Context: an optimization exercise on an open-source flow, tuned for small area. The choices shown serve that exercise and are no tape-out recipe.
In this exercise RTL edits were held to simulation tests only and were not proved equivalent to the original.
Some runs may be left out. An edit can pass the tests and still lose a function that they never use. No driver is modelled on the clock port, so clocking that relies on it looks cheaper here than on a real chip.

### Routed metal per tile, run 1

27 x 27 tiles, from black (low) to pale yellow (high), scaled to the fullest tile. Values are wire area over tile area, all layers added.
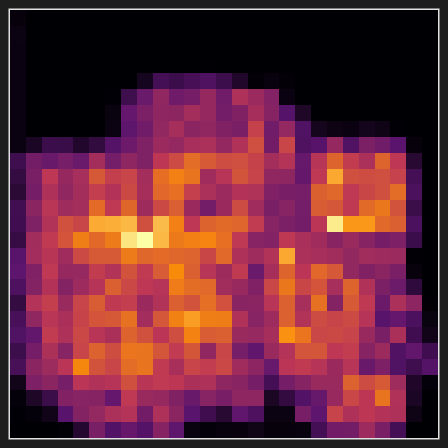
### Clock wires, drivers and flops, run 1

Drawn at 1 px/um.
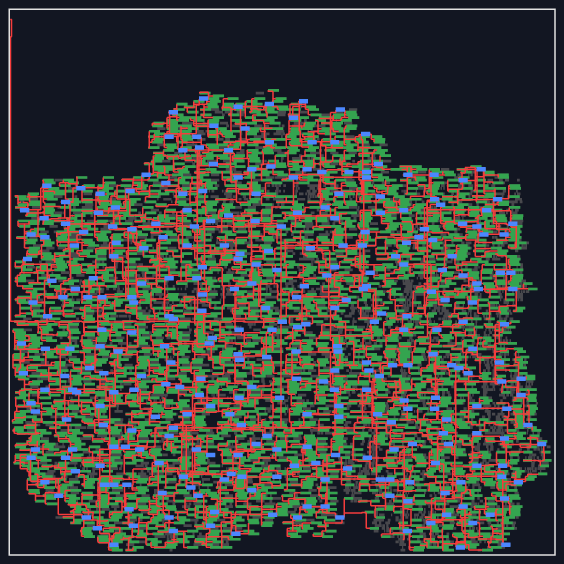
### Congestion heat map, run 1

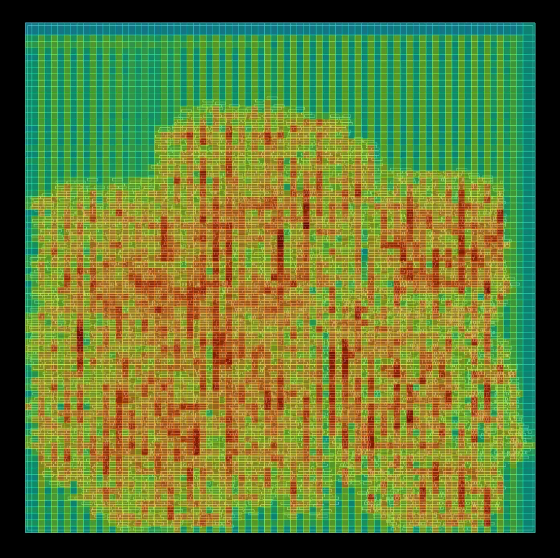
### Close-up of the layout, run 1

Region (383, 111) to (433, 161) um. Cells in grey, sequential cells in the stronger grey; small squares are vias.
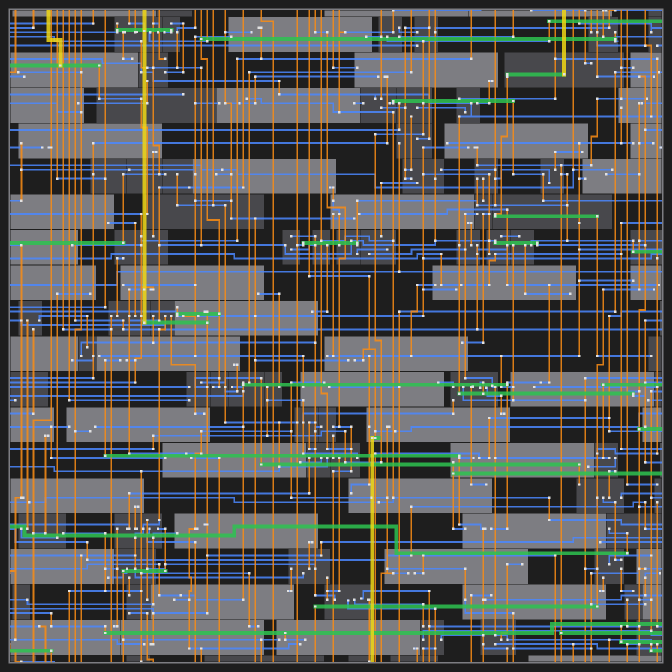
## flow/run.sh

```bash
#!/bin/bash
# synth_recipe.tcl (not shown) runs the flow's synth.tcl, then flattens the netlist and writes it again
# the make line also repeats each setting of config.mk as NAME=value (left out here)
make -C /OpenROAD-flow-scripts/flow DESIGN_CONFIG=/design/flow/config.mk WORK_HOME=/design/flow/orfs CLKGATE_MAP_FILE= SYNTH_SCRIPT=/design/flow/synth_recipe.tcl finish
```

## flow/config.mk

```make
export PLATFORM = sky130hd
export DESIGN_NAME = mem_access_top
export DESIGN_NICKNAME = mem_access_top
export VERILOG_FILES = /design/flow/design.v
export SDC_FILE = /design/flow/constraint.sdc
export NUM_CORES = 4
export LEC_CHECK = 0
export CAP_MARGIN = 20
export CORE_MARGIN = 2
export CORE_UTILIZATION = 40
export SLEW_MARGIN = 20
```

## flow/constraint.sdc

```tcl
create_clock -name core_clock -period 10.0 [get_ports {clk}]
set_input_delay 2.0000 -clock core_clock [delete_from_list [all_inputs] [get_ports {clk}]]
set_output_delay 2.0000 -clock core_clock [all_outputs]
set_load 0.01 [all_outputs]
```

## flow/design.v

```verilog
module baud_tick_gen #(
    parameter int unsigned CLK_FREQ_HZ = 100_000_000
) (
    input  logic        clk,
    input  logic        rst,
    input  logic [31:0] baud_rate,
    output logic        baud_tick
);
    logic [31:0] baud_cycles;
    logic [31:0] counter;
    always_comb begin
        baud_cycles = (baud_rate != 0) ? (CLK_FREQ_HZ / baud_rate) : 1;
    end
    always_ff @(posedge clk or posedge rst) begin
        if (rst)
            counter <= 0;
        else if (counter >= baud_cycles - 1)
            counter <= 0;
        else
            counter <= counter + 1;
    end
    assign baud_tick = (counter == baud_cycles - 1);
endmodule
typedef enum logic [2:0] {
    RX_IDLE,        
    RX_START,       
    RX_DATA,        
    RX_STOP,        
    RX_DONE         
} rx_state_e;
module uart_rx (
    input logic clk,
    input logic rst,
    input logic rx,
    input logic baud_tick,
    input logic baud_half_tick,
    output logic [7:0] data_out,
    output logic data_ready,
    output logic rx_idle,
    output logic rx_start,
    output logic rx_data
);
rx_state_e rx_state;
logic [7:0] sample_data;
logic [3:0] bit_count;
logic data_ready_r;
assign data_ready = data_ready_r;
always_ff @(posedge clk, posedge rst) begin
    if (rst) begin
        rx_state <= RX_IDLE;
        sample_data <= 8'b0;
        bit_count <= 0;
        rx_idle <= 0;
        rx_data <= 0;
        rx_start <= 0;
        data_out <= 8'b0;
        data_ready_r <= 0;
    end else if (baud_tick) begin
        case (rx_state)
            RX_IDLE: begin
                rx_idle <= 1;
                if (rx == 0)
                    rx_state <= RX_START;
            end
            RX_DATA : begin
                rx_data <= 1;
                if (bit_count == 8) begin
                    rx_state <= RX_STOP;
                    bit_count <= 0;
                end else begin
                    sample_data <= {rx, sample_data[7:1]};  
                    bit_count <= bit_count + 1;
                end
            end
            default: rx_state <= RX_IDLE;
        endcase
    end else if (baud_half_tick) begin
        case (rx_state)
            RX_START: begin
                begin
                    rx_state <= RX_DATA;
                    sample_data <= 8'b0;
                    bit_count <= 0;
                    rx_start <= 1;
                end
            end
        endcase
    end else if (rx_state == RX_DONE) begin
        data_ready_r <= 1;
        rx_state <= RX_IDLE;
    end else if (rx_state == RX_STOP) begin
        if (rx == 1) begin
            rx_state <= RX_DONE;
            data_out <= sample_data;
        end else begin
            rx_state <= RX_IDLE;  
        end
    end else begin
        data_ready_r <= 0;
    end
end
endmodule
module byte_fifo #(
    parameter DEPTH = 16,
    parameter ADDR_WIDTH = $clog2(DEPTH)
)(
    input  logic        clk,
    input  logic        rst,
    input  logic        wr_en,
    input  [7:0]  wr_data,
    input  logic        rd_en,
    output [7:0]  rd_data,
    output logic        valid,
    output logic        full,
    output logic        empty
);
logic [7:0] mem [0:DEPTH-1];
logic [ADDR_WIDTH-1:0] wr_ptr, rd_ptr;
logic [ADDR_WIDTH:0] count;
bit valid_write;
bit valid_read;
assign full = (count == DEPTH);
assign empty = (count == 0);
assign valid = !empty;
assign rd_data = mem[rd_ptr];
assign valid_write = (!full && wr_en);
assign valid_read = (!empty && rd_en);
always_ff @(posedge clk, posedge rst) begin
    if (rst) begin
        wr_ptr <= 0;
    end else if (valid_write) begin
        mem[wr_ptr] <= wr_data;
        wr_ptr <= wr_ptr + 1;  
    end 
end
always_ff @(posedge clk, posedge rst) begin
    if (rst) begin
        rd_ptr <= 0;
    end else if (valid_read) begin
        rd_ptr <= rd_ptr + 1;
    end
end
always_ff @ (posedge clk, posedge rst) begin
    if (rst) begin
        count <= 0;
    end else if (valid_write) begin
        count <= count - 1;
    end else if (valid_read) begin
        count <= count + 1;
    end
end
endmodule
module cmd_parser (
    input  logic        clk,
    input  logic        rst,
    input  logic        byte_fifo_valid,
    input  logic [7:0]  byte_fifo_data,
    output logic        byte_fifo_rd_en,
    output logic        cmd_fifo_wr_en,
    output logic [23:0] cmd_fifo_wr_data
);
logic [23:0] cmd_reg;
logic [1:0]  byte_count;
assign byte_fifo_rd_en = byte_fifo_valid;
always_ff @(posedge clk, posedge rst) begin
    if (rst) begin
        cmd_reg <= 0;
        byte_count <= 0;
        cmd_fifo_wr_data <= 0;
        cmd_fifo_wr_en <= 0;
    end else begin
        cmd_fifo_wr_en   <= 0;
        if (byte_fifo_valid) begin
            case (byte_count)
                2'b00: begin
                    cmd_reg[17:16] <= byte_fifo_data[1:0];
                end
                2'b01: begin
                    cmd_reg[15:8] <= byte_fifo_data;
                end
                2'b10: begin
                    cmd_fifo_wr_data <= {
                        cmd_reg[23:16],
                        cmd_reg[15:8],
                        byte_fifo_data
                    };
                    cmd_fifo_wr_en <= 1;
                end
            endcase
            if (byte_count == 2)
                byte_count <= 0;
            else
                byte_count <= byte_count + 1;
        end
    end
end
endmodule
module cmd_fifo #(
    parameter DEPTH = 16,
    parameter ADDR_WIDTH = $clog2(DEPTH)
)(
    input  logic        clk,
    input  logic        rst,
    input  logic        wr_en,
    input  logic [23:0]  wr_data,
    input  logic        rd_en,
    output logic [23:0]  rd_data,
    output logic        valid,
    output logic        full,
    output logic        empty
);
logic [23:0] mem [0:DEPTH-1];
logic [ADDR_WIDTH-1:0] wr_ptr, rd_ptr;
logic [ADDR_WIDTH:0] count;
assign full = (count == DEPTH);
assign empty = (count == 0);
assign valid = !empty;
assign rd_data = mem[rd_ptr];
always_ff @(posedge clk, posedge rst) begin
    if (rst) begin
        wr_ptr <= 0;
    end else if (wr_en && !full) begin
        mem[wr_ptr] <= wr_data;
        wr_ptr <= wr_ptr + 1;  
    end 
end
always_ff @(posedge clk, posedge rst) begin
    if (rst) begin
        rd_ptr <= 0;
    end else if (rd_en && !empty) begin
        rd_ptr <= rd_ptr + 1;
    end
end
always_ff @ (posedge clk, posedge rst) begin
    if (rst) begin
        count <= 0;
    end else if (wr_en && !full) begin
        count <= count + 1;
    end else if (rd_en && !empty) begin
        count <= count - 1;
    end
end
endmodule
typedef enum logic [2:0]{
    IDLE,
    FIFO_COLLECT,
    READ,
    READ_DELAY,
    READ_RX,
    WRITE,
    MODIFY,
    DONE
} cmd_state_t;
module cmd_dispatcher (
    input logic clk,
    input logic rst,
    input logic [23:0] cmd_rd_data,
    input logic cmd_valid,
    output logic cmd_rd_en,
    output logic [7:0] mem_addr,
    output logic mem_write_en,
    output logic [7:0] mem_write_data,
    output logic mem_read_en,
    input logic [7:0] mem_read_data,
    output logic [23:0] data_out_tx,
    output logic out_tx_en
);
cmd_state_t cmd_state;
logic [23:0] active_cmd;
always_ff @(posedge clk, posedge rst) begin
    if (rst) begin
        cmd_rd_en <= '0;
        cmd_state <= IDLE;
        mem_addr <= '0;
        mem_write_en <= '0;
        mem_read_en <= '0;
        data_out_tx <= '0;
        out_tx_en <= '0;
        active_cmd <= 0;
    end else begin
        cmd_rd_en      <= 0;
        mem_write_en   <= 0;
        mem_read_en    <= 0;
        out_tx_en      <= 0;
        case (cmd_state)
            IDLE: begin
                data_out_tx <= '0;
                if (cmd_valid) begin
                    cmd_rd_en <= 1;
                    cmd_state <= FIFO_COLLECT;
                end
            end
            FIFO_COLLECT: begin
                active_cmd <= cmd_rd_data;
                data_out_tx <= cmd_rd_data;
                case (cmd_rd_data[23:16])
                    2'd0: 
                        cmd_state <= READ;
                    2'd1:
                        cmd_state <= WRITE;
                    2'd2:
                        cmd_state <= MODIFY;
                    default:
                        cmd_state <= DONE;
                endcase
            end
            MODIFY: begin
                mem_addr       <= active_cmd[15:8];
                mem_read_en    <= 1;
                cmd_state      <= READ_DELAY;  
            end
            READ: begin
                mem_addr <= active_cmd[15:8];
                mem_read_en <= 1;
                cmd_state <= READ_DELAY;    
            end
            READ_DELAY: begin
                cmd_state <= READ_RX;
            end
            READ_RX: begin
                data_out_tx[7:0] <= mem_read_data;  
                out_tx_en <= 1;
                cmd_state <= DONE;
            end
            WRITE: begin
                mem_addr <= active_cmd[15:8];
                mem_write_en <= 1;
                mem_write_data <= active_cmd[7:0];
                out_tx_en <= 1;
                cmd_state <= DONE;
            end
            DONE: begin
                cmd_state <= IDLE;
            end
        endcase
    end
end
endmodule
module ram (
    input logic clk,
    input logic write_en,
    input logic read_strobe,
    input logic [7:0] addr,
    input logic [7:0] write_data,
    output logic [7:0] read_data 
);
    logic [7:0] ram [0:255];  
    always_ff @(posedge clk) begin
        if (write_en) 
            ram[addr] <= write_data;
    end
    always_ff @(posedge clk) begin
        if (read_strobe)
            read_data <= ram[addr];
    end
endmodule
module resp_fifo #(
    parameter DEPTH = 16,
    parameter ADDR_WIDTH = $clog2(DEPTH)
)(
    input  logic        clk,
    input  logic        rst,
    input  logic        wr_en,
    input  logic [23:0]  wr_data,
    input  logic        rd_en,
    output logic [23:0]  rd_data,
    output logic        valid,
    output logic        full,
    output logic        empty
);
logic [23:0] mem [0:DEPTH-1];
logic [ADDR_WIDTH-1:0] wr_ptr, rd_ptr;
logic [ADDR_WIDTH:0] count;
assign full = (count == DEPTH);
assign empty = (count == 0);
assign valid = !empty;
assign rd_data = mem[rd_ptr];
always_ff @(posedge clk, posedge rst) begin
    if (rst) begin
        wr_ptr <= 0;
    end else if (wr_en && !full) begin
        mem[wr_ptr] <= wr_data;
        wr_ptr <= wr_ptr + 1;  
    end 
end
always_ff @(posedge clk, posedge rst) begin
    if (rst) begin
        rd_ptr <= 0;
    end else if (rd_en && !empty) begin
        rd_ptr <= rd_ptr + 1;
    end
end
always_ff @ (posedge clk, posedge rst) begin
    if (rst) begin
        count <= 0;
    end else if (wr_en && !full) begin
        count <= count + 1;
    end else if (rd_en && !empty) begin
        count <= count - 1;
    end
end
endmodule
typedef enum logic [3:0] {
    TX_IDLE,        
    TX_READ,       
    TX_READ_DELAY,
    TX_READ_FIFO_COLLECT,
    TX_DATA,        
    TX_STOP,        
    TX_DONE         
} tx_state_e;
module uart_tx (
    input logic clk,
    input logic rst,
    input logic baud_tick,
    input logic [23:0] cmd_rsp,
    input logic data_ready,
    output logic data_read_en,
    output logic tx_en,
    output logic tx
);
tx_state_e tx_state;
logic [23:0] current_cmd_rsp;
logic [4:0] bit_count;
logic [29:0] shift_reg;
always_ff @(posedge clk, posedge rst) begin
    if (rst) begin
        tx_state     <= TX_IDLE;
        bit_count    <= 0;
        shift_reg    <= 0;
        tx           <= 1;
        tx_en        <= 0;
        current_cmd_rsp <= '0;
    end else if (baud_tick) begin
        tx           <= 1;
        data_read_en <= 0;
        case (tx_state)            
            TX_DATA : begin
                tx <= shift_reg[0];
                tx_en <= 1;
                shift_reg <= shift_reg >> 1;
                bit_count <= bit_count + 1;
                if (bit_count == 29)
                    tx_state <= TX_STOP;
            end
            TX_STOP : begin
                tx       <= 1;
                tx_en    <= 0;
                tx_state <= TX_DONE;
                shift_reg <= '0;
                bit_count <= '0;
            end
            default: tx_state <= TX_IDLE;
        endcase
    end else begin
        data_read_en <= 0;
        case (tx_state)            
            TX_IDLE: begin
                if (data_ready == 1) begin
                    tx_state     <= TX_READ;
                end
                tx_en <= 0;
            end
            TX_READ: begin
                data_read_en <= 1;
                tx_state     <= TX_READ_FIFO_COLLECT;
                current_cmd_rsp <= cmd_rsp;
            end
            TX_READ_FIFO_COLLECT: begin
                shift_reg <= {
                    1'b1,                                      
                    current_cmd_rsp[7:0],                              
                    1'b0,                                      
                    1'b1,
                    current_cmd_rsp[15:8],
                    1'b0,
                    1'b1,
                    current_cmd_rsp[23:16],
                    1'b0
                };
                tx_state  <= TX_DATA;
            end
            TX_DONE : begin
                tx_state <= TX_IDLE;
            end
        endcase
    end
end
endmodule
module mem_access_tlb(
    input logic clk,
    input logic rst,
    input logic rx,
    output logic tx_en,
    output logic tx,
    output logic rx_idle,
    output logic rx_start,
    output logic rx_data,
    output logic rx_byte_valid,
    input logic baud_half_tick,
    input logic baud_tick
);
    logic [7:0] sampled_byte_data;
    logic       sampled_byte_valid;
    assign rx_byte_valid = sampled_byte_valid;
    logic       byte_fifo_rd_en;
    logic [7:0] byte_fifo_data;
    logic       byte_fifo_valid;
    logic [23:0] cmd_fifo_wr_data;
    logic        cmd_fifo_wr_en;
    logic [23:0] cmd_fifo_rd_data;
    logic        cmd_fifo_rd_en;
    logic        cmd_fifo_valid;
    logic        cmd_fifo_full;
    logic        cmd_fifo_empty;
    logic        reg_read_en;
    logic        reg_write_en;
    logic [7:0]  reg_read_data;
    logic [7:0]  reg_write_data;
    logic [7:0]  reg_addr;
    logic [23:0] resp_fifo_wr_data;
    logic        resp_fifo_wr_en;
    logic [23:0] resp_fifo_rd_data;
    logic        resp_fifo_rd_en;
    logic        resp_fifo_valid;
    uart_rx uart_rx (
        .clk(clk),
        .rst(rst),
        .rx(rx),
        .baud_tick(baud_tick),
        .baud_half_tick(baud_half_tick),
        .data_out(sampled_byte_data),
        .data_ready(sampled_byte_valid),
        .rx_idle(rx_idle),
        .rx_start(rx_start),
        .rx_data(rx_data)
    );
    byte_fifo byte_fifo (
        .clk(clk),
        .rst(rst),
        .wr_en(sampled_byte_valid),
        .wr_data(sampled_byte_data),
        .rd_en(byte_fifo_rd_en),
        .rd_data(byte_fifo_data),
        .valid(byte_fifo_valid),
        .full(),
        .empty()
    );
    cmd_parser cmd_parser (
        .clk(clk),
        .rst(rst),
        .byte_fifo_valid(byte_fifo_valid),
        .byte_fifo_data(byte_fifo_data),
        .byte_fifo_rd_en(byte_fifo_rd_en),
        .cmd_fifo_wr_en(cmd_fifo_wr_en),
        .cmd_fifo_wr_data(cmd_fifo_wr_data)
    );
    cmd_fifo cmd_fifo (
        .clk(clk),
        .rst(rst),
        .wr_en(cmd_fifo_wr_en),
        .wr_data(cmd_fifo_wr_data),
        .rd_en(cmd_fifo_rd_en),
        .rd_data(cmd_fifo_rd_data),
        .valid(cmd_fifo_valid),
        .full(),
        .empty()
    );
    cmd_dispatcher cmd_dispatch (
        .clk(clk),
        .rst(rst),
        .cmd_rd_data(cmd_fifo_rd_data),
        .cmd_valid(cmd_fifo_valid),
        .cmd_rd_en(cmd_fifo_rd_en),
        .mem_addr(reg_addr),
        .mem_write_en(reg_write_en),
        .mem_write_data(reg_write_data),
        .mem_read_en(reg_read_en),
        .mem_read_data(reg_read_data),
        .data_out_tx(resp_fifo_wr_data),
        .out_tx_en(resp_fifo_wr_en)
    );
    ram ram(
        .clk(clk),
        .addr(reg_addr),
        .write_en(reg_write_en),
        .write_data(reg_write_data),
        .read_strobe(reg_read_en),
        .read_data(reg_read_data) 
    );
    resp_fifo resp_fifo (
        .clk(clk),
        .rst(rst),
        .wr_en(resp_fifo_wr_en),
        .wr_data(resp_fifo_wr_data),
        .rd_en(resp_fifo_rd_en),
        .rd_data(resp_fifo_rd_data),
        .valid(resp_fifo_valid),
        .full(),
        .empty()
    );
    uart_tx uart_tx (
        .clk(clk),
        .rst(rst),
        .baud_tick(baud_tick),
        .cmd_rsp(resp_fifo_rd_data),
        .data_ready(resp_fifo_valid),
        .data_read_en(resp_fifo_rd_en),
        .tx(tx),
        .tx_en(tx_en)
    );
endmodule
module mem_access_top(
    input wire clk,
    input wire rst,
    input wire uart_rx,
    output wire uart_tx,
    output reg  led_captured,
    output reg  led_reset,
    output reg uart_idle,
    output reg uart_start,
    output reg uart_data
);  
    logic baud_tick;
    logic baud_half_tick;
    logic rx_idle;
    logic rx_start;
    logic rx_data;
    logic rx_byte_valid;
    mem_access_tlb mem_access (
        .clk(clk),
        .rst(rst),
        .tx(uart_tx),
        .tx_en(),
        .rx(uart_rx),
        .baud_tick(baud_tick),
        .baud_half_tick(baud_half_tick),
        .rx_idle(rx_idle),
        .rx_start(rx_start),
        .rx_data(rx_data),
        .rx_byte_valid(rx_byte_valid)
    );
    baud_tick_gen baud_tick1 (
        .clk(clk),
        .rst(rst),
        .baud_rate(115200),
        .baud_tick(baud_tick)
    );
    baud_tick_gen baud_tick2 (
        .clk(clk),
        .rst(rst),
        .baud_rate(230400),
        .baud_tick(baud_half_tick)
    );
    always_ff @(posedge clk, posedge rst) begin
        if (rst) begin
            led_captured <= 0;
            led_reset    <= 1;
            uart_idle    <= 0;
            uart_start   <= 0;
            uart_data    <= 0;
        end else begin
            led_reset <= 0;
            if (rx_byte_valid == 1) begin
                led_captured <= 1; 
            end
            if (rx_idle == 1) begin
                uart_idle <= 1;
            end 
            if (rx_start == 1) begin
                uart_start <= 1;
            end
            if (rx_data == 1) begin
                uart_data <= 1;
            end
        end
    end
endmodule
```

==> summary.txt, run 1 <==
Mean number of vias per cell -> 5.740
Max-cap viol count -> 0
Final WS setup -> 4749 ps
Outcome -> complete, no violations
Mapped Avg Cell Area -> 18.96 um^2
Clock Pin Slew Worst Setup and Hold Paths -> 60 ps
Biggest regs -> mem_access.ram.ram x2048, mem_access.cmd_fifo.mem x288, mem_access.resp_fifo.mem x288
Final Hold Fails -> 0
Worst Path Max Fanout -> 102
Post-CTS Repair Setup Buffers -> 0
Setup crit end kind -> flop
Antenna violations before repair -> 9
TritonCTS clock tree -> yes
Worst path buffer plus inverter count -> 2
Biggest register -> mem_access.ram.ram
Vias in the first global route -> 60430
Period utilization -> 52.51%
Worst-margin pin slew -> 1323 ps
Maximum buffer depth of the clock tree -> 4
WP data required -> 10560 ps
Tot GR Track Use -> 19.17%
H-tree Lvls -> 5
Synth cell types -> 80
Multi-input logic area -> 25520 um^2
## Picture notes: 'Routed metal per tile'
mean over tiles: 0.15
fullest tile: 0.49
tiles over half the peak: 25%
emptiest ninth of the die: top right
nearly empty tiles: 26%
densest ninth of the die: middle

## Picture notes: 'Clock wires, drivers and flops'
[green] flip-flops | count: 3041
[red] clock wires | length: 34.6 mm
[blue] clock drivers | count: 311
routed clock nets: 312

## Picture notes: 'Congestion heat map'
M2 GR Usage: 31.57%
met1 Use GR: 26.60%

## Picture notes: 'Close-up of the layout'
| colour | layer |
|---|---|
| blue | metal 1 |
| orange | metal 2 |
| green | metal 3 |
| yellow | metal 4 |
most frequent: edfxtp_1 (34), nand3_1 (8)
cells with their middle in the window: 91
netlist names of flops here include: mem_access.cmd_fifo.mem (34)
sequential cells in the window: 34

## run 1: cells by family (layout without fill, tap and decap cells)
kind of cell / count (synthesis) / count (layout) / share of synthesized area [%]
flip-flops: 3041 / 3041 / 77.07
AND/OR/NAND/NOR: 1009 / 1009 / 3.904
AO/OA/AOI/OAI: 980 / 980 / 5.896
multiplexers: 602 / 602 / 10.79
buffers and inverters: 436 / 788 / 1.526
adder cells (fa/ha/maj): 44 / 44 / 0.4909
XOR/XNOR: 43 / 43 / 0.3226
other: 1 / 50 / 0.003213
## run 1: final cells by class
class                      count  share of cell area [%]
multi-input combinational   2724                   19.31
antenna                        4                0.007572
sequential                  3041                   68.06
inverter                      50                  0.1476
tap                         3900                   3.691
clock inverter               140                   1.101
clock buffer                 407                   6.404
timing repair buffer         191                   1.284
## run 1: worst register-to-register path: cells and delay by family, from the launching register on
family,cells,cell delay [ps]
buf+inv,2,1650
mux,1,610
simple gates,1,160
compound gates,3,1540
flops,1,990
## run 1: placed cells by master (no fill, tap or decap), drive strengths merged, types with 51 or more instances in the layout
master	netlist	routed
nor3	73	73
inv	48	57
mux2	52	52
o21ai	108	108
a22oi	351	351
edfxtp	2769	2769
a21oi	205	205
clkinv	2	94
nand3	104	104
nand2	281	281
mux4	520	520
buf	136	183
clkbuf	250	407
dfrtp	270	270
nor2	372	372
a221oi	51	51
## run 1: stage by stage
step	std cells
after floorplan	6201
after global placement	9898
after detailed placement	9903
after CTS	10450
after global routing	10460
final	10460
## run 1: layer usage
layer / global-route usage (%) / routed length, um
met5: 0 / 41
met4: 4.797 / 6920
met3: 3.169 / 19030
met2: 31.57 / 141000
met1: 26.60 / 119300
## run 1: path summary, 6_finish.rpt
check | slack, ps | cells past startpoint | to | from
max in group asynchronous | 6860 | 4 | mem_access.cmd_dispatch.mem_addr[1] | rst
max | 4750 | 7 | mem_access.ram.read_data[5] | mem_access.cmd_dispatch.mem_addr[0]
min | 450 | 0 | mem_access.cmd_dispatch.mem_write_data[0] | mem_access.cmd_dispatch.active_cmd[0]
min in group asynchronous | 1740 | 3 | led_captured | rst
min reg2reg | 450 | 0 | mem_access.cmd_dispatch.mem_write_data[0] | mem_access.cmd_dispatch.active_cmd[0]
max reg2reg | 4750 | 7 | mem_access.ram.read_data[5] | mem_access.cmd_dispatch.mem_addr[0]
## Run 2: files that changed since run 1, shown whole
==> flow/design.v <==
module mem_access_top(
    input wire clk,
    input wire rst,
    input wire uart_rx,
    output wire uart_tx,
    output reg  led_captured,
    output reg  led_reset,
    output reg uart_idle,
    output reg uart_start,
    output reg uart_data
);
    localparam int L = 265;
    logic [9:0] cnt;
    wire tick = (cnt == 10'd867);
    wire half = (cnt == 10'd433);
    always_ff @(posedge clk or posedge rst)
        if (rst) cnt <= '0;
        else     cnt <= tick ? 10'd0 : cnt + 10'd1;
    logic [8:0] p;
    logic [8*L-1:0] ring;
    wire  [7:0] tap = ring[8*L-1 -: 8];
    logic [7:0] we, wd;
    wire  [7:0] rin = (we & wd) | (~we & tap);
    always_ff @(posedge clk) begin
        ring <= {ring[8*L-9:0], rin};
        p    <= (p == L-1) ? 9'd0 : p + 9'd1;
    end
    localparam logic [3:0] S_IDLE = 4'd0, S_START = 4'd1, S_STOP = 4'd2,
                           S_DONE = 4'd3, S_RDY = 4'd4, S_D8 = 4'd5;
    logic [3:0] st;
    logic [7:0] sample;
    logic ri, rs, rd;
    always_ff @(posedge clk or posedge rst)
        if (rst) st <= S_IDLE;
        else if (tick) begin
            if (st[3])             st <= (st == 4'd15) ? S_D8 : st + 4'd1;
            else if (st == S_D8)   st <= S_STOP;
            else if (st == S_IDLE) st <= uart_rx ? S_IDLE : S_START;
            else                   st <= S_IDLE;
        end else if (half) begin
            if (st == S_START) st <= 4'd8;
        end else if (st == S_STOP) st <= uart_rx ? S_DONE : S_IDLE;
        else if (st == S_DONE) st <= S_RDY;
        else if (st == S_RDY)  st <= S_IDLE;
    always_ff @(posedge clk or posedge rst)
        if (rst) begin
            ri <= 1'b0; rs <= 1'b0; rd <= 1'b0;
            uart_idle <= 1'b0; uart_start <= 1'b0; uart_data <= 1'b0;
            led_captured <= 1'b0; led_reset <= 1'b1;
        end else begin
            if (tick && st == S_IDLE) ri <= 1'b1;
            if (half && st == S_START) rs <= 1'b1;
            if (tick && (st[3] || st == S_D8)) rd <= 1'b1;
            if (ri) uart_idle <= 1'b1;
            if (rs) uart_start <= 1'b1;
            if (rd) uart_data <= 1'b1;
            if (st == S_RDY) led_captured <= 1'b1;
            led_reset <= 1'b0;
        end
    logic [1:0] bc;           
    logic [1:0] typ;
    logic [7:0] addr;
    logic pend, mpend;        
    logic [2:0] head, tail;   
    wire [8:0] wslot = (bc == 2'd0) ? 9'd264 : {5'b10000, 1'b0, bc == 2'd2, tail[1:0]};
    wire do_mem  = mpend & (p == {1'b0, addr});
    wire do_slot = pend & ~mpend & (p == wslot);
    wire mem_wr  = do_mem & (typ == 2'd1);
    wire mem_rd  = do_mem & (typ != 2'd1);
    wire commit  = (bc == 2'd2) & (typ != 2'd3);
    always_comb
        for (int i = 0; i < 8; i++) begin
            we[i] = mem_wr | (do_slot & ((bc != 2'd0) | (tail[1:0] == i / 2)));
            wd[i] = (bc == 2'd0) ? sample[i % 2] : sample[i];
        end
    always_ff @(posedge clk)
        if (mem_rd) sample <= tap;
        else if (tick && st[3]) sample <= {uart_rx, sample[7:1]};
    always_ff @(posedge clk) begin
        if (do_slot && bc == 2'd0) typ <= sample[1:0];
        if (do_slot && bc == 2'd1) addr <= sample;
    end
    always_ff @(posedge clk or posedge rst)
        if (rst) begin
            bc <= 2'd0; pend <= 1'b0; mpend <= 1'b0; tail <= 3'd0;
        end else begin
            if (st == S_RDY) begin
                pend <= 1'b1;
                if (commit) mpend <= 1'b1;
            end
            if (do_mem) mpend <= 1'b0;
            if (do_slot) begin
                pend <= 1'b0;
                bc <= (bc == 2'd2) ? 2'd0 : bc + 2'd1;
                if (commit) tail <= tail + 3'd1;
            end
        end
    logic active;
    logic [1:0] y;            
    logic [3:0] k;            
    logic fb;                 
    logic txo;
    assign uart_tx = txo;
    wire [8:0] rslot = (y == 2'd0) ? 9'd264 : {5'b10000, 1'b0, y == 2'd2, head[1:0]};
    wire [2:0] bi = k[2:0] - 3'd1;
    wire [2:0] sel = (y == 2'd0) ? {head[1:0], bi[0]} : bi;
    always_ff @(posedge clk)
        if (p == rslot) fb <= (y == 2'd0 && bi[2:1] != 2'd0) ? 1'b0 : tap[sel];
    always_ff @(posedge clk or posedge rst)
        if (rst) begin
            active <= 1'b0; y <= 2'd0; k <= 4'd0; txo <= 1'b1; head <= 3'd0;
        end else if (tick) begin
            if (active) begin
                if (y == 2'd3) begin
                    txo <= 1'b1;
                    active <= 1'b0;
                    head <= head + 3'd1;
                end else begin
                    txo <= (k == 4'd0) ? 1'b0 : (k == 4'd9) ? 1'b1 : fb;
                    if (k == 4'd9) begin
                        k <= 4'd0;
                        y <= y + 2'd1;
                    end else k <= k + 4'd1;
                end
            end else if (head != tail) begin
                txo <= 1'b0;
                active <= 1'b1;
                y <= 2'd0;
                k <= 4'd1;
            end
        end
endmodule
### Routed metal per tile, run 2

Drawn at 1 px/um. 34 x 34 tiles, from black (low) to pale yellow (high), scaled to the fullest tile. Values are wire area over tile area, all layers added.
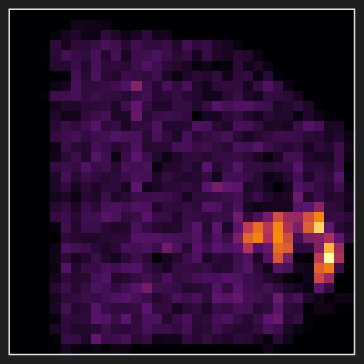
DR vias: 16410
Detailed Route WL: 50350 um

### Close-up of the layout, run 2

Region (233, 61) to (283, 111) um. Cells in grey, sequential cells in the stronger grey; small squares are vias.
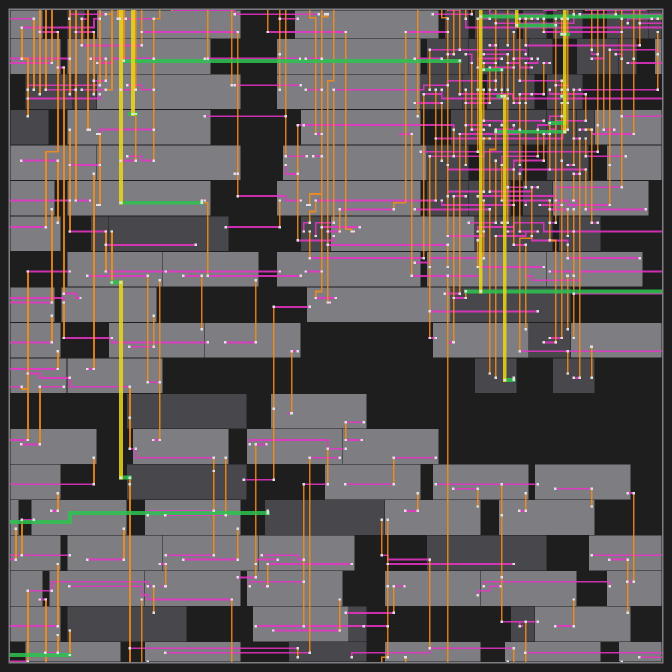
| colour | layer |
|---|---|
| yellow | metal 4 |
| orange | metal 2 |
| green | metal 3 |
| magenta | metal 1 |
cells with their middle in the window: 114
netlist names of flops here include: ring (42), addr (8), p (6)
sequential cells in the window: 64
most frequent: dfxtp_1 (48), edfxtp_1 (14), xor2_1 (11)

### Clock wires, drivers and flops, run 2

Drawn at 2 px/um.
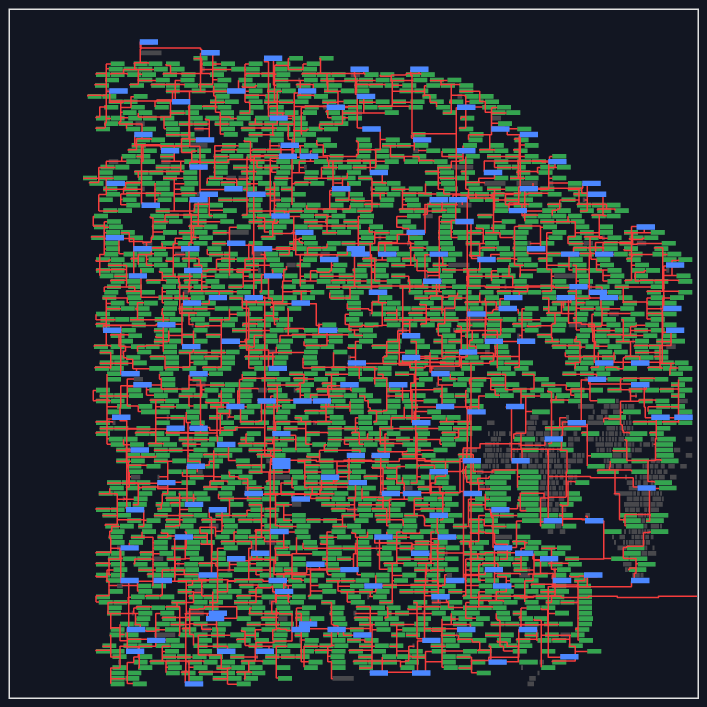
skew final: 24.96 ps

### Congestion heat map, run 2

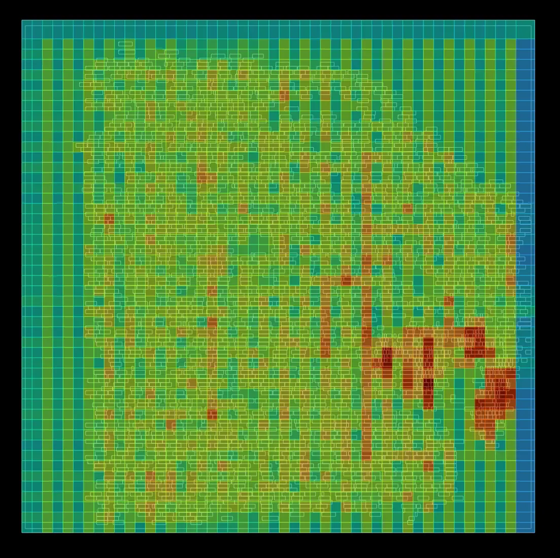
M2 GR Usage: 12.02%
routed len/inst: 11.61 um

==> summary.txt, run 2 <==
Setup crit end kind -> output pin
Most frequent cells in the layout -> dfxtp_1, clkbuf_16, clkbuf_1
Yosys top cell area share -> 92.31%
Max-cap viol count -> 0
Flop-to-flop setup slack -> 7320 ps
Most common flop cell mapped by yosys -> dfxtp_1
Row count -> 124
Starting DRT DRC Count -> 886
Biggest register -> ring
Period utilization -> 38.05%
Maximum buffer depth of the clock tree -> 3
Mean number of vias per cell -> 3.784
Worst-margin pin slew -> 1044 ps
TritonCTS clock tree -> yes
Biggest regs -> ring x2120, cnt x10, p x9
Number of antenna diodes -> 0
WP data required -> 8000 ps
Synth cell types -> 59
H-tree Lvls -> 4
Vias in the first global route -> 17520
Final Hold Fails -> 0
Antenna violations before repair -> 0
Outcome -> complete, no violations
Mapped Avg Cell Area -> 18.59 um^2
Fin. max-slew vios -> 0
Worst Path Max Fanout -> 2
run 2: cell families (layout without fill, tap and decap cells):
logic type	after synthesis	after routing	synth area share [%]
multiplexers	18	18	0.4634
adder cells (fa/ha/maj)	19	19	0.5149
other	1	1	0.008122
buffers and inverters	39	379	0.3333
AO/OA/AOI/OAI	67	67	0.9512
XOR/XNOR	33	33	0.6260
AND/OR/NAND/NOR	119	119	1.379
flip-flops	2188	2188	95.72
run 2: metal layers:
| layer | routed length, um | part of all wire [%] | track usage (%) | vias to the layer above |
|---|---|---|---|---|
| li1 | - | - | - | 8196 |
| met1 | 26040 | 52 | 12.48 | 7679 |
| met2 | 19680 | 39 | 12.02 | 356 |
| met3 | 2816 | 5.6 | 2.863 | 175 |
| met4 | 1821 | 3.6 | 4.967 | 0 |
| met5 | 0 | 0 | 0 | - |
run 2: cell type report:
type / count / area [um^2] / share of cell area, %
flip-flops and latches: 2188 / 44190 / 81.28
clock buffers: 277 / 5547 / 10.20
well taps: 1512 / 1892 / 3.479
multi-input cells: 257 / 1828 / 3.362
clock inverters: 65 / 710.7 / 1.307
inverters: 27 / 101.3 / 0.1864
repair buffers: 10 / 98.84 / 0.1818
run 2: path summary, 6_finish.rpt:
| path | from | endpoint | cells after the start |
|---|---|---|---|
| setup reg to reg | p[2] | sample[5] | 4 |
| max in group asynchronous | rst | k[0] | 3 |
| hold reg to reg | ring[1914] | ring[1922] | 0 |
| setup / recovery | txo | uart_tx | 1 |
| hold / removal | ring[1914] | ring[1922] | 0 |
| min in group asynchronous | rst | bc[1] | 3 |
run 2: stage by stage:
stage	area [um^2]	setup WS, ps	cells	utilization (%)
floorplan	46170	7086	2484	-
finish	54370	6195	4336	47.55
CTS	54360	6108	4335	47.54
global placement	48100	6886	3993	42.07
detailed placement	48100	6915	3993	42.07
global route	54370	6094	4336	47.55
==> run 3, diff against run 2 <==
--- a/flow/design.v
+++ b/flow/design.v
@@ -13,7 +13,9 @@
     logic [9:0] cnt;
-    wire tick = (cnt == 10'd867);
-    wire half = (cnt == 10'd433);
+    wire tick = cnt[0] & cnt[1] & ~cnt[2] & cnt[3] & ~cnt[4] & ~cnt[5] & ~cnt[6]
+              & cnt[7] & cnt[8];
+    wire half = cnt[0] & cnt[1] & cnt[2] & ~cnt[3] & cnt[4] & ~cnt[6] & cnt[7]
+              & ~cnt[8] & ~cnt[9];
     always_ff @(posedge clk or posedge rst)
-        if (rst) cnt <= '0;
-        else     cnt <= tick ? 10'd0 : cnt + 10'd1;
+        if (rst) cnt <= 10'b1100010111;
+        else     cnt <= {cnt[8:0], ~(cnt[2] ^ cnt[9]) ^ tick};
     logic [8:0] p;
@@ -25,3 +27,3 @@
         ring <= {ring[8*L-9:0], rin};
-        p    <= (p == L-1) ? 9'd0 : p + 9'd1;
+        p    <= (p[8] & p[3]) ? 9'd0 : p + 9'd1;    
     end
@@ -31,3 +33,3 @@
     logic [7:0] sample;
-    logic ri, rs, rd;
+    logic ri;
     always_ff @(posedge clk or posedge rst)
@@ -46,3 +48,3 @@
         if (rst) begin
-            ri <= 1'b0; rs <= 1'b0; rd <= 1'b0;
+            ri <= 1'b0;
             uart_idle <= 1'b0; uart_start <= 1'b0; uart_data <= 1'b0;
@@ -51,7 +53,5 @@
             if (tick && st == S_IDLE) ri <= 1'b1;
-            if (half && st == S_START) rs <= 1'b1;
-            if (tick && (st[3] || st == S_D8)) rd <= 1'b1;
-            if (ri) uart_idle <= 1'b1;
-            if (rs) uart_start <= 1'b1;
-            if (rd) uart_data <= 1'b1;
+            uart_idle <= ri;
+            if (st == 4'd8) uart_start <= 1'b1;
+            if (st == 4'd9) uart_data <= 1'b1;
             if (st == S_RDY) led_captured <= 1'b1;
@@ -63,6 +63,6 @@
     logic pend, mpend;        
-    logic [2:0] head, tail;   
-    wire [8:0] wslot = (bc == 2'd0) ? 9'd264 : {5'b10000, 1'b0, bc == 2'd2, tail[1:0]};
+    logic [1:0] head, tail;   
+    wire hit_w   = p[8] & ((bc == 2'd0) ? p[3] : (~p[3] & (p[2] == bc[1]) & (p[1:0] == tail)));
     wire do_mem  = mpend & (p == {1'b0, addr});
-    wire do_slot = pend & ~mpend & (p == wslot);
+    wire do_slot = pend & ~mpend & hit_w;
     wire mem_wr  = do_mem & (typ == 2'd1);
@@ -72,3 +72,3 @@
         for (int i = 0; i < 8; i++) begin
-            we[i] = mem_wr | (do_slot & ((bc != 2'd0) | (tail[1:0] == i / 2)));
+            we[i] = mem_wr | (do_slot & ((bc != 2'd0) | (tail == i / 2)));
             wd[i] = (bc == 2'd0) ? sample[i % 2] : sample[i];
@@ -84,3 +84,3 @@
         if (rst) begin
-            bc <= 2'd0; pend <= 1'b0; mpend <= 1'b0; tail <= 3'd0;
+            bc <= 2'd0; pend <= 1'b0; mpend <= 1'b0; tail <= 2'd0;
         end else begin
@@ -94,3 +94,3 @@
                 bc <= (bc == 2'd2) ? 2'd0 : bc + 2'd1;
-                if (commit) tail <= tail + 3'd1;
+                if (commit) tail <= tail + 2'd1;
             end
@@ -103,10 +103,10 @@
     assign uart_tx = txo;
-    wire [8:0] rslot = (y == 2'd0) ? 9'd264 : {5'b10000, 1'b0, y == 2'd2, head[1:0]};
+    wire hit_r = p[8] & ((y == 2'd0) ? p[3] : (~p[3] & (p[2] == y[1]) & (p[1:0] == head)));
     wire [2:0] bi = k[2:0] - 3'd1;
-    wire [2:0] sel = (y == 2'd0) ? {head[1:0], bi[0]} : bi;
+    wire [2:0] sel = (y == 2'd0) ? {head, bi[0]} : bi;
     always_ff @(posedge clk)
-        if (p == rslot) fb <= (y == 2'd0 && bi[2:1] != 2'd0) ? 1'b0 : tap[sel];
+        if (hit_r) fb <= (y == 2'd0 && bi[2:1] != 2'd0) ? 1'b0 : tap[sel];
     always_ff @(posedge clk or posedge rst)
         if (rst) begin
-            active <= 1'b0; y <= 2'd0; k <= 4'd0; txo <= 1'b1; head <= 3'd0;
+            active <= 1'b0; y <= 2'd0; k <= 4'd0; txo <= 1'b1; head <= 2'd0;
         end else if (tick) begin
@@ -116,3 +116,3 @@
                     active <= 1'b0;
-                    head <= head + 3'd1;
+                    head <= head + 2'd1;
                 end else begin
--- a/flow/config.mk
+++ b/flow/config.mk
@@ -10,2 +10,4 @@
 export CORE_UTILIZATION = 40
+export CTS_CLUSTER_DIAMETER = 100
+export CTS_CLUSTER_SIZE = 35
 export SLEW_MARGIN = 20
### Congestion heat map, run 3

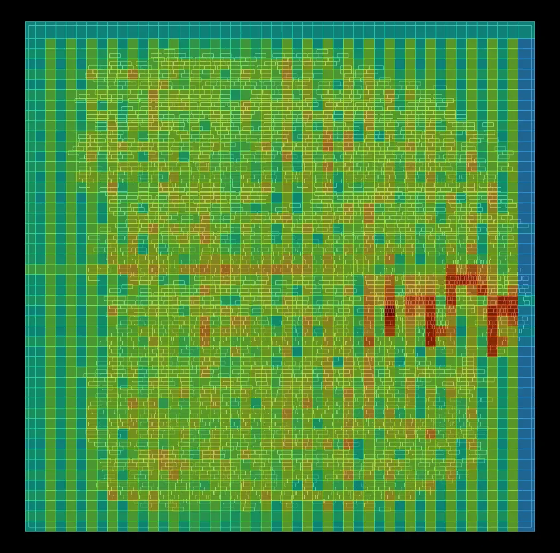
M2 GR Usage: 11.22%
routed len/inst: 11.39 um
Tot GR Track Use: 8.086%

### Routed metal per tile, run 3

Drawn at 1 px/um. 34 x 34 tiles, from black (low) to pale yellow (high), scaled to the fullest tile. Values are wire area over tile area, all layers added.
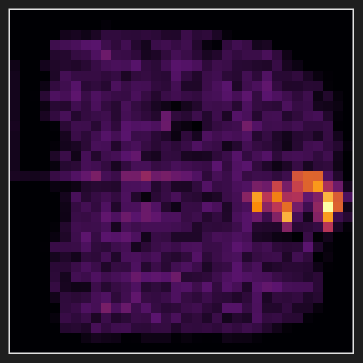
fullest tile: 0.52
nearly empty tiles: 28%
mean over tiles: 0.062

==> summary.txt, run 3 <==
H-tree Lvls -> 3
Post-CTS Repair Setup Buffers -> 0
Skew final -> 23.40 ps
Final WS setup -> 6264 ps
Vias in the first global route -> 15840
Detailed Route WL -> 45890 um
Clock Pin Slew Worst Setup and Hold Paths -> 120 ps
Period utilization -> 37.37%
Worst r2r path cells -> 4
Worst-margin pin slew -> 1082 ps
Worst path buffer plus inverter count -> 1
Most common flop cell mapped by yosys -> dfxtp_1
Worst Hold Path EP -> ring[1892]
DR vias -> 15170
Starting DRT DRC Count -> 815
Row count -> 124
Flop-to-flop setup slack -> 7380 ps
Mapped Avg Cell Area -> 18.80 um^2
Hold depth -> 0
Worst Path Max Fanout -> 2
Setup WS pre-CTS -> 6803 ps
Number of antenna diodes -> 0
Biggest regs -> ring x2120, cnt x10, p x9
Outcome -> complete, no violations
Antenna violations before repair -> 0
Maximum buffer depth of the clock tree -> 3
Mean number of vias per cell -> 3.765
Fin. max-slew vios -> 0
Biggest register -> ring
TritonCTS clock tree -> yes
### Cell sizes after repair, run 3

Drawn at 1.5 px/um.
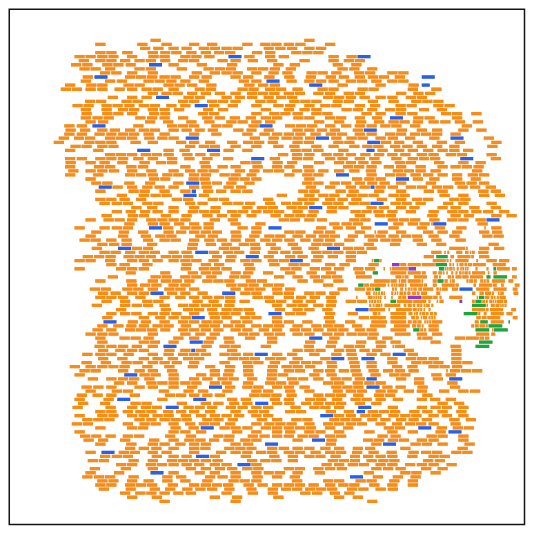
| colour | size | cells |
|---|---|---|
| purple | _3 and _4 cells | 4 |
| blue | _6 and larger | 80 |
| green | _2 cells | 24 |
| orange | _0 and _1 cells | 2410 |
non-clock buffer count: 8
Synth-to-Final Area Change: 8.405%

### Close-up of the layout, run 3

Region (232, 61) to (282, 111) um. Cells in grey, sequential cells in the stronger grey; small squares are vias.
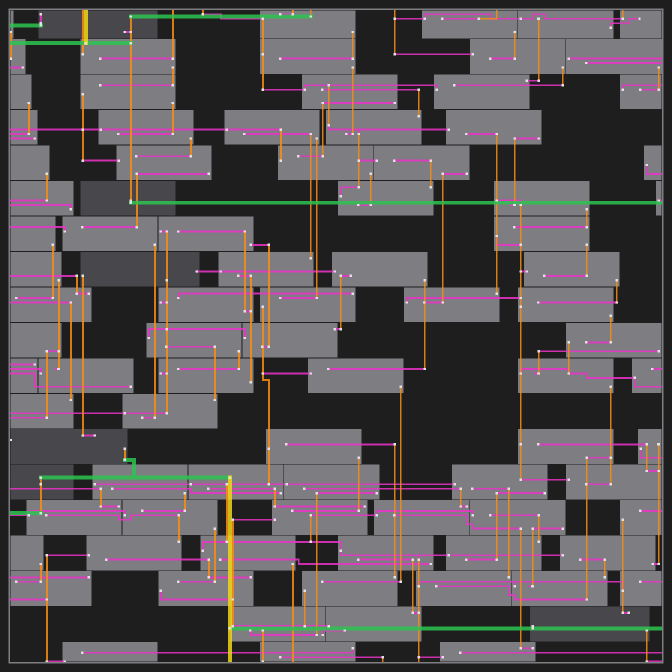
| colour | layer |
|---|---|
| yellow | metal 4 |
| orange | metal 2 |
| magenta | metal 1 |
| green | metal 3 |
sequential cells in the window: 69
netlist names of flops here include: ring (69)
cells with their middle in the window: 75
most frequent: dfxtp_1 (69), clkbuf_16 (4)

==> run 3: metrics by stage <==
| stage | hold WS [ps] | area, um^2 | std cells |
|---|---|---|---|
| final | 321.6 | 49690 | 4030 |
| after global routing | 323.7 | 49690 | 4030 |
| after CTS | 322.5 | 49690 | 4030 |
| after detailed placement | 312.1 | 47740 | 3943 |
| after global placement | 313.0 | 47740 | 3943 |
| after floorplan | 309.6 | 45830 | 2438 |
==> run 3: how the worst max path moves through the flow <==
stage | slack, ps | to | cells past startpoint
6_report | 6260 | uart_tx | 1
5_1_grt | 6190 | uart_tx | 1
4_1_cts | 6200 | uart_tx | 1
3_5_place_dp | 6800 | st[0] | 4
3_3_place_gp | 6530 | mpend | 2
2_1_floorplan | 7210 | active | 1
==> run 3: layer usage <==
layer | vias to the layer above | wire [um] | GRT usage [%]
met4 | 0 | 1185 | 3.317
met5 | - | 0 | 0
li1 | 7668 | - | -
met3 | 91 | 1975 | 1.803
met1 | 7183 | 24880 | 12.14
met2 | 229 | 17850 | 11.22
==> run 3: area by class of cell <==
| class | count | area [um^2] | area share [%] |
|---|---|---|---|
| clock inverters | 8 | 101.3 | 0.2040 |
| well taps | 1512 | 1892 | 3.808 |
| inverters | 27 | 101.3 | 0.2040 |
| clock buffers | 79 | 1849 | 3.722 |
| repair buffers | 8 | 80.08 | 0.1612 |
| flip-flops and latches | 2184 | 44100 | 88.76 |
| multi-input cells | 212 | 1560 | 3.140 |
==> run 3: cells by family (layout without fill, tap and decap cells) <==
kind of cell / Yosys count / count (layout) / share of synthesized area [%]
AO/OA/AOI/OAI: 77 / 77 / 1.147
AND/OR/NAND/NOR: 80 / 80 / 0.9773
multiplexers: 16 / 16 / 0.4313
other: 1 / 1 / 0.008182
adder cells (fa/ha/maj): 14 / 14 / 0.3822
XOR/XNOR: 24 / 24 / 0.4586
buffers and inverters: 42 / 122 / 0.3740
flip-flops: 2184 / 2184 / 96.22
### Clock wires, drivers and flops, run 3

Drawn at 2 px/um.
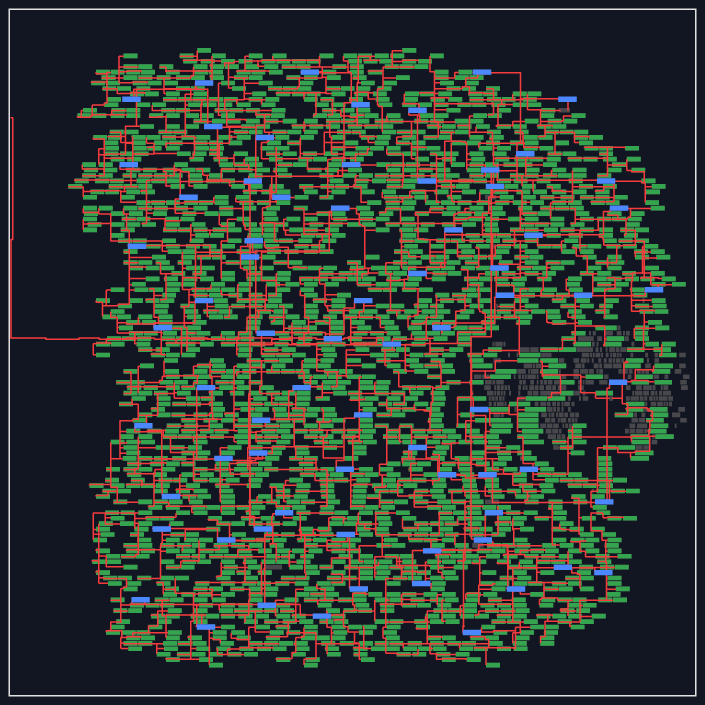

==> run 4, diff against run 3 <==
--- a/flow/config.mk
+++ b/flow/config.mk
@@ -11,3 +11,3 @@
 export CTS_CLUSTER_DIAMETER = 100
-export CTS_CLUSTER_SIZE = 35
+export CTS_CLUSTER_SIZE = 30
 export SLEW_MARGIN = 20
### Clock wires, drivers and flops, run 4

Drawn at 2 px/um.
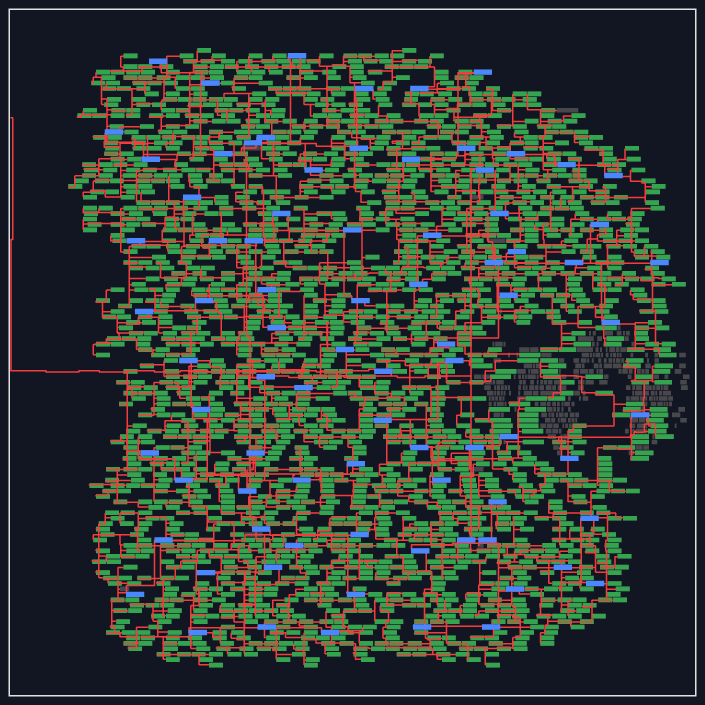
[blue] clock drivers | count: 82
[red] clock wires | length: 17500 um
[green] flip-flops | count: 2184
routed clock nets: 83

### Close-up of the layout, run 4

Region (232, 61) to (282, 111) um. Cells in grey, sequential cells in the stronger grey; small squares are vias.
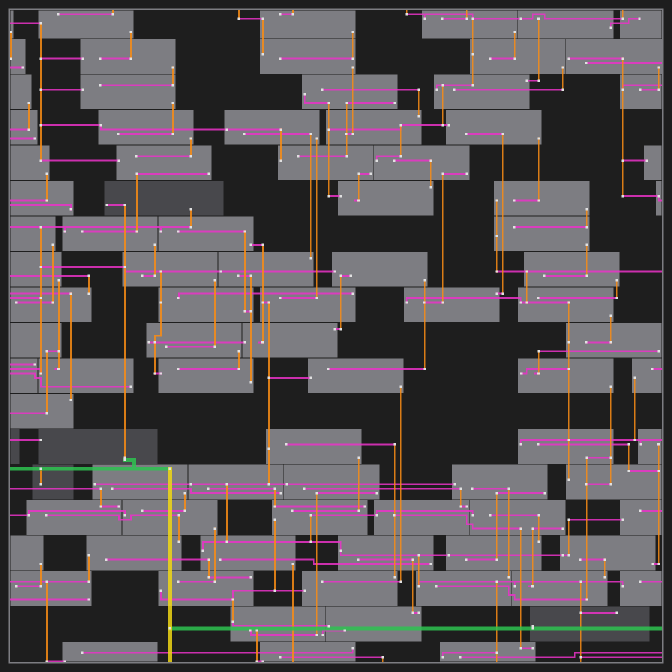
| colour | layer |
|---|---|
| orange | metal 2 |
| magenta | metal 1 |
| green | metal 3 |
| yellow | metal 4 |
sequential cells in the window: 70
cells with their middle in the window: 74
netlist names of flops here include: ring (70)
most frequent: dfxtp_1 (70), clkbuf_16 (3), inv_6 (1)

### Congestion heat map, run 4

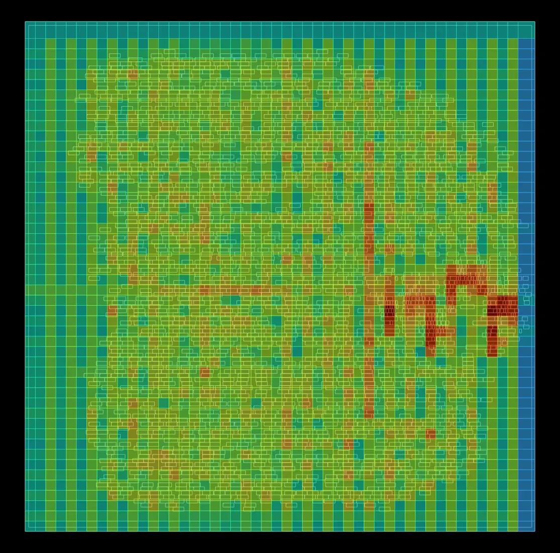
met1 Use GR: 12.13%
routed len/inst: 11.42 um
M3 GR Usage: 1.820%

### Routed metal per tile, run 4

Drawn at 1 px/um. 34 x 34 tiles, from black (low) to pale yellow (high), scaled to the fullest tile. Values are wire area over tile area, all layers added.
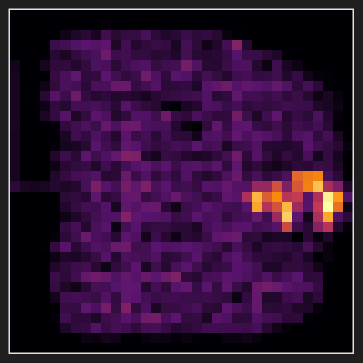
DR vias: 15230
Detailed Route WL: 46130 um

==> summary.txt, run 4 <==
Number of antenna diodes -> 0
Finished Layout Cells -> 4040
Yosys top cell area share -> 92.99%
Clock Pin Slew Worst Setup and Hold Paths -> 110 ps
Outcome -> complete, no violations
TritonCTS clock tree -> yes
WP data required -> 8000 ps
H-tree Lvls -> 3
RR Endpoint -> sample[7]
Most common cell after layout, fill and taps aside -> dfxtp_1
Worst path buffer plus inverter count -> 1
Post-layout util -> 43.84%
Biggest register -> ring
Mapped Avg Cell Area -> 18.80 um^2
Worst r2r src -> p[3]
Placed insts -> 3943
Most common flop cell mapped by yosys -> dfxtp_1
Synth cell types -> 62
Skew final -> 21.46 ps
Synth-to-Final Area Change -> 9.071%
Biggest regs -> ring x2120, cnt x10, p x9
Hold depth -> 0
Row count -> 124
Fin. max-slew vios -> 0
Worst Path Max Fanout -> 2
Max-cap viol count -> 0
Worst r2r path cells -> 4
M2 GR Usage -> 11.34%
Flop-to-flop setup slack -> 7370 ps
WP depth -> 1
Tot GR Track Use -> 8.148%
Most crowded layer after global routing -> met1
Worst Hold Path EP -> ring[724]
Maximum buffer depth of the clock tree -> 3
Post-CTS Repair Setup Buffers -> 0
[run 4: cell counts after synthesis]
No cell type changed its count.
[run 4: stage by stage]
step / hold WS (ps) / cell area (um^2) / setup slack, ps
floorplan: 309.6 / 45830 / 7209
global placement: 313.0 / 47740 / 6526
detailed placement: 312.1 / 47740 / 6803
CTS: 320.9 / 49990 / 6204
global route: 320.9 / 49990 / 6196
finish: 317.9 / 49990 / 6276
[run 4: final cells by class]
cell class / instances / area, um^2
clock buffer: 92 / 2163
clock inverter: 5 / 87.58
fill: 9674 / 64040
inverter: 27 / 101.3
multi-input combinational: 212 / 1565
sequential: 2184 / 44100
tap: 1512 / 1892
timing repair buffer: 8 / 80.08
[run 4: routing by layer]
metal	wire [um]	vias to the layer above	share of wire (%)
li1	-	7698	-
met1	24970	7216	54
met2	17890	225	39
met3	1997	94	4.3
met4	1269	0	2.8
met5	0	-	0
[run 4: how the worst max path moves through the flow]
stage | from | end | slack (ps)
2_1_floorplan | rst | active | 7210
3_3_place_gp | rst | mpend | 6530
3_5_place_dp | uart_rx | st[0] | 6800
4_1_cts | txo | uart_tx | 6200
5_1_grt | txo | uart_tx | 6200
6_report | txo | uart_tx | 6280
[run 4: worst reg2reg max path: stages (launching register included)]
cell,delay [ps]
dfxtp_1,710
xor2_1,160
nor4_2,410
nand4_1,510
nand2_1,500
[run 4: cells by family (layout without fill, tap and decap cells)]
group | Yosys count | count (layout) | share of synthesized area [%]
other cells | 1 | 1 | 0.008182
mux | 16 | 16 | 0.4313
compound gates | 77 | 77 | 1.147
xor+xnor | 24 | 24 | 0.4586
buf+inv | 42 | 132 | 0.3740
simple gates | 80 | 80 | 0.9773
flops | 2184 | 2184 | 96.22
fa+ha+maj | 14 | 14 | 0.3822
==> run 5: a larger rewrite; changed files in full <==
==> flow/design.v <==
module mem_access_top(
    input wire clk,
    input wire rst,
    input wire uart_rx,
    output wire uart_tx,
    output reg  led_captured,
    output reg  led_reset,
    output reg uart_idle,
    output reg uart_start,
    output reg uart_data
);
    localparam int L = 265;
    logic [9:0] cnt;
    wire tick = cnt[0] & cnt[1] & ~cnt[2] & cnt[3] & ~cnt[4] & ~cnt[5] & ~cnt[6]
              & cnt[7] & cnt[8];
    wire half = cnt[0] & cnt[1] & cnt[2] & ~cnt[3] & cnt[4] & ~cnt[6] & cnt[7]
              & ~cnt[8] & ~cnt[9];
    always_ff @(posedge clk or posedge rst)
        if (rst) cnt <= 10'b1100010111;
        else     cnt <= {cnt[8:0], ~(cnt[2] ^ cnt[9]) ^ tick};
    logic [8:0] p;
    logic [8*L-1:0] ring;
    wire  [7:0] tap = ring[8*L-1 -: 8];
    logic [7:0] we;
    logic wbit;
    wire  [7:0] rin = (we & {8{wbit}}) | (~we & tap);
    always_ff @(posedge clk) begin
        ring <= {ring[8*L-9:0], rin};
        p    <= (p[8] & p[3]) ? 9'd0 : p + 9'd1;    
    end
    localparam logic [3:0] S_D8 = 4'd0, S_IDLE = 4'd1, S_START = 4'd2,
                           S_STOP = 4'd3, S_DONE = 4'd4, S_RDY = 4'd5;
    logic [3:0] st;
    logic ri;
    always_ff @(posedge clk or posedge rst)
        if (rst) st <= S_IDLE;
        else if (tick) begin
            if (st[3])             st <= st + 4'd1;
            else if (st == S_D8)   st <= S_STOP;
            else if (st == S_IDLE) st <= uart_rx ? S_IDLE : S_START;
            else                   st <= S_IDLE;
        end else if (half) begin
            if (st == S_START) st <= 4'b1000;
        end else if (st == S_STOP) st <= uart_rx ? S_DONE : S_IDLE;
        else if (st == S_DONE) st <= S_RDY;
        else if (st == S_RDY)  st <= S_IDLE;
    always_ff @(posedge clk or posedge rst)
        if (rst) begin
            ri <= 1'b0;
            uart_idle <= 1'b0; uart_start <= 1'b0; uart_data <= 1'b0;
            led_captured <= 1'b0; led_reset <= 1'b1;
        end else begin
            if (tick && st == S_IDLE) ri <= 1'b1;
            uart_idle <= ri;
            if (st == 4'b1000) uart_start <= 1'b1;
            if (st == 4'b1001) uart_data <= 1'b1;
            if (st == S_RDY) led_captured <= 1'b1;
            led_reset <= 1'b0;
        end
    wire samp = tick & st[3];             
    wire [2:0] k = st[2:0] - 3'd1;        
    logic rbit;                           
    logic [1:0] bc;                       
    logic [1:0] typ;
    logic [7:0] addr;
    logic bpend, mpend;                   
    logic [1:0] head, tail;               
    wire hit_w   = p[8] & ((bc == 2'd0) ? p[3] : (~p[3] & (p[2] == bc[1]) & (p[1:0] == tail)));
    wire do_mem  = mpend & (p == {1'b0, addr});
    wire do_slot = bpend & ~mpend & hit_w;
    wire mem_wr  = do_mem & (typ == 2'd1);
    wire mem_rd  = do_mem & (typ != 2'd1);
    wire wen     = mem_wr | (do_slot & ((bc != 2'd0) | (k[2:1] == 2'd0)));
    wire [2:0] wlane = (bc == 2'd0) ? {tail, k[0]} : k;
    assign wbit = rbit;
    always_comb
        for (int i = 0; i < 8; i++) we[i] = wen & (wlane == i);
    logic [2:0] fsel;
    wire  [2:0] tsel = p[8] ? fsel : k;
    wire  tbit = tap[tsel];
    always_ff @(posedge clk) begin
        if (samp) rbit <= uart_rx;
        else if (mem_rd) rbit <= tbit;
        if (samp && bc == 2'd0 && st[2:0] == 3'd0) typ[0] <= uart_rx;
        if (samp && bc == 2'd0 && st[2:0] == 3'd1) typ[1] <= uart_rx;
        if (samp && bc == 2'd1) addr <= {uart_rx, addr[7:1]};
    end
    always_ff @(posedge clk or posedge rst)
        if (rst) begin
            bc <= 2'd0; bpend <= 1'b0; mpend <= 1'b0; tail <= 2'd0;
        end else begin
            if (samp) begin
                bpend <= 1'b1;
                if (bc == 2'd2 && typ != 2'd3) mpend <= 1'b1;
            end
            if (do_mem) mpend <= 1'b0;
            if (do_slot) bpend <= 1'b0;
            if (st == S_RDY) begin
                bc <= (bc == 2'd2) ? 2'd0 : bc + 2'd1;
                if (bc == 2'd2 && typ != 2'd3) tail <= tail + 2'd1;
            end
        end
    logic active;
    logic [1:0] y;            
    logic [3:0] kt;           
    logic fb;                 
    logic txo;
    assign uart_tx = txo;
    wire hit_r = p[8] & ((y == 2'd0) ? p[3] : (~p[3] & (p[2] == y[1]) & (p[1:0] == head)));
    wire [2:0] bi = kt[2:0] - 3'd1;
    assign fsel = (y == 2'd0) ? {head, bi[0]} : bi;
    always_ff @(posedge clk)
        if (hit_r) fb <= (y == 2'd0 && bi[2:1] != 2'd0) ? 1'b0 : tbit;
    always_ff @(posedge clk or posedge rst)
        if (rst) begin
            active <= 1'b0; y <= 2'd0; kt <= 4'd0; txo <= 1'b1; head <= 2'd0;
        end else if (tick) begin
            if (active) begin
                if (y == 2'd3) begin
                    txo <= 1'b1;
                    active <= 1'b0;
                    head <= head + 2'd1;
                end else begin
                    txo <= (kt == 4'd0) ? 1'b0 : (kt == 4'd9) ? 1'b1 : fb;
                    if (kt == 4'd9) begin
                        kt <= 4'd0;
                        y <= y + 2'd1;
                    end else kt <= kt + 4'd1;
                end
            end else if (head != tail) begin
                txo <= 1'b0;
                active <= 1'b1;
                y <= 2'd0;
                kt <= 4'd1;
            end
        end
endmodule
==> flow/config.mk <==
export PLATFORM = sky130hd
export DESIGN_NAME = mem_access_top
export DESIGN_NICKNAME = mem_access_top
export VERILOG_FILES = /design/flow/design.v
export SDC_FILE = /design/flow/constraint.sdc
export NUM_CORES = 4
export LEC_CHECK = 0
export CAP_MARGIN = 20
export CORE_MARGIN = 2
export CORE_UTILIZATION = 40
export CTS_CLUSTER_DIAMETER = 100
export CTS_CLUSTER_SIZE = 35
export SLEW_MARGIN = 20
### Clock wires, drivers and flops, run 5

Drawn at 2 px/um.
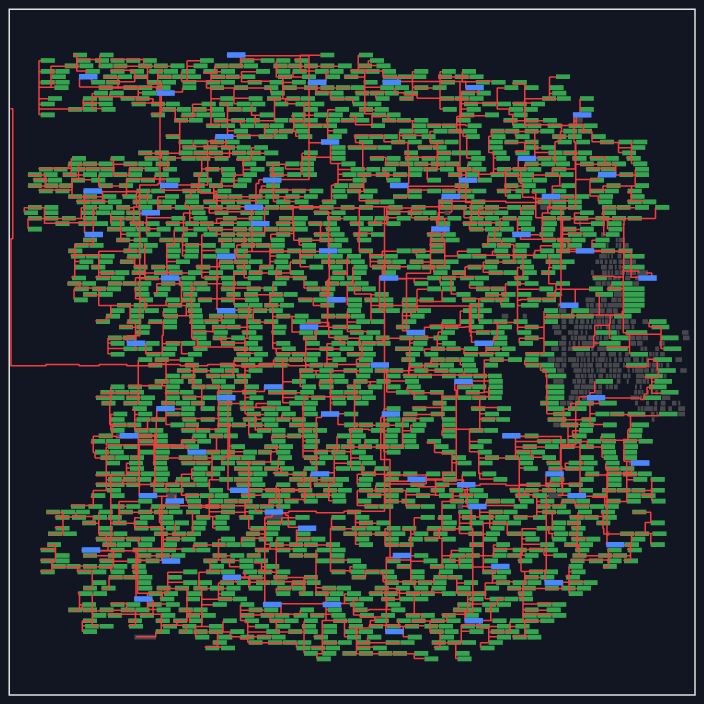
skew final: 17.25 ps

### Routed metal per tile, run 5

Drawn at 1 px/um. 34 x 34 tiles, from black (low) to pale yellow (high), scaled to the fullest tile. Values are wire area over tile area, all layers added.
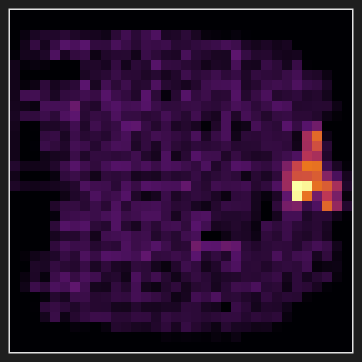
mean over tiles: 0.063
fullest tile: 0.60
densest ninth of the die: right middle
tiles over half the peak: 1.3%
nearly empty tiles: 26%
DR vias: 15110
routed len/inst: 11.41 um
Tot GR Track Use: 8.030%
Detailed Route WL: 46020 um

==> summary.txt, run 5 <==
Biggest regs -> ring x2120, cnt x10, p x9
Synth cell types -> 60
WP data required -> 8000 ps
Most frequent cell after synthesis -> dfxtp_1
Starting DRT DRC Count -> 1017
Die area -> 117000 um^2
Mean number of vias per cell -> 3.748
Period utilization -> 37.62%
Adder-cell share of the synthesized area -> 0.3010%
Outcome -> complete, no violations
Post-synthesis compound-gate area fraction -> 1.053%
Residual DRC -> 0
Max-cap viol count -> 0
Row count -> 124
Post-synth top cells -> dfxtp_1, dfrtp_1, o21ai_0, inv_1
Setup crit end kind -> output pin
Worst Path Max Fanout -> 2
Most common cell after layout, fill and taps aside -> dfxtp_1
Fillcell total -> 9772
Most common flop cell mapped by yosys -> dfxtp_1
Worst-margin pin slew -> 730.2 ps
Mux contribution to synthesized area -> 0.5254%
Xor and xnor area share after synthesis -> 0.4405%
Placed insts -> 3944
Vias in the first global route -> 15540
Post-synthesis simple-gate area fraction -> 1.292%
Post-route cell area -> 49600 um^2
Largest family of logic cells by synthesized area -> simple AND/OR/NAND/NOR gates
Worst path buffer plus inverter count -> 1
TritonCTS clock tree -> yes
Mapped Avg Cell Area -> 18.71 um^2
Antenna violations before repair -> 0
Hold slack -> 322.4 ps
Post-CTS Repair Setup Buffers -> 0
Clock Pin Slew Worst Setup and Hold Paths -> 120 ps
Finished Layout Cells -> 4032
Maximum buffer depth of the clock tree -> 3
Placed Area -> 47600 um^2
Number of antenna diodes -> 0
H-tree Lvls -> 3
Yosys top cell area share -> 93.21%
Core ar. -> 113900 um^2
Largest net degree at the start of global routing -> 37
Fin. max-slew vios -> 0
Synth-to-Final Area Change -> 8.461%
Most frequent cells in the layout -> dfxtp_1, clkbuf_16, dfrtp_1
Final Hold Fails -> 0
Biggest register -> ring
### Congestion heat map, run 5

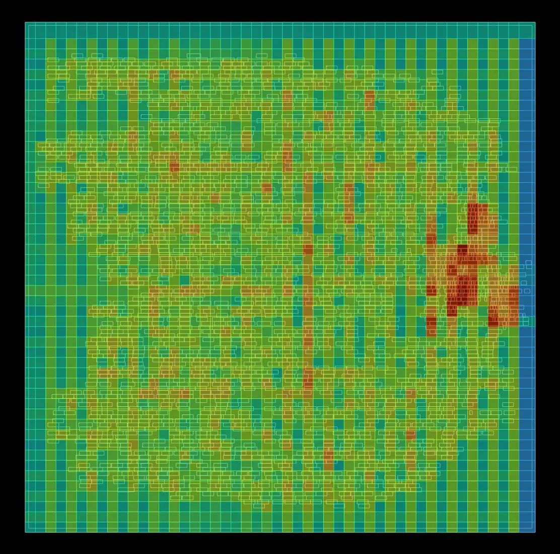
met1 Use GR: 12.22%
most crowded layer after global routing: met1
post-layout util: 43.55%
M3 GR Usage: 2.291%

### Close-up of the layout, run 5

Region (232, 61) to (282, 111) um. Cells in grey, sequential cells in the stronger grey; small squares are vias.
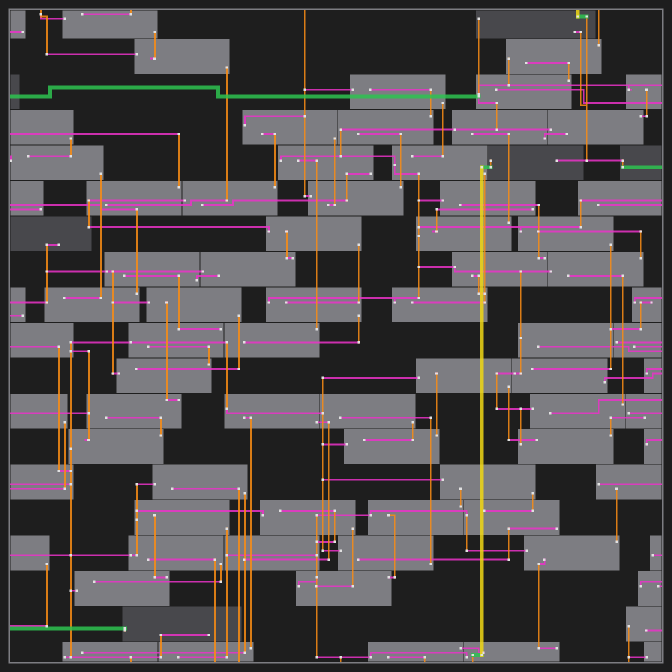
| colour | layer |
|---|---|
| yellow | metal 4 |
| magenta | metal 1 |
| orange | metal 2 |
| green | metal 3 |
sequential cells in the window: 63
netlist names of flops here include: ring (63)
most frequent: dfxtp_1 (63), clkbuf_16 (3), inv_16 (1)
cells with their middle in the window: 67

run 5: cell types whose count changed after synthesis, sizes merged, moves of 4 or more:
cell / change
a21o: -8
a21oi: -8
clkbuf: +5
edfxtp: -7
inv: -8
mux2: +5
nand3: +10
nand3b: +4
nor2: -5
nor2b: +7
o211ai: +7
xor2: -4
run 5: path summary, 6_finish.rpt:
check	cells past startpoint	slack [ps]	to	startpoint
max	1	6240	led_captured	led_captured
min	0	320	ring[757]	ring[749]
max reg2reg	7	7220	ring[6]	st[0]
min reg2reg	0	320	ring[757]	ring[749]
max in group asynchronous	3	7900	cnt[2]	rst
min in group asynchronous	3	1730	kt[3]	rst
run 5: logic make-up (layout without fill, tap and decap cells):
kind of cell | Yosys count | count (layout)
and+or+nand+nor | 99 | 99
adders and majority gates | 11 | 11
buffers and inverters | 40 | 116
DFF | 2177 | 2177
AOI/OAI and AO/OA | 73 | 73
xor gates and xnor gates | 23 | 23
other | 1 | 1
muxes | 20 | 20
run 5: per-stage QoR:
stage | worst slack (ps)
after floorplan | 7211
after global placement | 6434
after detailed placement | 6513
after CTS | 6078
after global routing | 5979
final | 6238
run 5: area by class of cell:
cell class                 count  area, um^2  area share, %
multi-input combinational    227        1660          3.348
sequential                  2177       43890          88.50
clock inverter                10       135.1         0.2725
timing repair buffer           9       87.58         0.1766
inverter                      19       71.32         0.1438
tap                         1512        1892          3.815
clock buffer                  78        1856          3.741
run 5: routing by layer:
metal	wire length, um	vias to the layer above	share of wire, %	global-route usage [%]
met5	0	-	0	0
met2	17070	220	37	10.60
met3	2115	122	4.6	2.291
li1	-	7688	-	-
met1	25300	7082	55	12.22
met4	1540	0	3.3	3.198
==> run 6, diff against run 5 <==
--- a/flow/config.mk
+++ b/flow/config.mk
@@ -7,2 +7,3 @@
 export LEC_CHECK = 0
+export ABC_AREA = 1
 export CAP_MARGIN = 20
### Routed metal per tile, run 6

Drawn at 1 px/um. 34 x 34 tiles, from black (low) to pale yellow (high), scaled to the fullest tile. Values are wire area over tile area, all layers added.
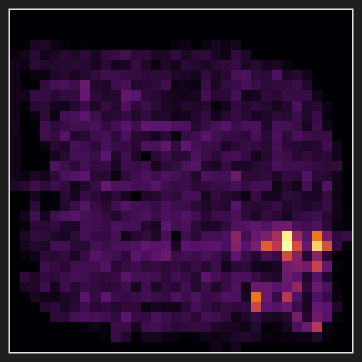
nearly empty tiles: 25%
tiles over half the peak: 1.0%
mean over tiles: 0.063
emptiest ninth of the die: top right
densest ninth of the die: bottom right
fullest tile: 0.56
Detailed Route WL: 46460 um
routed len/inst: 11.26 um

### Congestion heat map, run 6

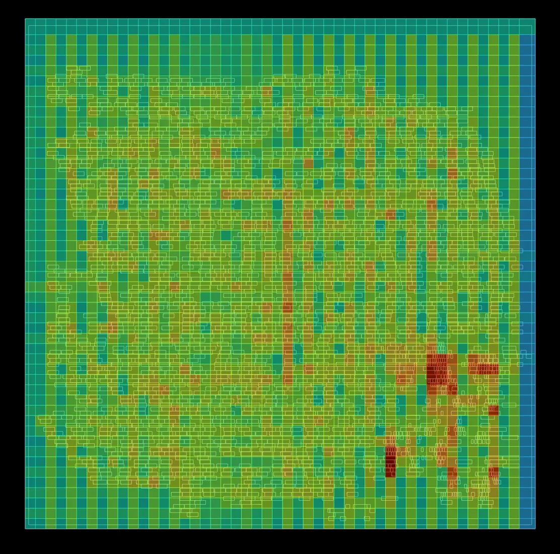
M3 GR Usage: 2.175%
met1 Use GR: 12.41%
Tot GR Track Use: 8.117%
post-layout util: 43.99%

==> summary.txt, run 6 <==
Outcome -> complete, no violations
Post-synthesis compound-gate area fraction -> 0.7480%
Worst r2r src -> st[0]
Post-synthesis simple-gate area fraction -> 2.049%
Flop-to-flop setup slack -> 7620 ps
Biggest regs -> ring x2120, cnt x10, p x9
Final Hold Fails -> 0
Worst Hold Path EP -> ring[1035]
Vias in the first global route -> 15730
Most crowded layer after global routing -> met1
Fin. max-slew vios -> 0
Largest family of logic cells by synthesized area -> simple AND/OR/NAND/NOR gates
Period utilization -> 37.44%
Worst path buffer plus inverter count -> 1
WP data required -> 8000 ps
Setup crit end kind -> output pin
Worst-margin pin slew -> 637.8 ps
Worst Path Max Fanout -> 2
Hold depth -> 0
Maximum buffer depth of the clock tree -> 3
M2 GR Usage -> 10.88%
Xor and xnor area share after synthesis -> 0.1726%
Worst setup path startpoint -> txo
Hold slack -> 310.2 ps
Row count -> 123
Finished Layout Cells -> 4126
Most frequent cells in the layout -> dfxtp_1, nand2_1, clkbuf_16
Post-synth top cells -> dfxtp_1, nand2_1, inv_1, nor2_1, o21ai_0
Mux contribution to synthesized area -> 0%
H-tree Lvls -> 3
Biggest register -> ring
Core ar. -> 112800 um^2
Placed Area -> 47590 um^2
Starting DRT DRC Count -> 801
Clock Pin Slew Worst Setup and Hold Paths -> 120 ps
Largest net degree at the start of global routing -> 37
TritonCTS clock tree -> yes
Most common flop cell mapped by yosys -> dfxtp_1
Number of antenna diodes -> 0
Worst Hold Launch -> ring[1027]
### Clock wires, drivers and flops, run 6

Drawn at 2 px/um.
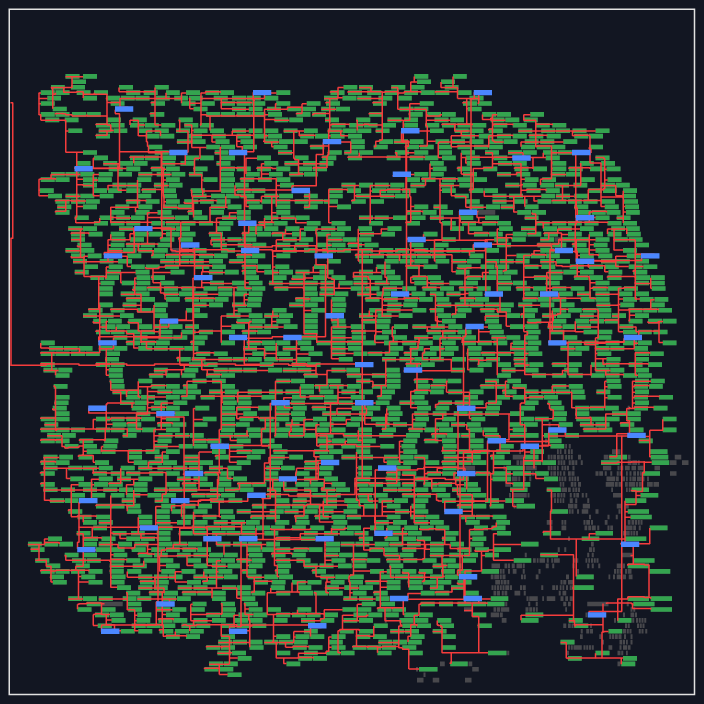
skew final: 27.20 ps
Clk Latency, worst-skew pair: 640 ps

### Cell sizes after repair, run 6

Drawn at 1.5 px/um.
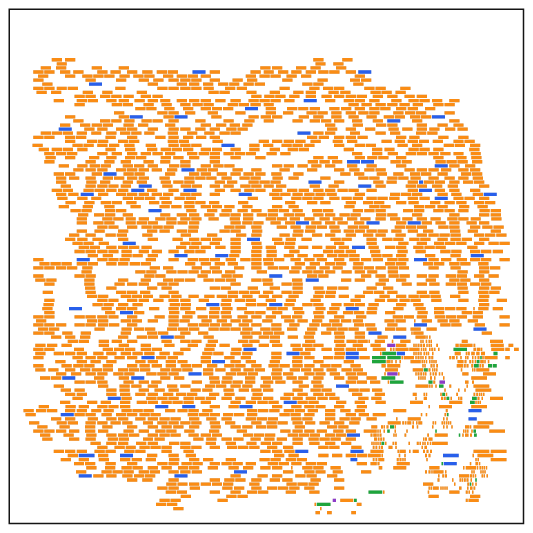
Synth-to-Final Area Change: 8.669%
post-route cell area: 49630 um^2
non-clock buffer count: 9
Final WS setup: 6256 ps

[run 6: cell types whose count changed in the layout (fill, tap and decap cells not counted), moves of 5 or more]
cell and delta:
nor2b_1 -9, o21ai_0 +13, nand4_1 -5, mux2i_1 -6, nand2b_1 -7, nand3b_1 -6, nand3_1 +12, o211ai_1 -5
xnor2_1 -12, inv_1 +36, nor2_1 +25, mux2_1 -8, nand2_1 +103, inv_2 +7
[run 6: cell families after synthesis]
family	after synthesis
simple gates	211
xor+xnor	9
buf+inv	67
fa+ha+maj	11
other cells	1
compound gates	60
flops	2177
[run 6: worst max-delay path by stage]
stage,endpoint,cells past startpoint
after detailed placement,st[0],6
final,uart_tx,1
after global routing,uart_tx,1
after global placement,st[0],6
after CTS,uart_tx,1
after floorplan,active,1
[run 6: metal layers]
metal	up-vias	wire (um)
met5	-	0
met4	0	1392
met3	100	1857
met2	170	17500
met1	7284	25710
li1	7886	-
[run 6: final cells by class]
class                           instances  area [um^2]
Timing Repair Buffer                    9        87.58
Clock inverter                          5        101.3
Clock buffer                           81         1931
Sequential cell                      2177        43890
Inverter                               62        232.7
Multi-Input combinational cell        292         1503
Tap cell                             1500         1877
Fill cell                            9552        63180
==> run 7, diff against run 6 <==
--- a/flow/design.v
+++ b/flow/design.v
@@ -115,3 +115,3 @@
         if (rst) begin
-            active <= 1'b0; y <= 2'd0; kt <= 4'd0; txo <= 1'b1; head <= 2'd0;
+            active <= 1'b0; txo <= 1'b1; head <= 2'd0;
         end else if (tick) begin
@@ -122,9 +122,4 @@
                     head <= head + 2'd1;
-                end else begin
+                end else
                     txo <= (kt == 4'd0) ? 1'b0 : (kt == 4'd9) ? 1'b1 : fb;
-                    if (kt == 4'd9) begin
-                        kt <= 4'd0;
-                        y <= y + 2'd1;
-                    end else kt <= kt + 4'd1;
-                end
             end else if (head != tail) begin
@@ -132,5 +127,13 @@
                 active <= 1'b1;
+            end
+        end
+    always_ff @(posedge clk)
+        if (tick) begin
+            if (!active) begin
                 y <= 2'd0;
                 kt <= 4'd1;
-            end
+            end else if (kt == 4'd9) begin
+                kt <= 4'd0;
+                y <= y + 2'd1;
+            end else kt <= kt + 4'd1;
         end
==> flow/flow/run.sh (new file) <==
#!/bin/bash
# The standard layout (standard.sh, unchanged synthesis, floorplan,
# placement, routing), with the clock tree built by TritonCTS options that the
# flow settings do not reach: no dummy loads, sink clusters of up to 38
# flip-flops within 100 um, and leaf buffers sized by a derated max cap
# (0.06) instead of always the strongest buffer.
set -euo pipefail
export CTS_ARGS="-sink_clustering_enable -repair_clock_nets -dont_use_dummy_load -sink_clustering_size 38 -sink_clustering_max_diameter 100 -sink_buffer_max_cap_derate 0.06"
bash standard.sh > standard_flow.log 2>&1
==> flow/standard.sh (new file) <==
#!/bin/bash
# synth_recipe.tcl (not shown) runs the flow's synth.tcl, then flattens the netlist and writes it again
# the make line also repeats each setting of config.mk as NAME=value (left out here)
make -C /OpenROAD-flow-scripts/flow DESIGN_CONFIG=/design/flow/config.mk WORK_HOME=/design/flow/orfs CLKGATE_MAP_FILE= SYNTH_SCRIPT=/design/flow/synth_recipe.tcl "${@:-finish}"
--- a/flow/config.mk
+++ b/flow/config.mk
@@ -11,4 +11,2 @@
 export CORE_UTILIZATION = 40
-export CTS_CLUSTER_DIAMETER = 100
-export CTS_CLUSTER_SIZE = 35
 export SLEW_MARGIN = 20
removed: flow/run.sh
### Clock wires, drivers and flops, run 7

Drawn at 2 px/um.
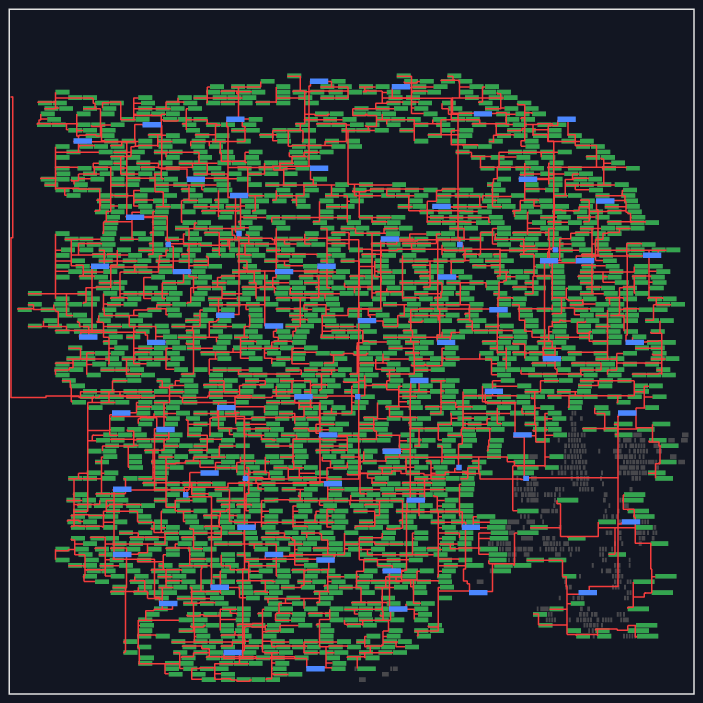
[red] clock wires | length: 17600 um
[blue] clock drivers | count: 69
[green] flip-flops | count: 2177
routed clock nets: 70
flops lie: widely spread
Clk Latency, worst-skew pair: 980 ps

### Cell sizes after repair, run 7

Drawn at 1.5 px/um.
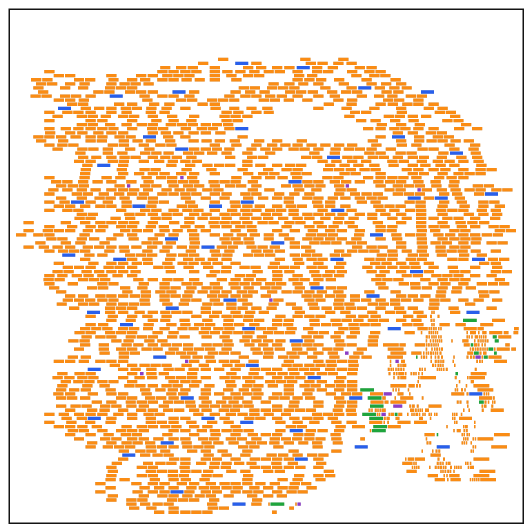
Synth-to-Final Area Change: 7.747%
post-route cell area: 49130 um^2
Final WS setup: 5993 ps

### Congestion heat map, run 7

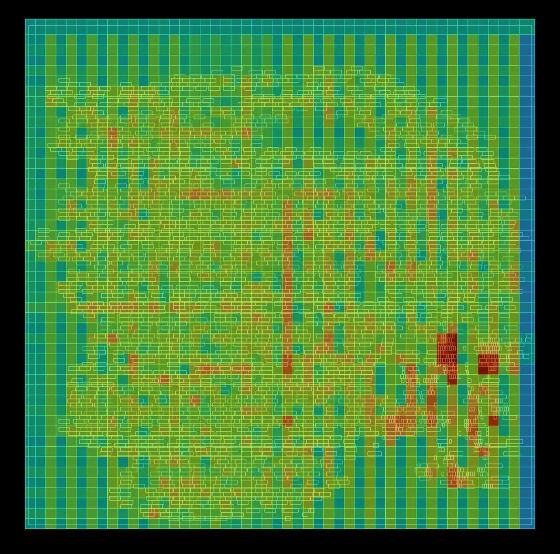
M2 GR Usage: 10.77%
post-layout util: 43.55%
routed len/inst: 11.25 um

### Close-up of the layout, run 7

Region (231, 60) to (281, 110) um. Cells in grey, sequential cells in the stronger grey; small squares are vias.
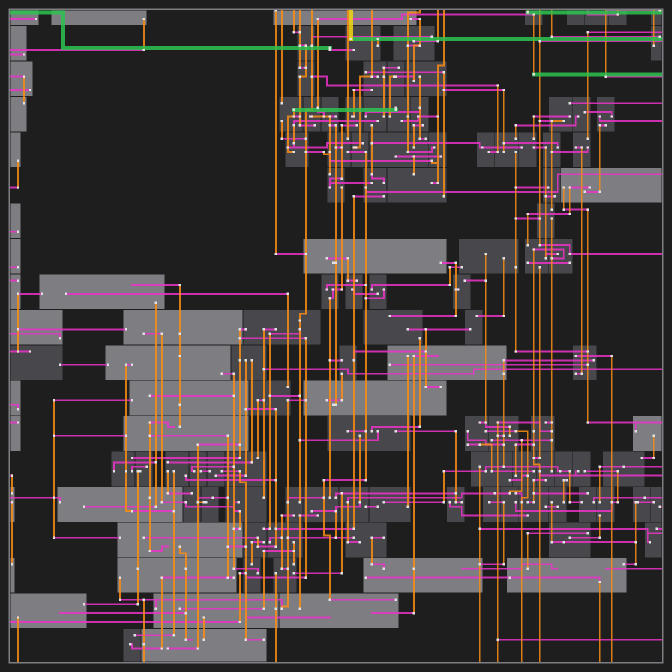
| colour | layer |
|---|---|
| magenta | metal 1 |
| green | metal 3 |
| orange | metal 2 |
| yellow | metal 4 |
sequential cells in the window: 19
netlist names of flops here include: cnt (10), head (2), y (2)
cells with their middle in the window: 106
most frequent: inv_1 (22), nand2_1 (14), nor2_1 (9)

==> summary.txt, run 7 <==
Fin. max-slew vios -> 0
WP data required -> 8000 ps
Crit Path Class -> reg2out
Die Y -> 341.6 um
Maximum buffer depth of the clock tree -> 3
Most common flop cell mapped by yosys -> dfxtp_1
Detailed Route WL -> 46140 um
Mean number of vias per cell -> 3.676
Clock sinks -> 2177
Clock Pin Slew Worst Setup and Hold Paths -> 120 ps
Synth async-reset ratio -> 1.378%
Residual DRC -> 0
Multi-input logic area -> 1398 um^2
Vias in the first global route -> 15350
Row count -> 123
Fillcell total -> 9575
Starting DRT DRC Count -> 909
Mapped Avg Cell Area -> 18.07 um^2
Tot GR Track Use -> 8.045%
Skew final -> 89.06 ps
Max-cap viol count -> 0
H-tree Lvls -> 3
Core ar. -> 112800 um^2
Period utilization -> 40.07%
DR vias -> 15080
Post-layout minimum cycle time -> 4007 ps
Initial Util -> 40.42%
Worst-margin pin slew -> 762.9 ps
Final Hold Fails -> 0
Most common cell after layout, fill and taps aside -> dfxtp_1
TritonCTS clock tree -> yes
Largest net degree at the start of global routing -> 39
Register area -> 43920 um^2
Setup crit end kind -> output pin
Biggest regs -> ring x2120, cnt x10, p x9
Synth cell types -> 38
Outcome -> complete, no violations
Biggest register -> ring
Worst Path Max Fanout -> 2
Die area -> 116700 um^2
Critical path's largest stage delay -> 590 ps
Yosys top cell area share -> 93.47%
Post-synth top cells -> dfxtp_1, nand2_1, inv_1, nor2_1, nand3_1
Post-CTS Repair Setup Buffers -> 0
Most frequent cell after synthesis -> dfxtp_1
Most frequent cells in the layout -> dfxtp_1, nand2_1, inv_1
Worst path buffer plus inverter count -> 1
Antenna violations before repair -> 3
-- run 7: cell types whose count changed after synthesis, moves of 3 or more --
cell / before / now
dfrtp_1: 27 / 21
edfxtp_1: 12 / 18
inv_1: 55 / 67
inv_2: 7 / 2
nand2_1: 118 / 112
nor2_2: 4 / 1
o21ai_0: 33 / 28
o21ai_2: 3 / 0
xor2_1: 5 / 8
-- run 7: path summary, 6_finish.rpt --
kind / startpoint / end / slack (ps) / cells past startpoint
hold reg to reg: ring[675] / ring[683] / 260 / 0
max in group asynchronous: rst / txo / 8160 / 3
min in group asynchronous: rst / cnt[6] / 1440 / 3
hold / removal: ring[675] / ring[683] / 260 / 0
setup / recovery: txo / uart_tx / 5990 / 1
setup reg to reg: cnt[8] / addr[4] / 7340 / 5
-- run 7: cells by family (layout without fill, tap and decap cells) --
family                   count (synthesis)  count (layout)  share of synthesized area (%)
AO/OA/AOI/OAI                           48              48                         0.5763
buffers and inverters                   73             147                         0.6147
other                                    1               7                       0.008224
AND/OR/NAND/NOR                        201             201                          1.937
XOR/XNOR                                12              12                         0.2305
flip-flops                            2177            2177                          96.33
adder cells (fa/ha/maj)                 11              11                         0.3018
-- run 7: cell type report --
| cell class | instances | share of cell area [%] |
|---|---|---|
| tap | 1500 | 3.820 |
| antenna | 6 | 0.03056 |
| multi-input combinational | 273 | 2.845 |
| inverter | 69 | 0.5272 |
| clock buffer | 69 | 3.194 |
| sequential | 2177 | 89.41 |
| timing repair buffer | 9 | 0.1783 |
-- run 7: per-stage QoR --
stage / utilization, % / setup slack [ps] / std cells / hold WS, ps / instance area [um^2]
floorplan: - / 7381 / 2523 / 309.6 / 45600
global placement: 42.14 / 6620 / 4028 / 312.1 / 47540
detailed placement: 42.14 / 6618 / 4028 / 312.1 / 47540
CTS: 43.53 / 5827 / 4097 / 236.2 / 49110
global route: 43.55 / 5832 / 4103 / 246.4 / 49130
finish: 43.55 / 5993 / 4103 / 263.2 / 49130
-- run 7: worst reg2reg max path, stage by stage, from the launching register on --
cell and delay [ps]:
dfstp_2 550, inv_1 50, or2_4 230, nor3_4 640, nand2_4 190, nor3_2 560
-- run 7: routing by layer --
| metal | global-route usage (%) | share of wire (%) |
|---|---|---|
| met5 | 0 | 0 |
| met4 | 3.093 | 3.2 |
| met3 | 1.978 | 3.6 |
| met2 | 10.77 | 37 |
| met1 | 12.36 | 56 |
### Routed metal per tile, run 7

Drawn at 1 px/um. 34 x 34 tiles, from black (low) to pale yellow (high), scaled to the fullest tile. Values are wire area over tile area, all layers added.
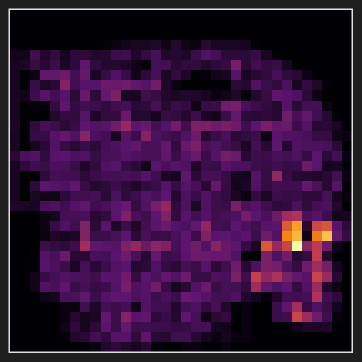

==> run 8, diff against run 7 <==
==> flow/flow/run.sh (replaced) <==
#!/bin/bash
# The standard layout (standard.sh, unchanged synthesis, floorplan,
# placement, routing), with the clock tree built by TritonCTS options that the
# flow settings do not reach: no dummy loads, sink clusters of up to 36
# flip-flops within 100 um, and leaf buffers sized by a derated max cap
# (0.06) instead of always the strongest buffer.
set -euo pipefail
export CTS_ARGS="-sink_clustering_enable -repair_clock_nets -dont_use_dummy_load -sink_clustering_size 36 -sink_clustering_max_diameter 100 -sink_buffer_max_cap_derate 0.06"
bash standard.sh > standard_flow.log 2>&1
### Routed metal per tile, run 8

Drawn at 1 px/um. 34 x 34 tiles, from black (low) to pale yellow (high), scaled to the fullest tile. Values are wire area over tile area, all layers added.
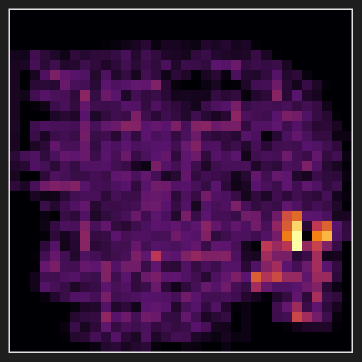
mean over tiles: 0.062
tiles over half the peak: 1.4%
nearly empty tiles: 25%
emptiest ninth of the die: top right

### Clock wires, drivers and flops, run 8

Drawn at 2 px/um.
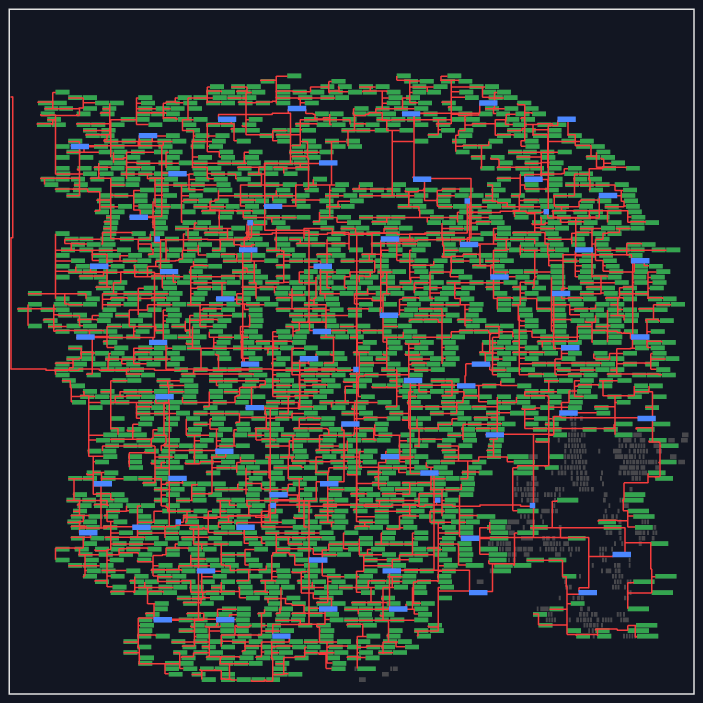
[red] clock wires | length: 17400 um
[green] flip-flops | count: 2177
[blue] clock drivers | count: 73
routed clock nets: 74
flops lie: widely spread
Clk Latency, worst-skew pair: 1000 ps
skew final: 65.02 ps

### Congestion heat map, run 8

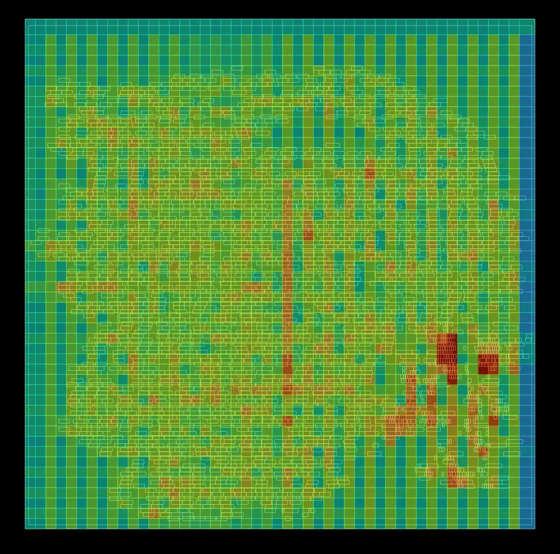
post-layout util: 43.63%
routed len/inst: 11.21 um
M2 GR Usage: 10.77%
M3 GR Usage: 2.028%

### Cell sizes after repair, run 8

Drawn at 1.5 px/um.
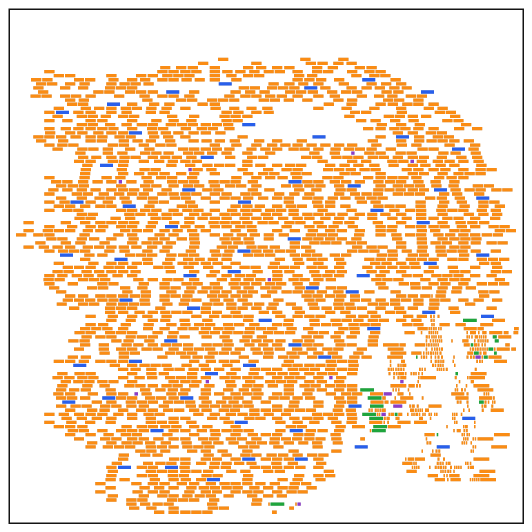
| colour | size | cells |
|---|---|---|
| orange | _0 and _1 cells | 2502 |
| green | _2 cells | 21 |
| purple | _3 and _4 cells | 14 |
| blue | _6 and larger | 64 |

==> summary.txt, run 8 <==
Biggest regs -> ring x2120, cnt x10, p x9
Outcome -> complete, no violations
Critical path's largest stage delay -> 590 ps
Biggest register -> ring
Largest net degree at the start of global routing -> 37
Worst Path Max Fanout -> 2
Worst Hold Path EP -> ring[1023]
Clock sinks -> 2177
Max-cap viol count -> 0
Clock Pin Slew Worst Setup and Hold Paths -> 120 ps
Most frequent cells in the layout -> dfxtp_1, nand2_1, inv_1
Residual DRC -> 0
Worst path buffer plus inverter count -> 1
DR vias -> 15090
Worst Hold Launch -> ring[1015]
Worst r2r src -> cnt[8]
Fin. max-slew vios -> 0
TritonCTS clock tree -> yes
Synth cell types -> 38
Worst-margin pin slew -> 751.2 ps
Starting DRT DRC Count -> 943
Yosys top cell area share -> 93.47%
Tot GR Track Use -> 8.072%
Setup crit end kind -> output pin
Post-synth top cells -> dfxtp_1, nand2_1, inv_1, nor2_1, nand3_1
Core ar. -> 112800 um^2
Initial Util -> 40.42%
Hold depth -> 0
Mapped Avg Cell Area -> 18.07 um^2
Vias in the first global route -> 15350
RR Endpoint -> addr[3]
Detailed Route WL -> 45990 um
WP data required -> 8000 ps
Crit Path Class -> reg2out
Most common flop cell mapped by yosys -> dfxtp_1
Most frequent cell after synthesis -> dfxtp_1
Post-CTS Repair Setup Buffers -> 0
Synth async-reset ratio -> 1.378%
Period utilization -> 40.30%
Maximum buffer depth of the clock tree -> 3
Die Y -> 341.6 um
Finished Layout Cells -> 4104
Final Hold Fails -> 0
Placed insts -> 4028
run 8: cell types whose count changed in the layout (fill, tap and decap cells not counted):
cell / previous run / this run
diode_2: 6 / 3
clkbuf_16: 60 / 64
run 8: cell families (layout without fill, tap and decap cells):
logic type / after synthesis / count (layout) / share of synthesized area, %
xor+xnor: 12 / 12 / 0.2305
compound gates: 48 / 48 / 0.5763
flops: 2177 / 2177 / 96.33
fa+ha+maj: 11 / 11 / 0.3018
buf+inv: 73 / 151 / 0.6147
simple gates: 201 / 201 / 1.937
other cells: 1 / 4 / 0.008224
run 8: how the worst max path moves through the flow:
stage	start	endpoint	slack, ps	depth (start not counted)
finish	txo	uart_tx	5970	1
floorplan	rst	active	7380	1
global route	txo	uart_tx	5800	1
global placement	uart_rx	st[0]	6620	7
CTS	txo	uart_tx	5780	1
detailed placement	uart_rx	st[0]	6620	7
run 8: routing by layer:
layer  routed length (um)  global-route usage (%)
met2                17110                   10.77
met3                 1782                   2.028
met4                 1397                   3.001
met5                    0                       0
met1                25700                   12.44
run 8: layout make-up:
| cell class | instances | area (um^2) | share of cell area, % |
|---|---|---|---|
| Timing Repair Buffer | 9 | 87.58 | 0.1779 |
| Tap cell | 1500 | 1877 | 3.813 |
| Sequential cell | 2177 | 43920 | 89.24 |
| Inverter | 69 | 259.0 | 0.5262 |
| Antenna cell | 3 | 7.507 | 0.01525 |
| Clock buffer | 73 | 1669 | 3.391 |
| Multi-Input combinational cell | 273 | 1398 | 2.839 |
run 8: stage by stage:
stage	hold slack (ps)	worst slack (ps)	area [um^2]	utilization, %
finish	270.5	5970	49220	43.63
global placement	312.1	6620	47540	42.14
global route	267.6	5796	49220	43.63
CTS	270.1	5780	49210	43.62
floorplan	309.6	7381	45600	-
detailed placement	312.1	6618	47540	42.14

==> gallery <==
Cell sizes after repair.
Drawn at 1.5 px/um.
panel A
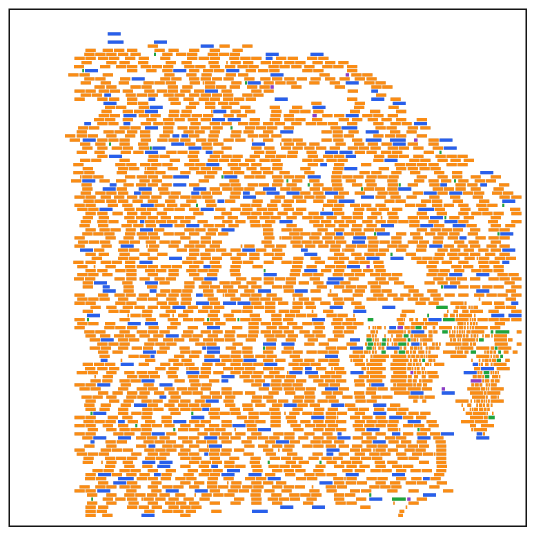
panel B
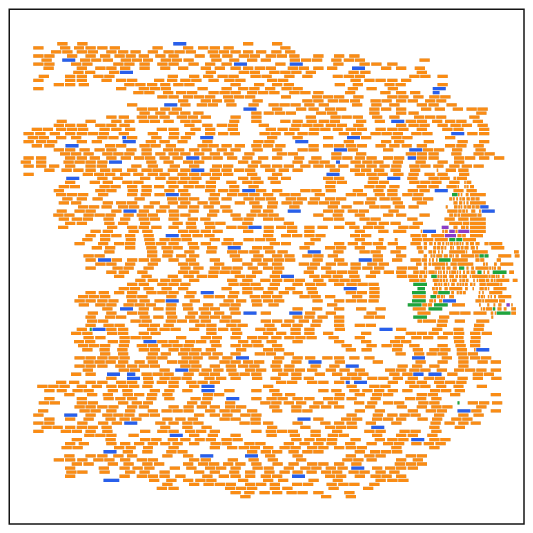
- run 2 = panel A
- run 5 = panel B

[static timing again, ports no longer ideal]
How much do the figures lean on ideal ports? The routed layouts below were timed once more, with nothing changed but the port constraints. Step 1 assumes that a clkbuf_16 drives the clock port and a buf_2 every other input. Step 2 adds t to the input delays and takes it off the output delays; t is the mean of the earliest and latest rising clock arrival at the registers after step 1. Input paths then give back, and output paths get back, about the clock's delay inside the block. a / b / c = no drivers / after step 1 / after step 2; a / b = the first two.
run	t (ns)	setup slack, ns	worst setup path at the end	clock arrival spread, ns
run 1	0.951	4.749 / 4.749 / 4.749	register to register	0.074 / 0.073
run 2	0.793	6.195 / 6.132 / 6.886	input to register	0.036 / 0.036
run 3	0.706	6.264 / 6.201 / 6.763	input to register	0.037 / 0.037
run 4	0.708	6.276 / 6.216 / 6.806	input to register	0.031 / 0.031
run 5	0.713	6.238 / 6.176 / 6.473	input to register	0.028 / 0.028
run 6	0.694	6.256 / 6.196 / 6.677	input to register	0.038 / 0.038
run 7	0.988	5.993 / 5.935 / 6.511	input to register	0.164 / 0.164
run 8	0.996	5.970 / 5.913 / 6.586	input to register	0.124 / 0.124
After both steps setup and hold are still met in every run listed.
